Source: an optimization exercise on an open RTL-to-GDS flow (aim: a short achievable clock period and few clock cycles). Production flows keep margins and buffers that such runs may drop. RTL that was checked went through simulation tests only; none was proved equivalent to the original. Not every run is shown, and edits may drop behaviour that the tests do not exercise. Function not checked in run 2: the RTL went through the layout flow alone. Power figures rest on the tool's default switching activity, not on a simulated workload.

[design/flow/constraint.sdc]
create_clock -name core_clock -period 15.0 [get_ports {clk}]
set_input_delay 3.0000 -clock core_clock [delete_from_list [all_inputs] [get_ports {clk}]]
set_output_delay 3.0000 -clock core_clock [all_outputs]
set_load 0.01 [all_outputs]
[design/flow/config.mk]
export PLATFORM = sky130hd
export DESIGN_NAME = cmu
export DESIGN_NICKNAME = cmu
export VERILOG_FILES = /design/flow/design.v
export SDC_FILE = /design/flow/constraint.sdc
export NUM_CORES = 4
export LEC_CHECK = 0
export CAP_MARGIN = 20
export CORE_MARGIN = 2
export CORE_UTILIZATION = 40
export PLACE_DENSITY = 0.6
export SETUP_SLACK_MARGIN = 1.0
export SLEW_MARGIN = 20
[design/flow/design.v]
localparam 
    ADDR_BITS = 32,
    WORD_BYTES = 4,
    WORD_BYTES_WIDTH = 2,    
    WORD_BITS = (WORD_BYTES * 8),
    ELEMENT_WORDS = 4,
    ELEMENT_WORDS_WIDTH = 2,    
    BLOCK_WIDTH = (ELEMENT_WORDS_WIDTH + WORD_BYTES_WIDTH),    
    ELEMENT_NUM = 32,
    WAYS = 2,
    ELEMENT_INDEX_WIDTH = 5,    
    SET_INDEX_WIDTH = 4,    
    TAG_BITS = (ADDR_BITS - SET_INDEX_WIDTH - BLOCK_WIDTH);   
module cache (
	input wire clk,   
	input wire rst,   
	input wire [31:0] addr,   
    input wire load,     
	input wire replace,   
	input wire store,   
	input wire invalid,   
    input wire [2:0] u_b_h_w,  
	input wire [31:0] din,   
	output hit,   
	output [31:0] dout,   
	output valid,   
	output dirty,   
	output [23:0] tag   
	);
     localparam 
    ADDR_BITS = 32,
    WORD_BYTES = 4,
    WORD_BYTES_WIDTH = 2,    
    WORD_BITS = (WORD_BYTES * 8),
    ELEMENT_WORDS = 4,
    ELEMENT_WORDS_WIDTH = 2,    
    BLOCK_WIDTH = (ELEMENT_WORDS_WIDTH + WORD_BYTES_WIDTH),    
    ELEMENT_NUM = 32,
    WAYS = 2,
    ELEMENT_INDEX_WIDTH = 5,    
    SET_INDEX_WIDTH = 4,    
    TAG_BITS = (ADDR_BITS - SET_INDEX_WIDTH - BLOCK_WIDTH);   
 	wire [31:0] word1, word2;
    wire [15:0] half_word1, half_word2;
    wire [7:0]  byte1, byte2;
    wire recent1, recent2, valid1, valid2, dirty1, dirty2;
    wire [TAG_BITS-1:0] tag1, tag2;
    wire hit1, hit2;
    reg [ELEMENT_NUM-1:0] inner_recent;
    reg [ELEMENT_NUM-1:0] inner_valid;
    reg [ELEMENT_NUM-1:0] inner_dirty;
    reg [TAG_BITS-1:0] inner_tag [0:ELEMENT_NUM-1];
    reg [31:0] inner_data [0:ELEMENT_NUM*ELEMENT_WORDS-1];
    wire [TAG_BITS-1:0] addr_tag;
    wire [SET_INDEX_WIDTH-1:0] addr_index;      
    wire [ELEMENT_INDEX_WIDTH-1:0] addr_element1; 
    wire [ELEMENT_INDEX_WIDTH-1:0] addr_element2;      
    wire [ELEMENT_INDEX_WIDTH+ELEMENT_WORDS_WIDTH-1:0] addr_word1;
    wire [ELEMENT_INDEX_WIDTH+ELEMENT_WORDS_WIDTH-1:0] addr_word2;  
    assign addr_tag = addr[31:8];   
    assign addr_index = addr[7:4];  
    assign addr_element1 = {addr_index, 1'b0};   
    assign addr_element2 = {addr_index, 1'b1};   
    assign addr_word1 = {addr_element1, addr[ELEMENT_WORDS_WIDTH+WORD_BYTES_WIDTH-1:WORD_BYTES_WIDTH]};
    assign addr_word2 = {addr_element2, addr[ELEMENT_WORDS_WIDTH+WORD_BYTES_WIDTH-1:WORD_BYTES_WIDTH]};            
    assign word1 = inner_data[addr_word1];
    assign word2 = inner_data[addr_word2];                 
    assign half_word1 = addr[1] ? word1[31:16] : word1[15:0];
    assign half_word2 = addr[1] ? word2[31:16] : word2[15:0];  
    assign byte1 = addr[1] ?
                    addr[0] ? word1[31:24] : word1[23:16] :
                    addr[0] ? word1[15:8] :  word1[7:0]   ;
    assign byte2 = addr[1] ?
                    addr[0] ? word2[31:24] : word2[23:16] :
                    addr[0] ? word2[15:8] :  word2[7:0]   ;
    assign recent1 = inner_recent[addr_element1];
    assign recent2 = inner_recent[addr_element2];               
    assign valid1 = inner_valid[addr_element1];
    assign valid2 = inner_valid[addr_element2];                
    assign dirty1 = inner_dirty[addr_element1];
    assign dirty2 = inner_dirty[addr_element2];                
    assign tag1 = inner_tag[addr_element1];
    assign tag2 = inner_tag[addr_element2];                  
    assign hit1 = valid1 & (tag1 == addr_tag);
    assign hit2 = valid2 & (tag2 == addr_tag);                  
    assign valid = hit1 ? valid1 : hit2 ? valid2 : recent1 ? valid2 : recent2 ? valid1 : 0;                   
    assign dirty = hit1 ? dirty1 : hit2 ? dirty2 : recent1 ? dirty2 : recent2 ? dirty1 : 0;                   
    assign hit = valid && (hit1 || hit2);        
    assign tag = hit1 ? tag1 : hit2 ? tag2 : recent1 ? tag2 : tag1;      
    assign dout = (load && hit1) ? 
    (u_b_h_w[1] ? word1 : 
        (u_b_h_w[0] ? 
            {u_b_h_w[2] ? 16'b0 : {16{half_word1[15]}}, half_word1} :
            {u_b_h_w[2] ? 24'b0 : {24{byte1[7]}}, byte1})) :
    (load && hit2) ? 
    (u_b_h_w[1] ? word2 :
        (u_b_h_w[0] ? 
            {u_b_h_w[2] ? 16'b0 : {16{half_word2[15]}}, half_word2} :
            {u_b_h_w[2] ? 24'b0 : {24{byte2[7]}}, byte2})) : 
    (!load) ? inner_data[ recent1 ? addr_word2 : addr_word1 ]
        : 32'b0;
    always @ (posedge clk) begin
        if (rst) begin
            inner_recent <= {ELEMENT_NUM{1'b0}};
            inner_valid <= {ELEMENT_NUM{1'b0}};
            inner_dirty <= {ELEMENT_NUM{1'b0}};
        end
        else if (load) begin
            if (hit1) begin
                inner_recent[addr_element1] <= 1'b1;
                inner_recent[addr_element2] <= 1'b0;
            end
            else if (hit2) begin
                inner_recent[addr_element1] <= 1'b0;
                inner_recent[addr_element2] <= 1'b1;
            end
        end
        else if (store) begin
            if (hit1) begin
                inner_data[addr_word1] <= 
                    u_b_h_w[1] ?         
                        din
                    :
                        u_b_h_w[0] ?     
                            addr[1] ?        
                                {din[15:0], word1[15:0]} 
                            :
                                {word1[31:16], din[15:0]} 
                        :    
                            addr[1] ?
                                addr[0] ?
                                    {din[7:0], word1[23:0]}    
                                :
                                    {word1[31:24], din[7:0], word1[15:0]}  
                            :
                                addr[0] ?
                                    {word1[31:16], din[7:0], word1[7:0]}    
                                :
                                    {word1[31:8], din[7:0]}  
                ;
                inner_dirty[addr_element1] <= 1'b1;
                inner_recent[addr_element1] <= 1'b1;
                inner_recent[addr_element2] <= 1'b0;
            end
            else if (hit2) begin
                inner_data[addr_word2] <=
                    u_b_h_w[1] ?         
                        din
                    :
                        u_b_h_w[0] ?     
                            addr[1] ?        
                                {din[15:0], word2[15:0]} 
                            :
                                {word2[31:16], din[15:0]} 
                        :    
                            addr[1] ?
                                addr[0] ?
                                    {din[7:0], word2[23:0]}    
                                :
                                    {word2[31:24], din[7:0], word2[15:0]}  
                            :
                                addr[0] ?
                                    {word2[31:16], din[7:0], word2[7:0]}    
                                :
                                    {word2[31:8], din[7:0]}  
                ;
                inner_dirty[addr_element2] <= 1'b1;  
                inner_recent[addr_element1] <= 1'b0;
                inner_recent[addr_element2] <= 1'b1;  
            end 
        end
        else if (replace) begin
            if (hit1) begin
                inner_data[addr_word1] <= din;
                inner_valid[addr_element1] <= 1'b1;
                inner_dirty[addr_element1] <= 1'b0;
                inner_tag[addr_element1] <= addr_tag;
                inner_recent[addr_element1] <= 1'b1;
                inner_recent[addr_element2] <= 1'b0;
            end
            else if (hit2) begin
                inner_data[addr_word2] <= din;
                inner_valid[addr_element2] <= 1'b1;
                inner_dirty[addr_element2] <= 1'b0;
                inner_tag[addr_element2] <= addr_tag;
                inner_recent[addr_element1] <= 1'b0;
                inner_recent[addr_element2] <= 1'b1;
            end
            else if (recent1) begin   
                inner_data[addr_word2] <= din;
                inner_valid[addr_element2] <= 1'b1;
                inner_dirty[addr_element2] <= 1'b0;
                inner_tag[addr_element2] <= addr_tag;
                inner_recent[addr_element1] <= 1'b0;
                inner_recent[addr_element2] <= 1'b1;
            end else begin
                inner_data[addr_word1] <= din;
                inner_valid[addr_element1] <= 1'b1;
                inner_dirty[addr_element1] <= 1'b0;
                inner_tag[addr_element1] <= addr_tag;
                inner_recent[addr_element1] <= 1'b1;
                inner_recent[addr_element2] <= 1'b0;
            end
        end
        else if (invalid) begin
            inner_recent[addr_element1] <= 1'b0;
            inner_recent[addr_element2] <= 1'b0;
            inner_valid[addr_element1] <= 1'b0;
            inner_valid[addr_element2] <= 1'b0;
            inner_dirty[addr_element1] <= 1'b0;
            inner_dirty[addr_element2] <= 1'b0;
        end
    end
endmodule
module cmu (
		input clk,
		input rst,
		input [31:0] addr_rw,
		input en_r,
		input en_w,
        input [2:0] u_b_h_w,
		input [31:0] data_w,
		output [31:0] data_r,
		output stall,
		output reg mem_cs_o,
		output reg mem_we_o,
		output reg [31:0] mem_addr_o,
		input [31:0] mem_data_i,
		output [31:0] mem_data_o,
		input mem_ack_i
	);
     localparam 
    ADDR_BITS = 32,
    WORD_BYTES = 4,
    WORD_BYTES_WIDTH = 2,    
    WORD_BITS = (WORD_BYTES * 8),
    ELEMENT_WORDS = 4,
    ELEMENT_WORDS_WIDTH = 2,    
    BLOCK_WIDTH = (ELEMENT_WORDS_WIDTH + WORD_BYTES_WIDTH),    
    ELEMENT_NUM = 32,
    WAYS = 2,
    ELEMENT_INDEX_WIDTH = 5,    
    SET_INDEX_WIDTH = 4,    
    TAG_BITS = (ADDR_BITS - SET_INDEX_WIDTH - BLOCK_WIDTH);   
    reg [ADDR_BITS-1:0] cache_addr;
    reg cache_load;
    reg cache_replace;
    reg cache_store;
    reg [2:0] cache_u_b_h_w;
    reg [WORD_BITS-1:0] cache_din;
    wire cache_hit;
    wire [WORD_BITS-1:0] cache_dout;
    wire cache_valid;
    wire cache_dirty;
    wire [TAG_BITS-1:0] cache_tag;
    cache CACHE (
        .clk(clk),
        .rst(rst),
        .addr(cache_addr),
        .load(cache_load),
        .replace(cache_replace),
        .store(cache_store),
        .invalid(1'b0),
        .u_b_h_w(cache_u_b_h_w),
        .din(cache_din),
        .hit(cache_hit),
        .dout(cache_dout),
        .valid(cache_valid),
        .dirty(cache_dirty),
        .tag(cache_tag)
    );
    localparam
        S_IDLE = 0,
        S_BACK = 2,
        S_FILL = 3,
        S_WAIT = 4;
    reg [2:0]state;
    reg [2:0]next_state;
    reg [ELEMENT_WORDS_WIDTH-1:0]word_count;
    reg [ELEMENT_WORDS_WIDTH-1:0]next_word_count;
    always @ (posedge clk) begin
        if (rst) begin
            state <= S_IDLE;
            word_count <= 2'b00;
        end
        else begin
            state <= next_state;
            word_count <= next_word_count;
        end
    end
    always @ (*) begin
        case (state)
            S_IDLE: begin
                if (en_r || en_w) begin
                    if (cache_hit)
                        next_state = S_IDLE;
                    else if (cache_valid && cache_dirty)
                        next_state = S_BACK;
                    else
                        next_state = S_FILL;
                end
                else begin
                    next_state = S_IDLE;
                end
                next_word_count = 2'b00;
            end
            S_BACK: begin
                if (mem_ack_i && word_count == {ELEMENT_WORDS_WIDTH{1'b1}})     
                    next_state = S_FILL;
                else
                    next_state = S_BACK;
                if (mem_ack_i)
                    next_word_count = word_count + 2'b01;
                else
                    next_word_count = word_count;
            end
            S_FILL: begin
                if (mem_ack_i && word_count == {ELEMENT_WORDS_WIDTH{1'b1}})
                    next_state = S_WAIT;
                else
                    next_state = S_FILL;
                if (mem_ack_i)
                    next_word_count = word_count + 2'b01;
                else
                    next_word_count = word_count;
            end
            S_WAIT: begin
                next_state = S_IDLE;
                next_word_count = 2'b00;
            end
            default: begin
                next_state = S_IDLE;
                next_word_count = 2'b00;
            end
        endcase
    end
    always @ (*) begin
        case(state)
            S_IDLE, S_WAIT: begin
                cache_addr = addr_rw;
                cache_load = en_r;
                cache_store = en_w;
                cache_replace = 1'b0;
                cache_u_b_h_w = u_b_h_w;
                cache_din = data_w;
            end
            S_BACK: begin
                cache_addr = {addr_rw[ADDR_BITS-1:BLOCK_WIDTH], word_count, {ELEMENT_WORDS_WIDTH{1'b0}}};  
                cache_load = 1'b0;
                cache_store = 1'b0;
                cache_replace = 1'b0;
                cache_u_b_h_w = 3'b010;
                cache_din = 32'b0;
            end
            S_FILL: begin
                cache_addr = {addr_rw[ADDR_BITS-1:BLOCK_WIDTH], word_count, {ELEMENT_WORDS_WIDTH{1'b0}}};
                cache_load = 1'b0;
                cache_store = 1'b0;
                cache_replace = mem_ack_i;
                cache_u_b_h_w = 3'b010;
                cache_din = mem_data_i;
            end
            default: begin
                cache_addr = addr_rw;
                cache_load = en_r;
                cache_store = en_w;
                cache_replace = 1'b0;
                cache_u_b_h_w = u_b_h_w;
                cache_din = data_w;
            end
        endcase
    end
    assign data_r = cache_dout;
    always @ (*) begin
        case (state)
            S_IDLE, S_WAIT: begin
                mem_cs_o = 1'b0;
                mem_we_o = 1'b0;
                mem_addr_o = 32'b0;
            end
            S_BACK: begin
                mem_cs_o = 1'b1;
                mem_we_o = 1'b1;
                mem_addr_o = {cache_tag, addr_rw[ADDR_BITS-TAG_BITS-1:BLOCK_WIDTH], word_count, {ELEMENT_WORDS_WIDTH{1'b0}}};  
            end
            S_FILL: begin
                mem_cs_o = 1'b1;
                mem_we_o = 1'b0;
                mem_addr_o = {addr_rw[ADDR_BITS-1:BLOCK_WIDTH], word_count, {ELEMENT_WORDS_WIDTH{1'b0}}};  
            end
            default: begin
                mem_cs_o = 1'b0;
                mem_we_o = 1'b0;
                mem_addr_o = 32'b0;
            end
        endcase
    end
    assign mem_data_o = cache_dout;
    assign stall = (next_state != S_IDLE);
endmodule
[design/flow/run.sh]
#!/bin/bash
# synth_recipe.tcl (not shown) runs the flow's synth.tcl, then flattens the netlist and writes it again
# the make line also repeats each setting of config.mk as NAME=value (left out here)
make -C /OpenROAD-flow-scripts/flow DESIGN_CONFIG=/design/flow/config.mk WORK_HOME=/design/flow/orfs CLKGATE_MAP_FILE= SYNTH_SCRIPT=/design/flow/synth_recipe.tcl finish
run_1/pdn.png
Drawn at 0.5 px/um. Pins as bars on the die edge. Tap cells in grey.
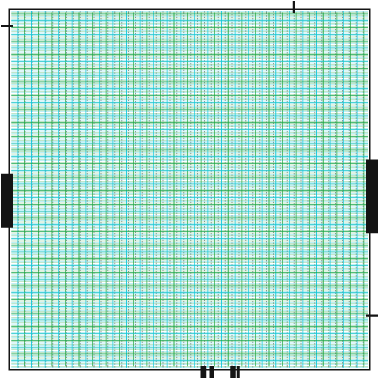
[green] VDD
[cyan] VSS
met1 rails: 263
met5 straps: 52
met4 straps: 52
signal pins: 203
die width: 718 um
worst vdd ir: 0.114 mV
height of the die: 718 um
core area: 508000 um^2

run_1/cell_classes.png
Drawn at 1 px/um.
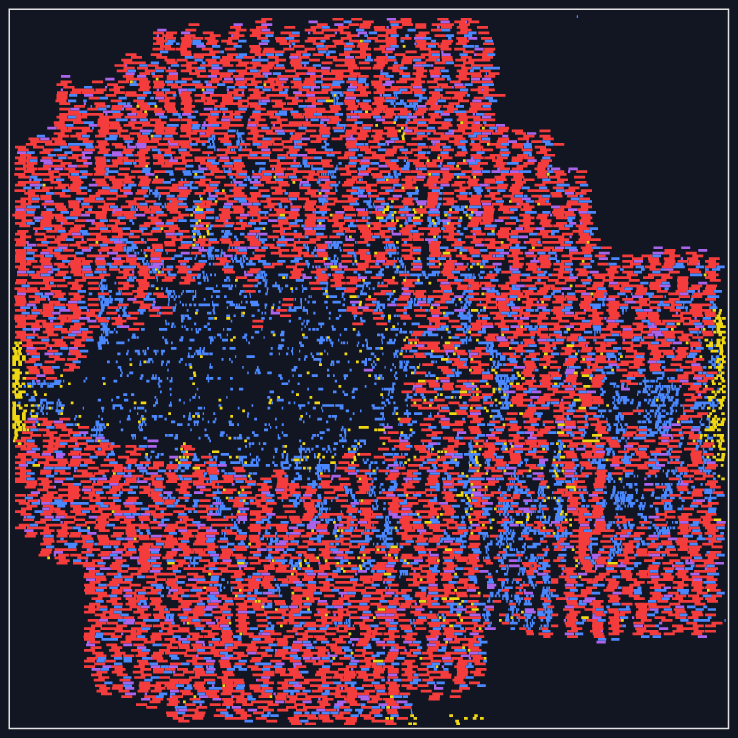
[blue] all other logic | cells: 4980
[yellow] other buffers and delay cells | cells: 765
[red] flops | cells: 4965
[purple] clock drivers and dummy loads | cells: 937

run_1/clock_map.png
Drawn at 1 px/um.
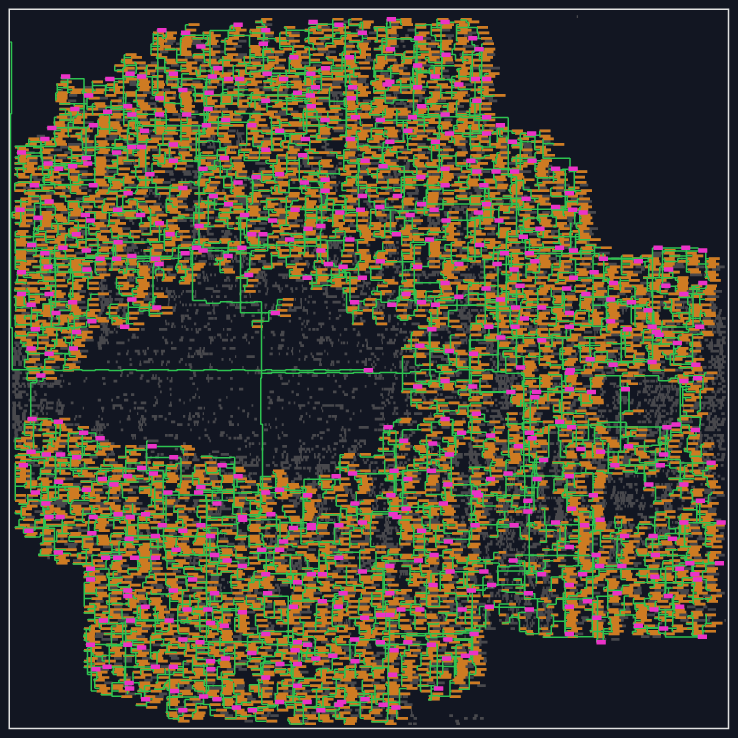
[green] clock wires | length: 57.8 mm
[orange] flip-flops | count: 4965
[magenta] cells driving clock nets | count: 531
routed clock nets: 532
flops lie: all over the die

[run 1: metal layers]
metal	global-route usage	wire (um)
met3	0.0921	98400
met2	0.450	352000
met4	0.171	54300
met1	0.413	305000
met5	0	245
[run 1: where the power goes]
group          total, W  switching [W]  leakage (nW)  internal (W)
clock network    0.0128        0.00567          8.14       0.00713
registers        0.0158     0.00000907          44.6        0.0158
logic           0.00440        0.00321          22.6       0.00120
[run 1: kinds of logic after synthesis]
group	count (synthesis)	share of synthesized area
simple gates	1608	0.0345
xor+xnor	36	0.00155
flops	4965	0.727
buf+inv	766	0.0185
mux	2057	0.178
other cells	1	0.0000184
fa+ha+maj	7	0.000430
compound gates	1225	0.0404
[run 1: cells in the final DEF, fill, tap and decap left out, types with 22 or more instances in the layout]
| cell type | count |
|---|---|
| a211oi_1 | 58 |
| a21oi_1 | 279 |
| a221oi_1 | 25 |
| a22oi_1 | 135 |
| a311oi_1 | 22 |
| a31oi_1 | 77 |
| and2_1 | 32 |
| and3_1 | 75 |
| buf_12 | 39 |
| buf_4 | 516 |
| bufinv_16 | 30 |
| clkbuf_1 | 107 |
| clkbuf_16 | 531 |
| clkdlybuf4s50_1 | 193 |
| clkinv_1 | 121 |
| clkinv_16 | 27 |
| clkinv_2 | 72 |
| dfxtp_1 | 100 |
| diode_2 | 44 |
| edfxtp_1 | 4864 |
| inv_1 | 36 |
| mux2_2 | 72 |
| mux2i_1 | 691 |
| mux2i_2 | 42 |
| mux4_2 | 1248 |
| nand2_1 | 758 |
| nand2b_1 | 25 |
| nand3_1 | 171 |
| nand4_1 | 26 |
| nor2_1 | 177 |
| nor2_4 | 162 |
| nor3_1 | 53 |
| o211ai_1 | 28 |
| o21ai_0 | 159 |
| o221ai_1 | 75 |
| o22ai_1 | 99 |
| xnor2_1 | 31 |
[run 1: sequential cells by signal, indices dropped and copies added, names as in the netlist, named ones only]
register and count:
CACHE.inner_dirty 32, CACHE.inner_data 4096, CACHE.inner_valid 32, state 3, word_count 2, CACHE.inner_tag 768
[run 1: area by class of cell]
type                       instances  area [um^2]
fill                           42300       274000
sequential                      4965       148000
multi-input combinational       4935        54100
clock buffer                     638        13700
tap                             6732         8420
timing repair buffer             765         6850
clock inverter                   299         3190
inverter                          45          191
antenna                           44          110
==> results.py, run 1 <==
metrics = {
    "setup_path": {
        "worstReg2RegStart": "state[1]",
        "rrSetupSlack_ns": 6.79,
        "reg2reg_to": "CACHE.inner_data[127][18]",
        "worstPathCellList": "clkdlybuf4s50_1 > a21oi_4 > buf_16 > buf_12 > buf_4 > buf_12 > buf_4 > mux4_2 > mux4_2 > o221ai_1 > a21oi_1 > a221o_1 > a21oi_1 > buf_4 > clkdlybuf4s50_1",
        "critical_path_class": "input port to output pin",
        "worstRegToRegCells": 14,
        "cp-startpoint": "addr_rw[2]",
        "cp_common_cell": "buf_4",
        "end_kind": "output pin",
        "crit_buf_inv": 8,
        "max_stage_delay_ns": 1.13,
    },
    "sta": {
        "rsz0062_at_grt": "no",
        "tightest_slew_ns": 1.44,
        "setup_viol": 0,
        "finalClockSkew_ns": 0.102,
        "maxSlewHeadroom": 0.0407,
        "finalMaxSlewViolations": 0,
    },
    "place": {
        "port_buffers": 200,
        "place_area_um2": 217000,
        "dp_slack_ns": 1.68,
        "dp_hpwl_mm": 532,
    },
    "grt": {
        "grt_max_degree": 105,
        "grt_usage": 0.308,
        "grt_pass1_wl_mm": 1060,
    },
    "synth": {
        "yosysTopAreaCell": "edfxtp_1",
        "synth_most_common_cell": "edfxtp_1",
        "synth_warnings": 2,
        "synthCells": 10700,
        "synthArstFlopShare": 0,
        "yosys-top-cells-count": "edfxtp_1 (4864), mux4_2 (1248), nand2_1 (765), mux2i_1 (736), nor2_1 (354)",
        "syn_area_um2": 204000,
        "synth_top_area_frac": 0.717,
    },
    "detailed_routing": {
        "first_iter_violations": 20000,
    },
    "floorplan": {
        "rows": 262,
        "io_pins": 203,
        "start_util": 0.401,
    },
    "cts": {
        "cts_tree": "done",
        "ctsResizeCount": 0,
        "cts-buffers-inserted": 531,
    },
    "run_status": {
        "outcome": "complete, no violations",
    },
    "min_path": {
        "hp-start": "CACHE.inner_valid[13]",
    },
    "final_layout": {
        "area_delta_synth_final_pct": 15.1,
        "drive_gt1_frac": 0.253,
    },
    "pwr": {
        "power.total_w": 0.0330,
        "cellLeakagePower_nw": 75.4,
        "power_density_nw_per_um2": 140,
    },
}
Testbench counts for the RTL of run 1, summed over its fixed seeds: cycles 122,279.
run_1/metal_stack.png
Drawn at 1 px/um. Only two layers are drawn.
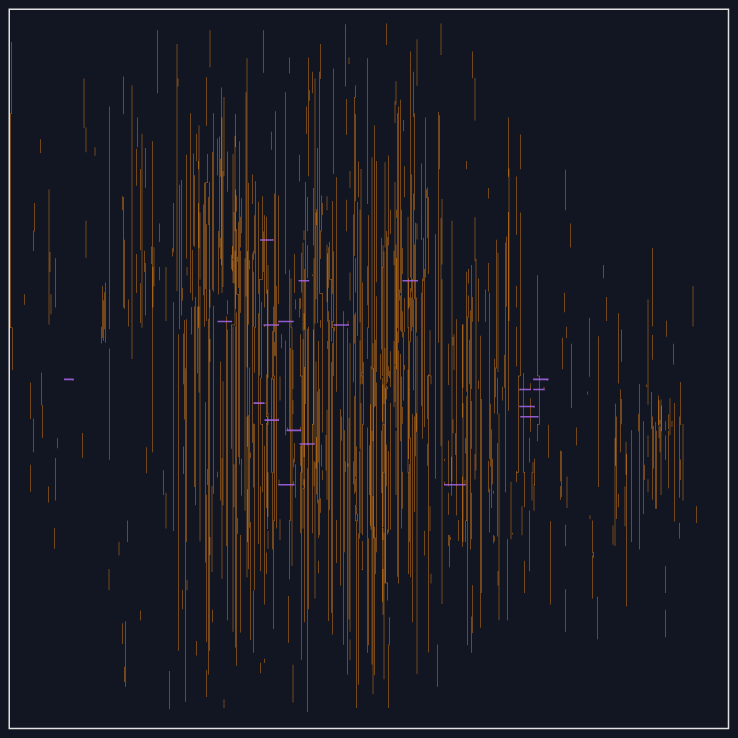

## Run 2: files that changed since run 1, shown whole
removed: design/flow/run.sh
==> design/flow/design.v <==
localparam 
    ADDR_BITS = 32,
    WORD_BYTES = 4,
    WORD_BYTES_WIDTH = 2,    
    WORD_BITS = (WORD_BYTES * 8),
    ELEMENT_WORDS = 4,
    ELEMENT_WORDS_WIDTH = 2,    
    BLOCK_WIDTH = (ELEMENT_WORDS_WIDTH + WORD_BYTES_WIDTH),    
    ELEMENT_NUM = 32,
    WAYS = 2,
    ELEMENT_INDEX_WIDTH = 5,    
    SET_INDEX_WIDTH = 4,    
    TAG_BITS = (ADDR_BITS - SET_INDEX_WIDTH - BLOCK_WIDTH);   
module mux_tree #(
    parameter W = 32,
    parameter S = 4
) (
    input  wire [W*(1<<S)-1:0] d,
    input  wire [S-1:0]        s,
    output wire [W-1:0]        y
);
    localparam N = 1 << S;
    wire [2*N*W-1:0] t;
    genvar n;
    generate
        for (n = N; n < 2*N; n = n + 1) begin : leaf
            assign t[n*W +: W] = d[(n-N)*W +: W];
        end
        for (n = 1; n < N; n = n + 1) begin : node
            localparam integer D = (n >= 64) ? 6 : (n >= 32) ? 5 : (n >= 16) ? 4 :
                                   (n >= 8) ? 3 : (n >= 4) ? 2 : (n >= 2) ? 1 : 0;
            assign t[n*W +: W] = s[S-1-D] ? t[(2*n+1)*W +: W] : t[2*n*W +: W];
        end
    endgenerate
    assign t[W-1:0] = {W{1'b0}};
    assign y = t[W +: W];
endmodule
module cmu (
        input clk,
        input rst,
        input [31:0] addr_rw,
        input en_r,
        input en_w,
        input [2:0] u_b_h_w,
        input [31:0] data_w,
        output [31:0] data_r,
        output stall,
        output mem_cs_o,
        output mem_we_o,
        output [31:0] mem_addr_o,
        input [31:0] mem_data_i,
        output [31:0] mem_data_o,
        input mem_ack_i
    );
     localparam 
    ADDR_BITS = 32,
    WORD_BYTES = 4,
    WORD_BYTES_WIDTH = 2,    
    WORD_BITS = (WORD_BYTES * 8),
    ELEMENT_WORDS = 4,
    ELEMENT_WORDS_WIDTH = 2,    
    BLOCK_WIDTH = (ELEMENT_WORDS_WIDTH + WORD_BYTES_WIDTH),    
    ELEMENT_NUM = 32,
    WAYS = 2,
    ELEMENT_INDEX_WIDTH = 5,    
    SET_INDEX_WIDTH = 4,    
    TAG_BITS = (ADDR_BITS - SET_INDEX_WIDTH - BLOCK_WIDTH);   
    function [31:0] load_ext(input [31:0] wd, input [1:0] bo, input [2:0] m);
        reg [15:0] h;
        reg [7:0] b;
        begin
            h = bo[1] ? wd[31:16] : wd[15:0];
            b = bo[1] ? (bo[0] ? wd[31:24] : wd[23:16]) : (bo[0] ? wd[15:8] : wd[7:0]);
            if (m[1]) load_ext = wd;
            else if (m[0]) load_ext = {m[2] ? 16'b0 : {16{h[15]}}, h};
            else load_ext = {m[2] ? 24'b0 : {24{b[7]}}, b};
        end
    endfunction
    function [3:0] store_be(input [1:0] bo, input [2:0] m);
        begin
            if (m[1]) store_be = 4'b1111;
            else if (m[0]) store_be = bo[1] ? 4'b1100 : 4'b0011;
            else store_be = 4'b0001 << bo;
        end
    endfunction
    function [31:0] store_lanes(input [31:0] d, input [2:0] m);
        begin
            if (m[1]) store_lanes = d;
            else if (m[0]) store_lanes = {d[15:0], d[15:0]};
            else store_lanes = {4{d[7:0]}};
        end
    endfunction
    reg [4095:0] dat;
    reg [383:0] tag0, tag1;
    reg [15:0] v0, v1, d0, d1;
    reg [15:0] r0;               
    reg s_idle, s_rd, s_wb, s_fill, s_fin;
    reg stall_q;
    reg cs_q, we_q;
    reg [29:0] maddr_q;
    reg [31:0] mdata_q;
    reg [31:0] data_r_q;
    reg [1:0] cnt;
    reg [31:0] addr_q;
    reg [2:0] ubhw_q;
    reg [31:0] din_q;
    reg st_q;                    
    reg way_q;                   
    reg miss_q;
    reg [23:0] vtag_q;           
    reg [27:0] last_line;        
    reg last_way;
    reg last_valid;
    reg [127:0] lb;              
    wire req = en_r | en_w;
    wire [3:0] set_i = addr_rw[7:4];
    wire [23:0] tag_i = addr_rw[31:8];
    wire fast = last_valid & (addr_rw[31:4] == last_line);
    wire [383:0] vt_all;
    wire [511:0] vw0_all;
    wire [15:0] vd_all;
    wire [15:0] m0, m1;
    genvar gs;
    generate
        for (gs = 0; gs < 16; gs = gs + 1) begin : per_set
            assign vt_all[gs*24 +: 24] = r0[gs] ? tag1[gs*24 +: 24] : tag0[gs*24 +: 24];
            assign vw0_all[gs*32 +: 32] = r0[gs] ? dat[(gs*2+1)*128 +: 32] : dat[(gs*2)*128 +: 32];
            assign vd_all[gs] = r0[gs] ? (v1[gs] & d1[gs]) : (v0[gs] & d0[gs]);
            assign m0[gs] = v0[gs] & (tag0[gs*24 +: 24] == tag_i);
            assign m1[gs] = v1[gs] & (tag1[gs*24 +: 24] == tag_i);
        end
    endgenerate
    wire hit0_i = m0[set_i];
    wire hit1_i = m1[set_i];
    wire hit_i = hit0_i | hit1_i;
    wire vic_i = r0[set_i];
    wire vd_i = vd_all[set_i];
    wire [23:0] vt_i;
    wire [31:0] vw0_i;
    mux_tree #(.W(24), .S(4)) MVT (.d(vt_all), .s(set_i), .y(vt_i));
    mux_tree #(.W(32), .S(4)) MVW (.d(vw0_all), .s(set_i), .y(vw0_i));
    wire [31:0] lb_word = lb[addr_rw[3:2]*32 +: 32];
    wire [3:0] set_q = addr_q[7:4];
    wire [23:0] tag_q = addr_q[31:8];
    wire [1:0] word_q = addr_q[3:2];
    wire [255:0] setline;
    mux_tree #(.W(256), .S(4)) MD (.d(dat), .s(set_q), .y(setline));
    wire [127:0] line_w = way_q ? setline[255:128] : setline[127:0];
    wire [1:0] cnt_nx = cnt + 2'd1;
    wire [31:0] wb_next = line_w[cnt_nx*32 +: 32];
    wire [31:0] wb_cur = line_w[cnt*32 +: 32];
    wire [31:0] lbw_q = lb[word_q*32 +: 32];
    wire [1:0] cnt_eff = mem_ack_i ? cnt_nx : cnt;
    wire wb_on = s_wb & ~(mem_ack_i & (cnt == 2'd3));
    wire [3:0] be_q = store_be(addr_q[1:0], ubhw_q);
    wire [31:0] sd_q = store_lanes(din_q, ubhw_q);
    wire fill_end = s_fill & mem_ack_i & (cnt == 2'd3);
    wire start = s_idle & req;
    wire nx_idle = (s_idle & ~req) | s_fin;
    wire nx_rd = start & ~fast & hit_i;
    wire nx_wb = (start & ~fast & ~hit_i & vd_i) | wb_on;
    wire nx_fill = (start & ~fast & ~hit_i & ~vd_i) | (s_wb & ~wb_on) | (s_fill & ~fill_end);
    wire nx_fin = (start & fast) | s_rd | fill_end;
    always @(posedge clk) begin
        if (rst) begin
            s_idle <= 1'b1;
            s_rd <= 1'b0;
            s_wb <= 1'b0;
            s_fill <= 1'b0;
            s_fin <= 1'b0;
            stall_q <= 1'b1;
            cs_q <= 1'b0;
        end else begin
            s_idle <= nx_idle;
            s_rd <= nx_rd;
            s_wb <= nx_wb;
            s_fill <= nx_fill;
            s_fin <= nx_fin;
            stall_q <= ~nx_fin;
            cs_q <= nx_wb | nx_fill;
        end
    end
    always @(posedge clk) begin
        if (rst) begin
            last_valid <= 1'b0;
            v0 <= 16'b0;
            v1 <= 16'b0;
            d0 <= 16'b0;
            d1 <= 16'b0;
            r0 <= 16'b0;
        end else if (s_fin) begin
            last_valid <= 1'b1;
            if (way_q) begin
                v1[set_q] <= 1'b1;
                d1[set_q] <= st_q | (d1[set_q] & ~miss_q);
            end else begin
                v0[set_q] <= 1'b1;
                d0[set_q] <= st_q | (d0[set_q] & ~miss_q);
            end
            r0[set_q] <= ~way_q;
        end
    end
    always @(posedge clk) begin
        if (s_idle) begin
            addr_q <= addr_rw;
            ubhw_q <= u_b_h_w;
            din_q <= data_w;
            st_q <= en_w;
            cnt <= 2'd0;
            miss_q <= ~(fast | hit_i);
            way_q <= fast ? last_way : hit_i ? hit1_i : vic_i;
            vtag_q <= vt_i;
        end
        if (s_rd) begin
            lb <= line_w;
        end
        if (s_wb & mem_ack_i) cnt <= cnt_nx;
        if (s_fill) begin
            lb[cnt*32 +: 32] <= mem_data_i;
            if (mem_ack_i) cnt <= cnt_nx;
        end
        if (s_fin) begin
            last_line <= addr_q[31:4];
            last_way <= way_q;
            if (st_q) begin
                if (be_q[0]) lb[word_q*32 + 0 +: 8] <= sd_q[7:0];
                if (be_q[1]) lb[word_q*32 + 8 +: 8] <= sd_q[15:8];
                if (be_q[2]) lb[word_q*32 + 16 +: 8] <= sd_q[23:16];
                if (be_q[3]) lb[word_q*32 + 24 +: 8] <= sd_q[31:24];
            end
            if (miss_q) begin
                if (way_q) tag1[set_q*24 +: 24] <= tag_q;
                else tag0[set_q*24 +: 24] <= tag_q;
            end
        end
    end
    wire [6:0] row_q = {set_q, way_q, s_fill ? cnt : word_q};
    wire st_we = s_fin & st_q;
    wire [31:0] wdat = s_fill ? mem_data_i : sd_q;
    integer i, b;
    always @(posedge clk) begin
        for (i = 0; i < 128; i = i + 1)
            for (b = 0; b < 4; b = b + 1)
                if ((row_q == i) & (s_fill | (st_we & be_q[b])))
                    dat[i*32 + b*8 +: 8] <= wdat[b*8 +: 8];
    end
    always @(posedge clk) begin
        if (s_idle) begin
            we_q <= vd_i;
            maddr_q <= vd_i ? {vt_i, set_i, 2'd0} : {tag_i, set_i, 2'd0};
            mdata_q <= vw0_i;
            data_r_q <= load_ext(lb_word, addr_rw[1:0], u_b_h_w);
        end else begin
            we_q <= wb_on;
            maddr_q <= {wb_on ? vtag_q : tag_q, set_q, cnt_eff};
            mdata_q <= mem_ack_i ? wb_next : wb_cur;
            if (s_rd)
                data_r_q <= load_ext(line_w[word_q*32 +: 32], addr_q[1:0], ubhw_q);
            else if (cnt == word_q)
                data_r_q <= load_ext(mem_data_i, addr_q[1:0], ubhw_q);
            else
                data_r_q <= load_ext(lbw_q, addr_q[1:0], ubhw_q);
        end
    end
    assign data_r = data_r_q;
    assign stall = stall_q;
    assign mem_cs_o = cs_q;
    assign mem_we_o = we_q;
    assign mem_addr_o = {maddr_q, 2'b00};
    assign mem_data_o = mdata_q;
endmodule
==> design/flow/flow/run.sh <==
#!/bin/bash
set -euo pipefail
cd "$(dirname "$0")/.."
MARGIN=$(cat flow/margin.txt)
bash standard.sh "SETUP_SLACK_MARGIN=${MARGIN}" finish > flow_make.log 2>&1
==> design/flow/flow/margin.txt <==
10
==> design/flow/standard.sh <==
#!/bin/bash
# synth_recipe.tcl (not shown) runs the flow's synth.tcl, then flattens the netlist and writes it again
# the make line also repeats each setting of config.mk as NAME=value (left out here)
make -C /OpenROAD-flow-scripts/flow DESIGN_CONFIG=/design/flow/config.mk WORK_HOME=/design/flow/orfs CLKGATE_MAP_FILE= SYNTH_SCRIPT=/design/flow/synth_recipe.tcl "${@:-finish}"
==> design/flow/config.mk <==
export PLATFORM = sky130hd
export DESIGN_NAME = cmu
export DESIGN_NICKNAME = cmu
export VERILOG_FILES = /design/flow/design.v
export SDC_FILE = /design/flow/constraint.sdc
export NUM_CORES = 4
export LEC_CHECK = 0
export ABC_CLOCK_PERIOD_IN_PS = 4000
export CAP_MARGIN = 20
export CORE_MARGIN = 2
export CORE_UTILIZATION = 50
export PLACE_DENSITY = 0.65
export SETUP_SLACK_MARGIN = 5
export SLEW_MARGIN = 20
run_2/metal_stack.png
Drawn at 1 px/um. Only two layers are drawn.
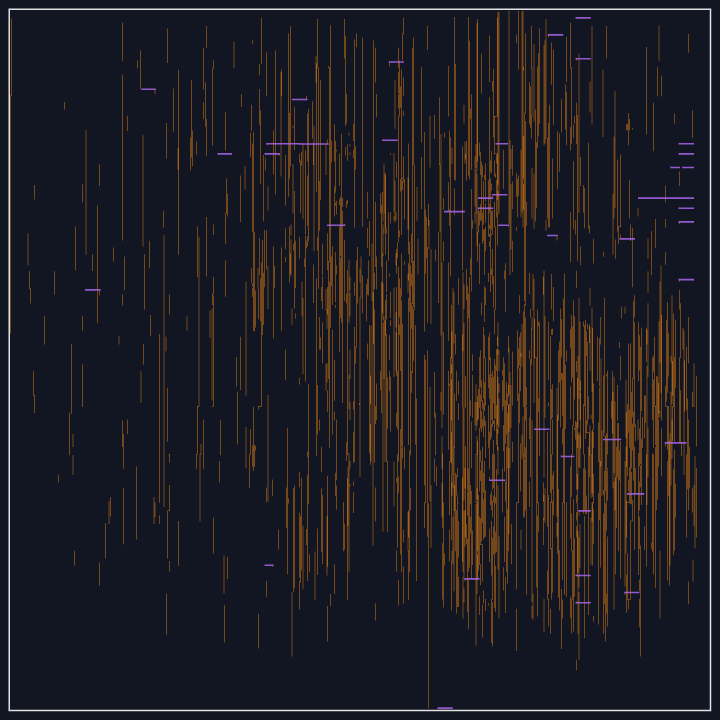
[purple] met5 | wire length: 640 um
[orange] met4 | wire length: 63.8 mm
total track usage: 0.364
routed len/inst: 40.4 um
Vias: 158000
Post-Route WL: 914 mm

run_2/pdn.png
Drawn at 0.5 px/um. Pins as bars on the die edge. Tap cells in grey.
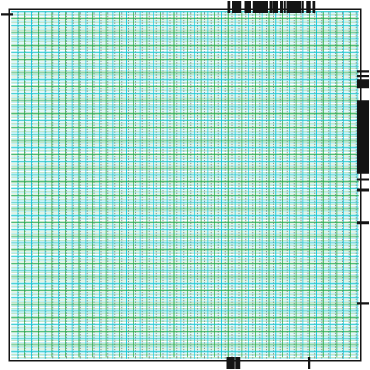
[green] VDD
[cyan] VSS
rows: 255
tap cells: 6425
met1 rails: 256
met4 straps: 51

==> run 2 against run 1 <==
Effect of this change: still clean; sequential power grew 9%; critical path depth grew 1; routed wire length grew 13%.
==> results.py, run 2 <==
metrics = {
    "final_layout": {
        "layout_common_cells": "edfxtp_1 (4987), mux4_2 (1360), mux2i_1 (1313), nand2_1 (964), buf_4 (712)",
        "top_register": "dat",
        "final_common_cell": "edfxtp_1",
        "drive_gt1_frac": 0.225,
        "top_regs": "dat (4096), tag0 (384), tag1 (384)",
        "largest_reg_flops": 4096,
        "ff_latch_area_um2": 156000,
        "multi_input_area_um2": 82400,
        "fill_cells": 37000,
    },
    "floorplan": {
        "dieHeight_um": 700,
        "io_pins": 203,
        "die_width_um": 700,
        "rows": 255,
        "start_util": 0.502,
    },
    "detailed_routing": {
        "first_iter_violations": 28100,
    },
    "synth": {
        "synth_top_area_frac": 0.619,
        "synthMuxAreaShare": 0.186,
        "synth_most_common_cell": "edfxtp_1",
        "synthCells": 15200,
        "synth_warnings": 1,
        "syn_area_um2": 242000,
        "synth-compound-area-share": 0.0611,
        "synthArstFlopShare": 0,
        "yosysTopAreaCell": "edfxtp_1",
        "yosys.area_share.xor_xnor": 0.0292,
        "yosys-top-cells-count": "edfxtp_1 (4987), mux4_2 (1359), mux2i_1 (1339), nand2_1 (1016), clkbuf_1 (681)",
        "synth_simple_gate_area_frac": 0.0516,
    },
    "pwr": {
        "power_density_nw_per_um2": 131,
        "peakVddDrop_mv": 0.103,
        "cellLeakagePower_nw": 89.2,
    },
    "setup_path": {
        "worstReg2RegStart": "addr_q[5]",
        "worstRegToRegCells": 16,
        "cp_common_cell": "nor2_1",
        "reg2reg_to": "tag1[173]",
        "worstPathCellList": "buf_8 > inv_2 > buf_12 > ha_1 > a21o_1 > a21oi_1 > xnor2_2 > nor2_1 > ha_4 > o21bai_2 > buf_4 > nor2_1 > a22oi_1 > nand2b_1 > nor2_1 > a21o_1",
        "max_stage_delay_ns": 0.57,
        "rrSetupSlack_ns": 9.85,
        "critical_path_class": "flop to flop",
    },
    "cts": {
        "cts_tree": "done",
        "cts-buffers-inserted": 557,
    },
    "place": {
        "gp_congestion": 1.03,
        "dp_hpwl_mm": 606,
    },
    "run_status": {
        "outcome": "complete, no violations",
    },
    "sta": {
        "tightest_slew_ns": 1.33,
        "setup_viol": 0,
        "finalMaxSlewViolations": 0,
        "rsz0062_at_grt": "yes",
    },
    "min_path": {
        "hp-start": "last_valid",
    },
    "grt": {
        "grt_pass1_wl_mm": 1240,
        "grt_max_degree": 155,
    },
}
run_2/clock_map.png
Drawn at 1 px/um.
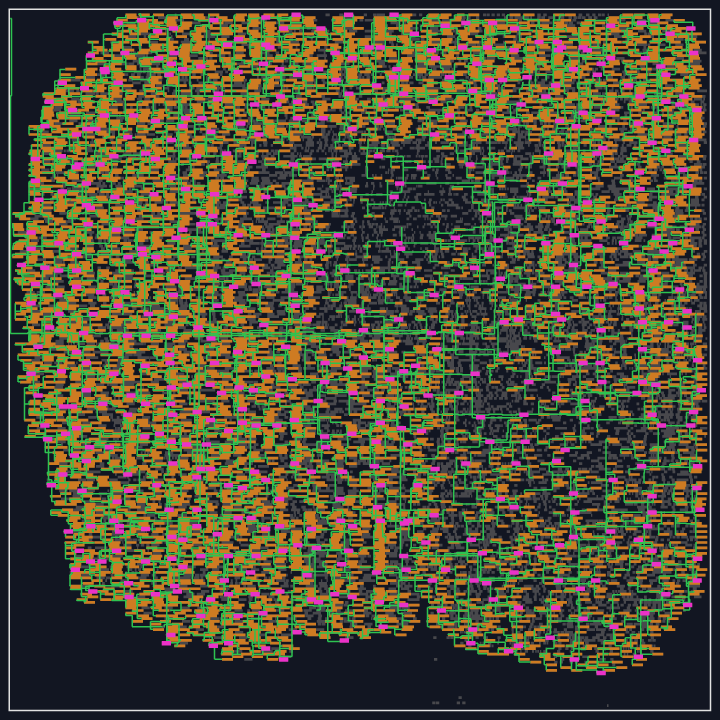
[magenta] cells driving clock nets | count: 557
[green] clock wires | length: 64.0 mm
[orange] flip-flops | count: 5300
flops lie: all over the die

run_2/cell_classes.png
Drawn at 1 px/um.
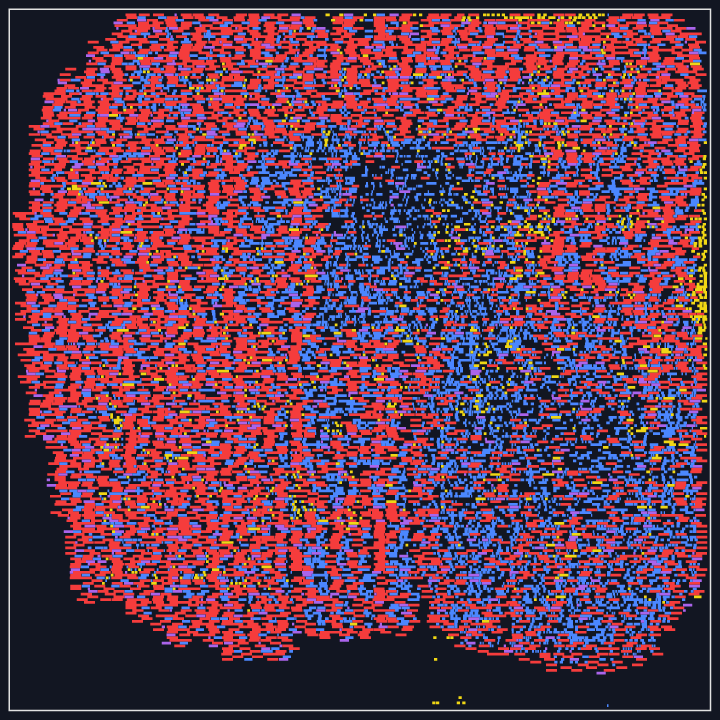
[purple] clock drivers and dummy loads | cells: 999
[blue] all other logic | cells: 8674
[yellow] other buffers and delay cells | cells: 1072
[red] flops | cells: 5300

==> run 2: final cells by class <==
class / count / share of cell area
sequential: 5300 / 0.567
multi-input combinational: 8582 / 0.299
clock buffer: 705 / 0.0542
timing repair buffer: 1072 / 0.0377
tap: 6425 / 0.0292
clock inverter: 294 / 0.00978
inverter: 92 / 0.00136
antenna: 135 / 0.00123
==> run 2: what timing repair did <==
action	CTS	global route
endpoints found under the setup margin	2397	2167
endpoints found under the hold margin	0	0
buffers inserted	15	34
resized for setup	516	229
pin swaps	9	11
hold buffers	0	0
cloned	11	12
==> run 2: critical path, delay by kind of cell (launching register included) <==
kind | cells | cell delay [ns]
buffers and inverters | 4 | 1.17
XOR/XNOR | 1 | 0.20
flip-flops | 1 | 0.45
AO/OA/AOI/OAI | 5 | 1.25
AND/OR/NAND/NOR | 4 | 1.26
adder cells (fa/ha/maj) | 2 | 0.47
==> run 2: metal layers <==
| layer | routed length [um] | GRT usage |
|---|---|---|
| met1 | 327000 | 0.487 |
| met2 | 384000 | 0.509 |
| met3 | 138000 | 0.137 |
| met4 | 63800 | 0.214 |
| met5 | 639 | 0.000882 |
==> run 2: logic make-up after synthesis <==
kind of cell / Yosys count
DFF: 5300
and+or+nand+nor: 2761
muxes: 2745
AOI/OAI and AO/OA: 2235
buffers and inverters: 1307
xor gates and xnor gates: 808
adders and majority gates: 26
other: 1
==> run 2: report_power, final <==
| group | switching (W) | internal (W) | total, W |
|---|---|---|---|
| Combinational | 0.00356 | 0.00154 | 0.00511 |
| Clock | 0.00599 | 0.00768 | 0.0137 |
| Sequential | 0.000385 | 0.0168 | 0.0172 |
| Total | 0.00994 | 0.0260 | 0.0360 |
==> run 2: per-stage QoR <==
step                      utilization  setup slack [ns]  instance area [um^2]  power (W)
after floorplan                     -              7.62                242000     0.0199
after global placement          0.526              7.65                254000     0.0221
after detailed placement        0.526              7.63                254000     0.0222
after CTS                       0.567              9.90                273000     0.0357
after global routing            0.571              9.86                275000     0.0366
final                           0.571              9.85                275000     0.0360
==> run 2: worst max path at each step <==
stage / start / endpoint / slack, ns / cells past startpoint
detailed placement: addr_rw[25] / miss_q / 7.63 / 11
global placement: addr_rw[25] / miss_q / 7.65 / 11
CTS: ubhw_q[1] / dat[1421] / 9.90 / 8
global route: addr_q[5] / tag1[173] / 9.86 / 16
floorplan: way_q / tag1[0] / 7.62 / 8
finish: addr_q[5] / tag1[173] / 9.85 / 16
run_2/final_placement.png
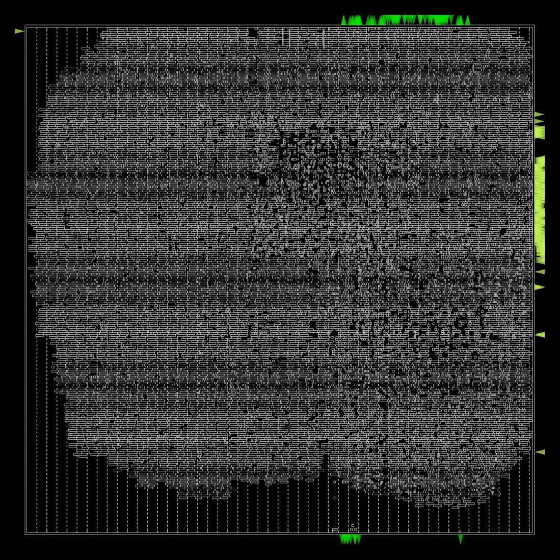

## Run 3: what changed since run 2
--- a/design/flow/design.v
+++ b/design/flow/design.v
@@ -76,6 +76,16 @@
             else load_ext = {m[2] ? 24'b0 : {24{b[7]}}, b};
         end
     endfunction
+    function [31:0] w4(input [127:0] l, input [1:0] k);
+        begin
+            case (k)
+                2'd0: w4 = l[31:0];
+                2'd1: w4 = l[63:32];
+                2'd2: w4 = l[95:64];
+                default: w4 = l[127:96];
+            endcase
+        end
+    endfunction
     function [3:0] store_be(input [1:0] bo, input [2:0] m);
         begin
             if (m[1]) store_be = 4'b1111;
@@ -112,6 +122,7 @@
     reg last_way;
     reg last_valid;
     reg [127:0] lb;              
+    integer i, b;
     wire req = en_r | en_w;
     wire [3:0] set_i = addr_rw[7:4];
     wire [23:0] tag_i = addr_rw[31:8];
@@ -139,7 +150,7 @@
     wire [31:0] vw0_i;
     mux_tree #(.W(24), .S(4)) MVT (.d(vt_all), .s(set_i), .y(vt_i));
     mux_tree #(.W(32), .S(4)) MVW (.d(vw0_all), .s(set_i), .y(vw0_i));
-    wire [31:0] lb_word = lb[addr_rw[3:2]*32 +: 32];
+    wire [31:0] lb_word = w4(lb, addr_rw[3:2]);
     wire [3:0] set_q = addr_q[7:4];
     wire [23:0] tag_q = addr_q[31:8];
     wire [1:0] word_q = addr_q[3:2];
@@ -147,9 +158,9 @@
     mux_tree #(.W(256), .S(4)) MD (.d(dat), .s(set_q), .y(setline));
     wire [127:0] line_w = way_q ? setline[255:128] : setline[127:0];
     wire [1:0] cnt_nx = cnt + 2'd1;
-    wire [31:0] wb_next = line_w[cnt_nx*32 +: 32];
-    wire [31:0] wb_cur = line_w[cnt*32 +: 32];
-    wire [31:0] lbw_q = lb[word_q*32 +: 32];
+    wire [31:0] wb_next = w4(line_w, cnt_nx);
+    wire [31:0] wb_cur = w4(line_w, cnt);
+    wire [31:0] lbw_q = w4(lb, word_q);
     wire [1:0] cnt_eff = mem_ack_i ? cnt_nx : cnt;
     wire wb_on = s_wb & ~(mem_ack_i & (cnt == 2'd3));
     wire [3:0] be_q = store_be(addr_q[1:0], ubhw_q);
@@ -190,14 +201,18 @@
             r0 <= 16'b0;
         end else if (s_fin) begin
             last_valid <= 1'b1;
-            if (way_q) begin
-                v1[set_q] <= 1'b1;
-                d1[set_q] <= st_q | (d1[set_q] & ~miss_q);
-            end else begin
-                v0[set_q] <= 1'b1;
-                d0[set_q] <= st_q | (d0[set_q] & ~miss_q);
+            for (i = 0; i < 16; i = i + 1) begin
+                if (set_q == i) begin
+                    if (way_q) begin
+                        v1[i] <= 1'b1;
+                        d1[i] <= st_q | (d1[i] & ~miss_q);
+                    end else begin
+                        v0[i] <= 1'b1;
+                        d0[i] <= st_q | (d0[i] & ~miss_q);
+                    end
+                    r0[i] <= ~way_q;
+                end
             end
-            r0[set_q] <= ~way_q;
         end
     end
     always @(posedge clk) begin
@@ -216,28 +231,27 @@
         end
         if (s_wb & mem_ack_i) cnt <= cnt_nx;
         if (s_fill) begin
-            lb[cnt*32 +: 32] <= mem_data_i;
+            for (i = 0; i < 4; i = i + 1)
+                if (cnt == i) lb[i*32 +: 32] <= mem_data_i;
             if (mem_ack_i) cnt <= cnt_nx;
         end
         if (s_fin) begin
             last_line <= addr_q[31:4];
             last_way <= way_q;
-            if (st_q) begin
-                if (be_q[0]) lb[word_q*32 + 0 +: 8] <= sd_q[7:0];
-                if (be_q[1]) lb[word_q*32 + 8 +: 8] <= sd_q[15:8];
-                if (be_q[2]) lb[word_q*32 + 16 +: 8] <= sd_q[23:16];
-                if (be_q[3]) lb[word_q*32 + 24 +: 8] <= sd_q[31:24];
-            end
-            if (miss_q) begin
-                if (way_q) tag1[set_q*24 +: 24] <= tag_q;
-                else tag0[set_q*24 +: 24] <= tag_q;
-            end
+            for (i = 0; i < 4; i = i + 1)
+                for (b = 0; b < 4; b = b + 1)
+                    if (st_q & (word_q == i) & be_q[b])
+                        lb[i*32 + b*8 +: 8] <= sd_q[b*8 +: 8];
+            for (i = 0; i < 16; i = i + 1)
+                if (miss_q & (set_q == i)) begin
+                    if (way_q) tag1[i*24 +: 24] <= tag_q;
+                    else tag0[i*24 +: 24] <= tag_q;
+                end
         end
     end
     wire [6:0] row_q = {set_q, way_q, s_fill ? cnt : word_q};
     wire st_we = s_fin & st_q;
     wire [31:0] wdat = s_fill ? mem_data_i : sd_q;
-    integer i, b;
     always @(posedge clk) begin
         for (i = 0; i < 128; i = i + 1)
             for (b = 0; b < 4; b = b + 1)
@@ -255,7 +269,7 @@
             maddr_q <= {wb_on ? vtag_q : tag_q, set_q, cnt_eff};
             mdata_q <= mem_ack_i ? wb_next : wb_cur;
             if (s_rd)
-                data_r_q <= load_ext(line_w[word_q*32 +: 32], addr_q[1:0], ubhw_q);
+                data_r_q <= load_ext(w4(line_w, word_q), addr_q[1:0], ubhw_q);
             else if (cnt == word_q)
                 data_r_q <= load_ext(mem_data_i, addr_q[1:0], ubhw_q);
             else
==> design/flow/flow/margin.txt (replaced) <==
11.5
run_3/final_placement.png
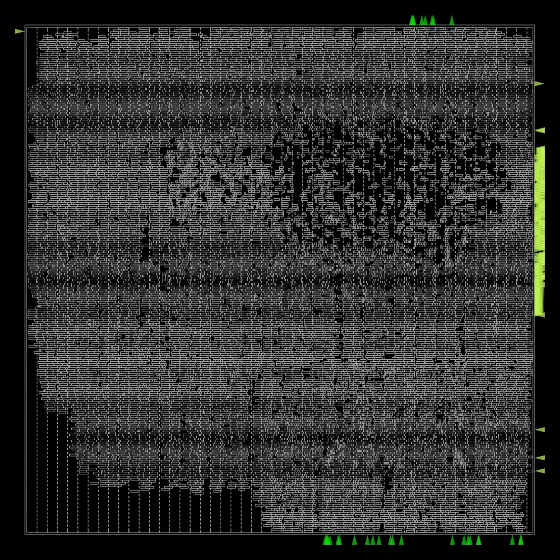
core area: 467000 um^2
# rows: 251
Well Taps: 6198
Seq/total area: 0.533

run_3/final_routing.png
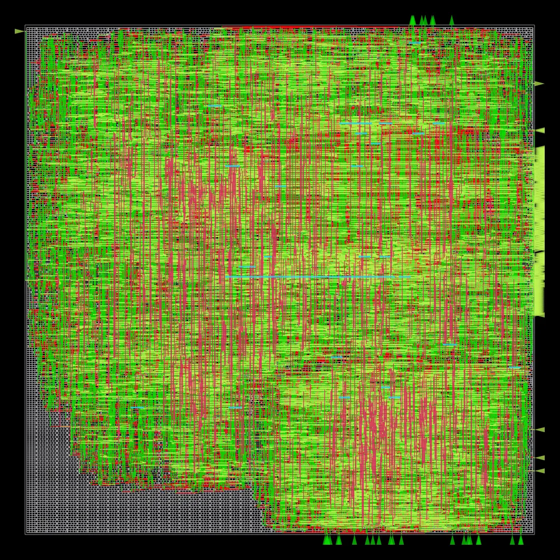
Vias: 160000
uppermost routed layer: met5
Post-Route WL: 1030 mm
met3 wire length: 169 mm

run_3/metal_stack.png
Drawn at 1 px/um. Only two layers are drawn.
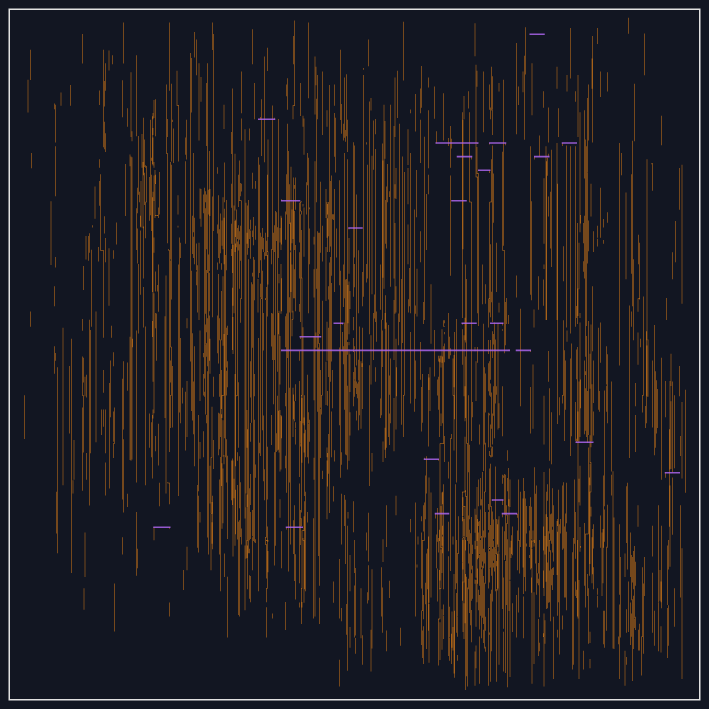
[purple] met5 | wire length: 591 um
[orange] met4 | wire length: 73.8 mm
routed len/inst: 46.9 um
total track usage: 0.423

run_3/pdn.png
Pins as bars on the die edge. Tap cells in grey.
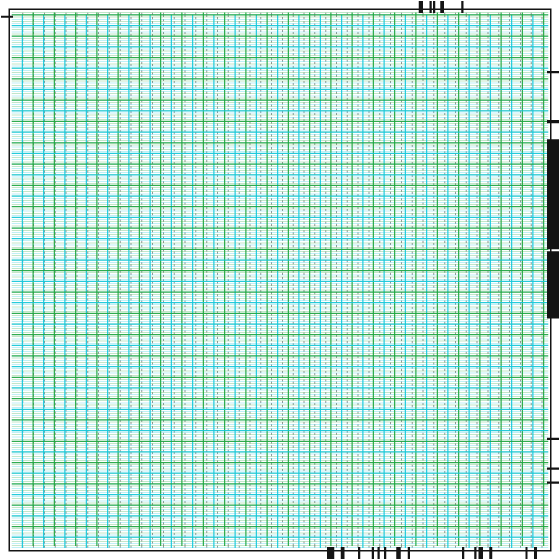
[cyan] VSS
[green] VDD
tap cells: 6198
met1 rails: 252
met5 straps: 50
worst vdd ir: 0.134 mV
die width: 689 um
height of the die: 689 um

==> run 3 against run 2 <==
Effect of this change: clock-buffer cell count increased by 4; largest power group unchanged; critical endpoint is now mem_data_o[0]; clock power about the same; sequential power about the same; first-iteration DRC count increased by 3.8%; via count increased by 1.3%; register-to-register slack improved by 0.64 ns; total power increased by 3.3%.
==> results.py, run 3 <==
metrics = {
    "final_layout": {
        "layout_common_cells": "edfxtp_1 (4987), mux2i_1 (1391), mux4_2 (1305), buf_4 (993), clkbuf_16 (622)",
        "final_common_cell": "edfxtp_1",
        "top_register": "dat",
        "drive_gt1_frac": 0.350,
        "ff_latch_area_um2": 156000,
        "largest_reg_flops": 4096,
        "fill_cells": 32500,
    },
    "synth": {
        "syn_area_um2": 235000,
        "yosys-top-cells-count": "edfxtp_1 (4987), mux2i_1 (1463), mux4_2 (1305), nor3_1 (618), xor2_1 (571)",
        "synth_top_area_frac": 0.638,
        "synthArstFlopShare": 0,
        "yosysTopAreaCell": "edfxtp_1",
        "synth_most_common_cell": "edfxtp_1",
    },
    "floorplan": {
        "dieArea_um2": 475000,
        "start_util": 0.502,
        "io_pins": 203,
    },
    "place": {
        "gp_congestion": 1.07,
        "dp_hpwl_mm": 606,
    },
    "sta": {
        "rsz0062_at_grt": "yes",
        "finalMaxSlewViolations": 0,
        "tightest_slew_ns": 1.41,
        "setup_viol": 0,
    },
    "pwr": {
        "pwr-share-seq": 0.460,
        "cellLeakagePower_nw": 97.4,
        "switching_share": 0.280,
        "power.switching_w": 0.0104,
        "pwr-share-comb": 0.163,
        "power.total_w": 0.0372,
    },
    "setup_path": {
        "crit_cells": 1,
        "worstReg2RegStart": "addr_q[2]",
        "critPathTopFamily": "flip-flops",
        "crit_buf_inv": 1,
        "rrSetupSlack_ns": 10.49,
        "worstPathCellList": "buf_6",
        "worstRegToRegCells": 9,
        "max_stage_delay_ns": 0.54,
        "reg2reg_to": "data_r_q[12]",
        "critical_path_class": "flop to output pin",
    },
    "grt": {
        "grt_pass1_wl_mm": 1340,
        "top_usage_layer": "met2",
        "met1_usage": 0.568,
        "grt_max_degree": 129,
        "met2_usage": 0.584,
    },
    "min_path": {
        "hp-start": "d0[11]",
    },
    "cts": {
        "cts.hold.buffers_added": 0,
        "cts-buffers-inserted": 567,
    },
    "run_status": {
        "outcome": "complete, no violations",
    },
}
Testbench counts for the RTL of run 3, summed over its fixed seeds: cycles 142,827.
-- run 3: cell count changes after synthesis, sizes merged, moves of 123 or more --
cell,previous run,this run
mux2i,1339,1463
a21o,140,17
o21ai,601,295
nand2,1016,441
a22o,244,34
xnor2,416,228
xor2,392,571
-- run 3: layout make-up --
type / instances / share of cell area
diodes: 74 / 0.000632
clock buffers: 709 / 0.0516
clock inverters: 322 / 0.0106
inverters: 60 / 0.00158
multi-input cells: 7455 / 0.285
flip-flops and latches: 5300 / 0.533
well taps: 6198 / 0.0264
repair buffers: 1961 / 0.0911
-- run 3: power groups by stage --
stage / Combinational, W / Clock (W) / Sequential [W]
final: 0.00605 / 0.0140 / 0.0171
after global routing: 0.00602 / 0.0146 / 0.0171
after CTS: 0.00544 / 0.0140 / 0.0171
after detailed placement: 0.00436 / 0 / 0.0174
after global placement: 0.00430 / 0 / 0.0173
after floorplan: 0.00234 / 0 / 0.0172
-- run 3: how the worst max path moves through the flow --
stage,endpoint,start
finish,mem_data_o[0],mdata_q[0]
global route,mem_data_o[1],mdata_q[1]
floorplan,data_r_q[10],addr_rw[2]
CTS,mem_data_o[16],mdata_q[16]
detailed placement,data_r_q[9],addr_q[4]
global placement,data_r_q[9],addr_q[4]
-- run 3: metrics by stage --
stage / area, um^2 / util / worst slack [ns]
CTS: 287000 / 0.615 / 10.13
finish: 293000 / 0.627 / 10.11
global placement: 248000 / 0.530 / 7.22
detailed placement: 248000 / 0.531 / 7.15
floorplan: 239000 / - / 9.85
global route: 293000 / 0.627 / 10.12
-- run 3: tightest hold or removal path, cell delays in order (launching register included) --
cell	delay, ns
dfxtp_1	0.30
o21ai_0	0.06
a21oi_1	0.06
-- run 3: timing repair --
item / CTS / global route
gates resized for setup: 2687 / 454
pin swaps: 233 / 128
cloned: 217 / 48
buffers inserted: 588 / 247
setup endpoints to repair: 9353 / 4889
-- run 3: cells by family after synthesis --
kind of cell,Yosys count,synth area share
buffers and inverters,1151,0.0226
flip-flops,5300,0.665
AO/OA/AOI/OAI,1661,0.0475
adder cells (fa/ha/maj),7,0.000373
other,1,0.0000160
XOR/XNOR,799,0.0298
multiplexers,2876,0.193
AND/OR/NAND/NOR,2057,0.0416
run_3/clock_map.png
Drawn at 1 px/um.
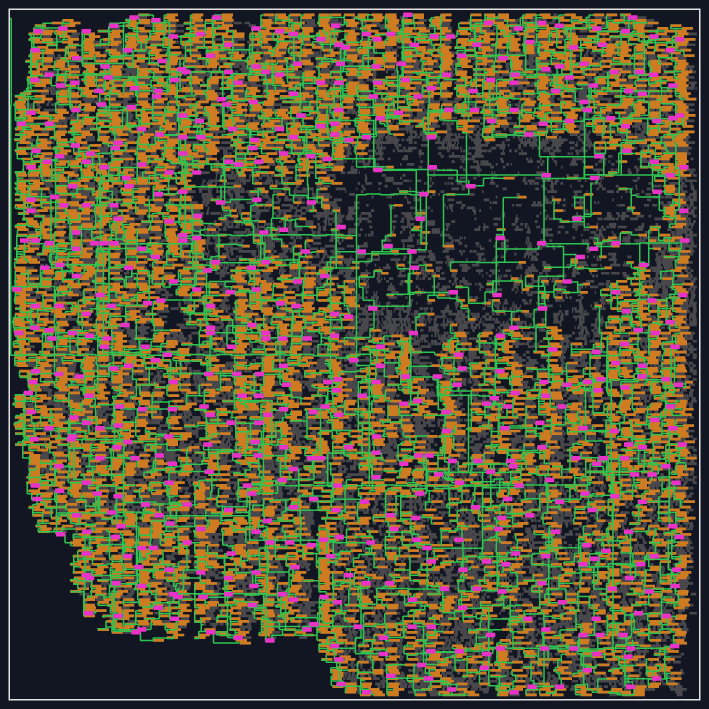

## Run 4: what changed since run 3
--- a/design/flow/design.v
+++ b/design/flow/design.v
@@ -160,7 +160,6 @@
     wire [1:0] cnt_nx = cnt + 2'd1;
     wire [31:0] wb_next = w4(line_w, cnt_nx);
     wire [31:0] wb_cur = w4(line_w, cnt);
-    wire [31:0] lbw_q = w4(lb, word_q);
     wire [1:0] cnt_eff = mem_ack_i ? cnt_nx : cnt;
     wire wb_on = s_wb & ~(mem_ack_i & (cnt == 2'd3));
     wire [3:0] be_q = store_be(addr_q[1:0], ubhw_q);
@@ -168,10 +167,10 @@
     wire fill_end = s_fill & mem_ack_i & (cnt == 2'd3);
     wire start = s_idle & req;
     wire nx_idle = (s_idle & ~req) | s_fin;
-    wire nx_rd = start & ~fast & hit_i;
+    wire nx_rd = start & ~fast & hit_i & ~en_w;
     wire nx_wb = (start & ~fast & ~hit_i & vd_i) | wb_on;
     wire nx_fill = (start & ~fast & ~hit_i & ~vd_i) | (s_wb & ~wb_on) | (s_fill & ~fill_end);
-    wire nx_fin = (start & fast) | s_rd | fill_end;
+    wire nx_fin = (start & (fast | (hit_i & en_w))) | s_rd | fill_end;
     always @(posedge clk) begin
         if (rst) begin
             s_idle <= 1'b1;
@@ -226,13 +225,8 @@
             way_q <= fast ? last_way : hit_i ? hit1_i : vic_i;
             vtag_q <= vt_i;
         end
-        if (s_rd) begin
-            lb <= line_w;
-        end
         if (s_wb & mem_ack_i) cnt <= cnt_nx;
         if (s_fill) begin
-            for (i = 0; i < 4; i = i + 1)
-                if (cnt == i) lb[i*32 +: 32] <= mem_data_i;
             if (mem_ack_i) cnt <= cnt_nx;
         end
         if (s_fin) begin
@@ -240,8 +234,8 @@
             last_way <= way_q;
             for (i = 0; i < 4; i = i + 1)
                 for (b = 0; b < 4; b = b + 1)
-                    if (st_q & (word_q == i) & be_q[b])
-                        lb[i*32 + b*8 +: 8] <= sd_q[b*8 +: 8];
+                    lb[i*32 + b*8 +: 8] <= (st_q & (word_q == i) & be_q[b]) ?
+                        sd_q[b*8 +: 8] : line_w[i*32 + b*8 +: 8];
             for (i = 0; i < 16; i = i + 1)
                 if (miss_q & (set_q == i)) begin
                     if (way_q) tag1[i*24 +: 24] <= tag_q;
@@ -268,12 +262,10 @@
             we_q <= wb_on;
             maddr_q <= {wb_on ? vtag_q : tag_q, set_q, cnt_eff};
             mdata_q <= mem_ack_i ? wb_next : wb_cur;
-            if (s_rd)
-                data_r_q <= load_ext(w4(line_w, word_q), addr_q[1:0], ubhw_q);
-            else if (cnt == word_q)
+            if (s_fill & (cnt == word_q))
                 data_r_q <= load_ext(mem_data_i, addr_q[1:0], ubhw_q);
             else
-                data_r_q <= load_ext(lbw_q, addr_q[1:0], ubhw_q);
+                data_r_q <= load_ext(w4(line_w, word_q), addr_q[1:0], ubhw_q);
         end
     end
     assign data_r = data_r_q;
run_4/clock_map.png
Drawn at 1 px/um.
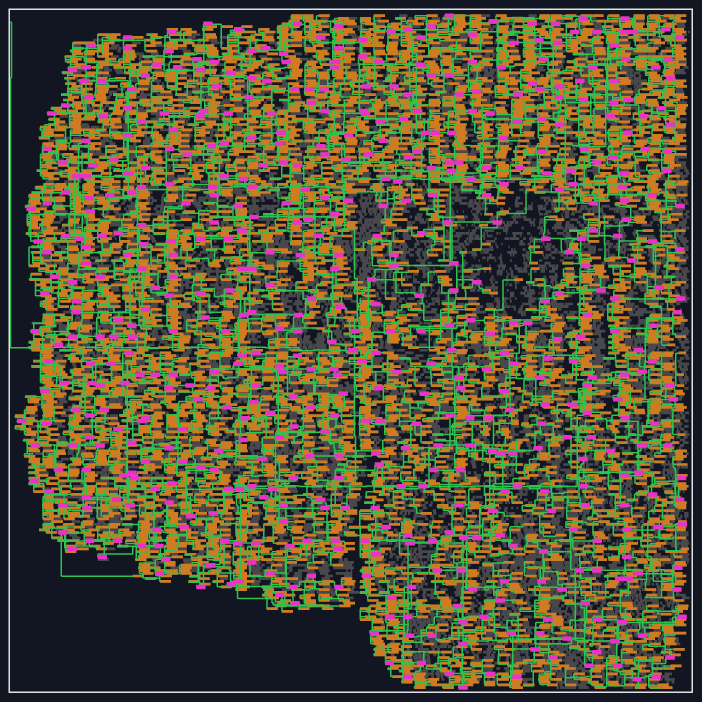
[magenta] cells driving clock nets | count: 563
[green] clock wires | length: 63.2 mm
[orange] flip-flops | count: 5300
routed clock nets: 564
flops lie: all over the die
clock-net power: 0.0139 W
skew final: 0.118 ns
Clock power frac: 0.391
Clk Latency, worst-skew pair: 1.16 ns

run_4/cell_classes.png
Drawn at 1 px/um.
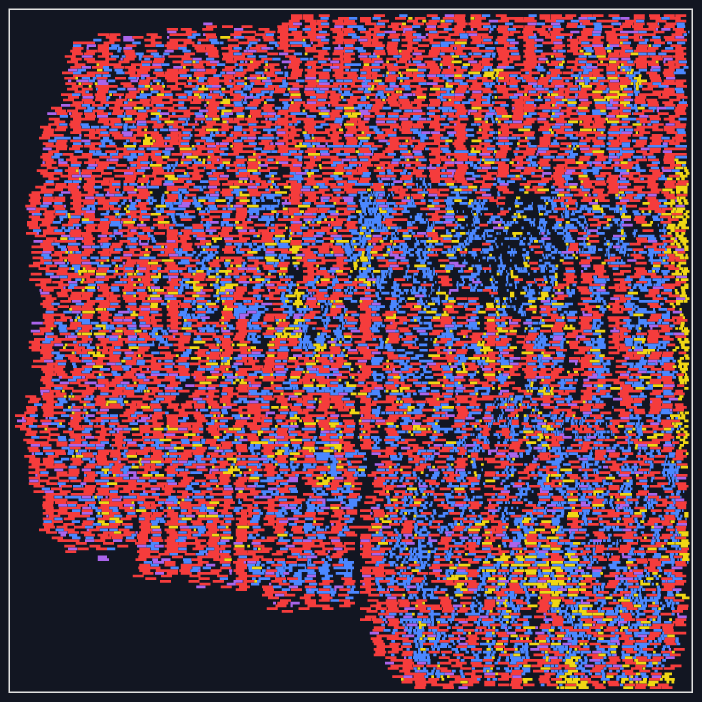
[blue] all other logic | cells: 6412
[red] flops | cells: 5300
[yellow] other buffers and delay cells | cells: 1606
[purple] clock drivers and dummy loads | cells: 1016
final design area excluding fillers: 284000 um^2
Final Util: 0.621

run_4/final_routing.png
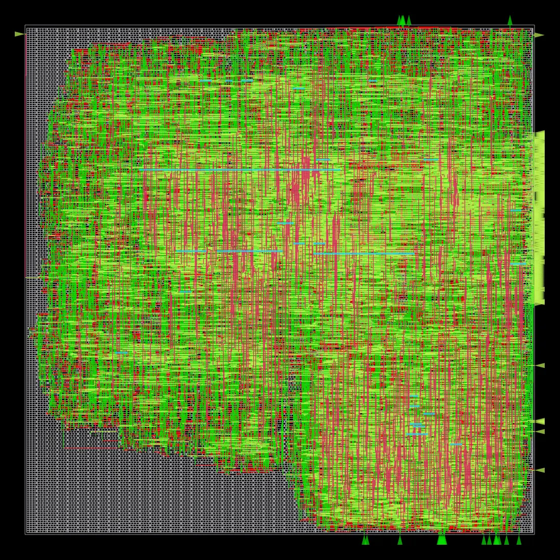
met3 wire length: 151 mm
total track usage: 0.375
routed len/inst: 43.7 um
Post-Route WL: 897 mm

run_4/pdn.png
Pins as bars on the die edge. Tap cells in grey.
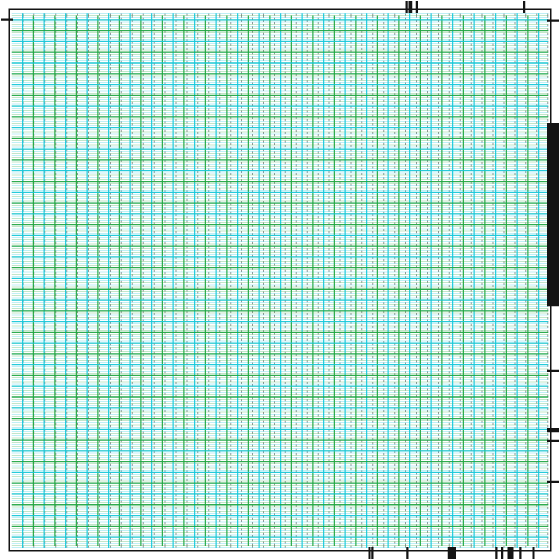
[cyan] VSS
[green] VDD
rows: 248
tap cells: 6125
met4 straps: 49

==> run 4 against run 3 <==
Effect of this change: die area shrank 2.1%; first-iteration DRC count shrank 9.3%; sequential power is essentially flat; synthesized cell count shrank 8.8%; global-route usage shrank 4.8 points; total power shrank 4.3%; non-clock buffer count shrank 355; critical path type is now input port to flop; largest power group unchanged.
==> results.py, run 4 <==
metrics = {
    "synth": {
        "synth_top_area_frac": 0.669,
        "syn_area_um2": 230000,
        "synthArstFlopShare": 0,
        "yosysTopAreaCell": "edfxtp_1",
        "yosys-top-cells-count": "edfxtp_1 (5115), mux4_2 (1421), mux2i_1 (1204), nor3_1 (576), clkbuf_1 (565)",
        "synth_most_common_cell": "edfxtp_1",
    },
    "final_layout": {
        "final_common_cell": "edfxtp_1",
        "top_register": "dat",
        "largest_reg_flops": 4096,
        "drive_gt1_frac": 0.362,
    },
    "floorplan": {
        "io_pins": 203,
        "die_width_um": 682,
        "dieHeight_um": 682,
        "coreArea_um2": 457000,
    },
    "sta": {
        "setup_viol": 0,
        "finalMaxSlewViolations": 0,
        "rsz0062_at_grt": "yes",
        "fin_ws_ns": 10.18,
    },
    "grt": {
        "grt_max_degree": 129,
        "grt_pass1_wl_mm": 1190,
    },
    "place": {
        "gp_congestion": 0.970,
        "dp_hpwl_mm": 499,
    },
    "pwr": {
        "cellLeakagePower_nw": 92.6,
        "peakVddDrop_mv": 0.146,
    },
    "detailed_routing": {
        "via_count": 146000,
    },
    "cts": {
        "cts.hold.buffers_added": 0,
        "cts-buffers-inserted": 563,
    },
    "run_status": {
        "outcome": "complete, no violations",
    },
    "setup_path": {
        "critical_path_class": "input port to flop",
    },
}
Testbench counts for the RTL of run 4, summed over its fixed seeds: cycles 140,926.
[run 4: cell count changes in the layout (fill, tap and decap cells not counted), sizes merged, moves of 54 or more]
| cell | before | now |
|---|---|---|
| mux4 | 1306 | 1422 |
| edfxtp | 4987 | 5115 |
| xnor2 | 228 | 313 |
| buf | 1780 | 1428 |
| o21a | 58 | 4 |
| mux2i | 1463 | 1209 |
| nor2 | 484 | 354 |
| o21ai | 295 | 151 |
| xor2 | 571 | 485 |
| a22oi | 152 | 19 |
| a21oi | 393 | 284 |
| a211oi | 179 | 112 |
| dfxtp | 313 | 185 |
[run 4: where the power goes]
group	leakage, nW	internal, W	switching, W
clock network	8.81	0.00787	0.00604
registers	47.7	0.0167	0.000179
logic	36.1	0.00166	0.00311
[run 4: logic make-up (layout without fill, tap and decap cells)]
logic type	count (synthesis)	in the layout	share of synthesized area
adders and majority gates	6	6	0.000327
xor gates and xnor gates	798	798	0.0304
and+or+nand+nor	1776	1801	0.0372
other	1	41	0.0000163
DFF	5300	5300	0.685
buffers and inverters	1031	2675	0.0209
muxes	2708	2732	0.196
AOI/OAI and AO/OA	1012	1020	0.0299
[run 4: layer usage]
layer  vias to the layer above  share of wire  GRT usage
met5                         -        0.00091    0.00677
met1                     75500           0.34      0.502
met3                      2705           0.17      0.152
met2                     13200           0.42      0.527
li1                      54400              -          -
met4                        50          0.067      0.199
[run 4: path summary, 6_finish.rpt]
kind,startpoint,end,slack [ns],cells after the start
worst max-delay path,addr_rw[29],stall_q,10.18,13
worst min-delay path,d1[8],d1[8],0.47,2
worst max register to register,addr_q[4],mdata_q[10],10.73,16
worst min register to register,d1[8],d1[8],0.47,2
[run 4: what timing repair did]
item,in CTS,in global routing
resized for setup,2277,454
gates cloned,220,32
hold endpoints to repair,0,0
setup endpoints to repair,9083,4443
pin swaps,254,218
setup buffers,485,200
[run 4: area by class of cell]
type	count	area [um^2]
fillers	31400	173000
repair inverters	2	17.5
flip-flops and latches	5300	158000
clock inverters	309	2990
clock buffers	707	15000
multi-input cells	6359	77400
repair buffers	1606	22400
diodes	39	97.6
inverters	51	399
well taps	6125	7660
[run 4: critical path: stages]
cell      delay (ns)
buf_6           0.13
buf_12          0.17
buf_12          0.16
buf_4           0.14
xnor2_1         0.18
nand4_1         0.18
nor4_2          0.38
a22oi_2         0.25
mux4_2          0.56
a31oi_4         0.21
buf_12          0.16
o211ai_1        0.11
a21o_1          0.22

## re-timing with driven ports
No port has a modelled driver above. Below, the same layouts with a new extraction and two added sets of constraints.
Step 1: set_driving_cell puts a clkbuf_16 on clk and a buf_2 on each other input, an assumption about the parent block.
Step 2 times the ports against the registers' clock, not the clock port: input delays grow and output delays shrink by t, the midpoint of the rising clock arrivals with the driver on.
Slacks: no drivers / after step 1 / after step 2; pairs: no drivers / after step 1.
run	shift t [ns]	slack for setup (ns)	hold WS [ns]	worst data-port slew with drivers (ns)
run 1	1.198	1.299 / 1.234 / 1.234	0.449 / 0.449 / 0.449	0.25
run 2	1.205	9.849 / 9.849 / 8.650	0.487 / 0.487 / 0.487	0.37
run 3	1.243	10.107 / 10.007 / 9.066	0.478 / 0.478 / 0.478	0.29
run 4	1.221	10.179 / 10.087 / 8.936	0.473 / 0.473 / 0.473	0.36
After both steps every run listed still meets setup and hold. The setup slack of run 4, which loses most, moves by -0.092 ns with the drivers and by -1.243 ns with both steps.
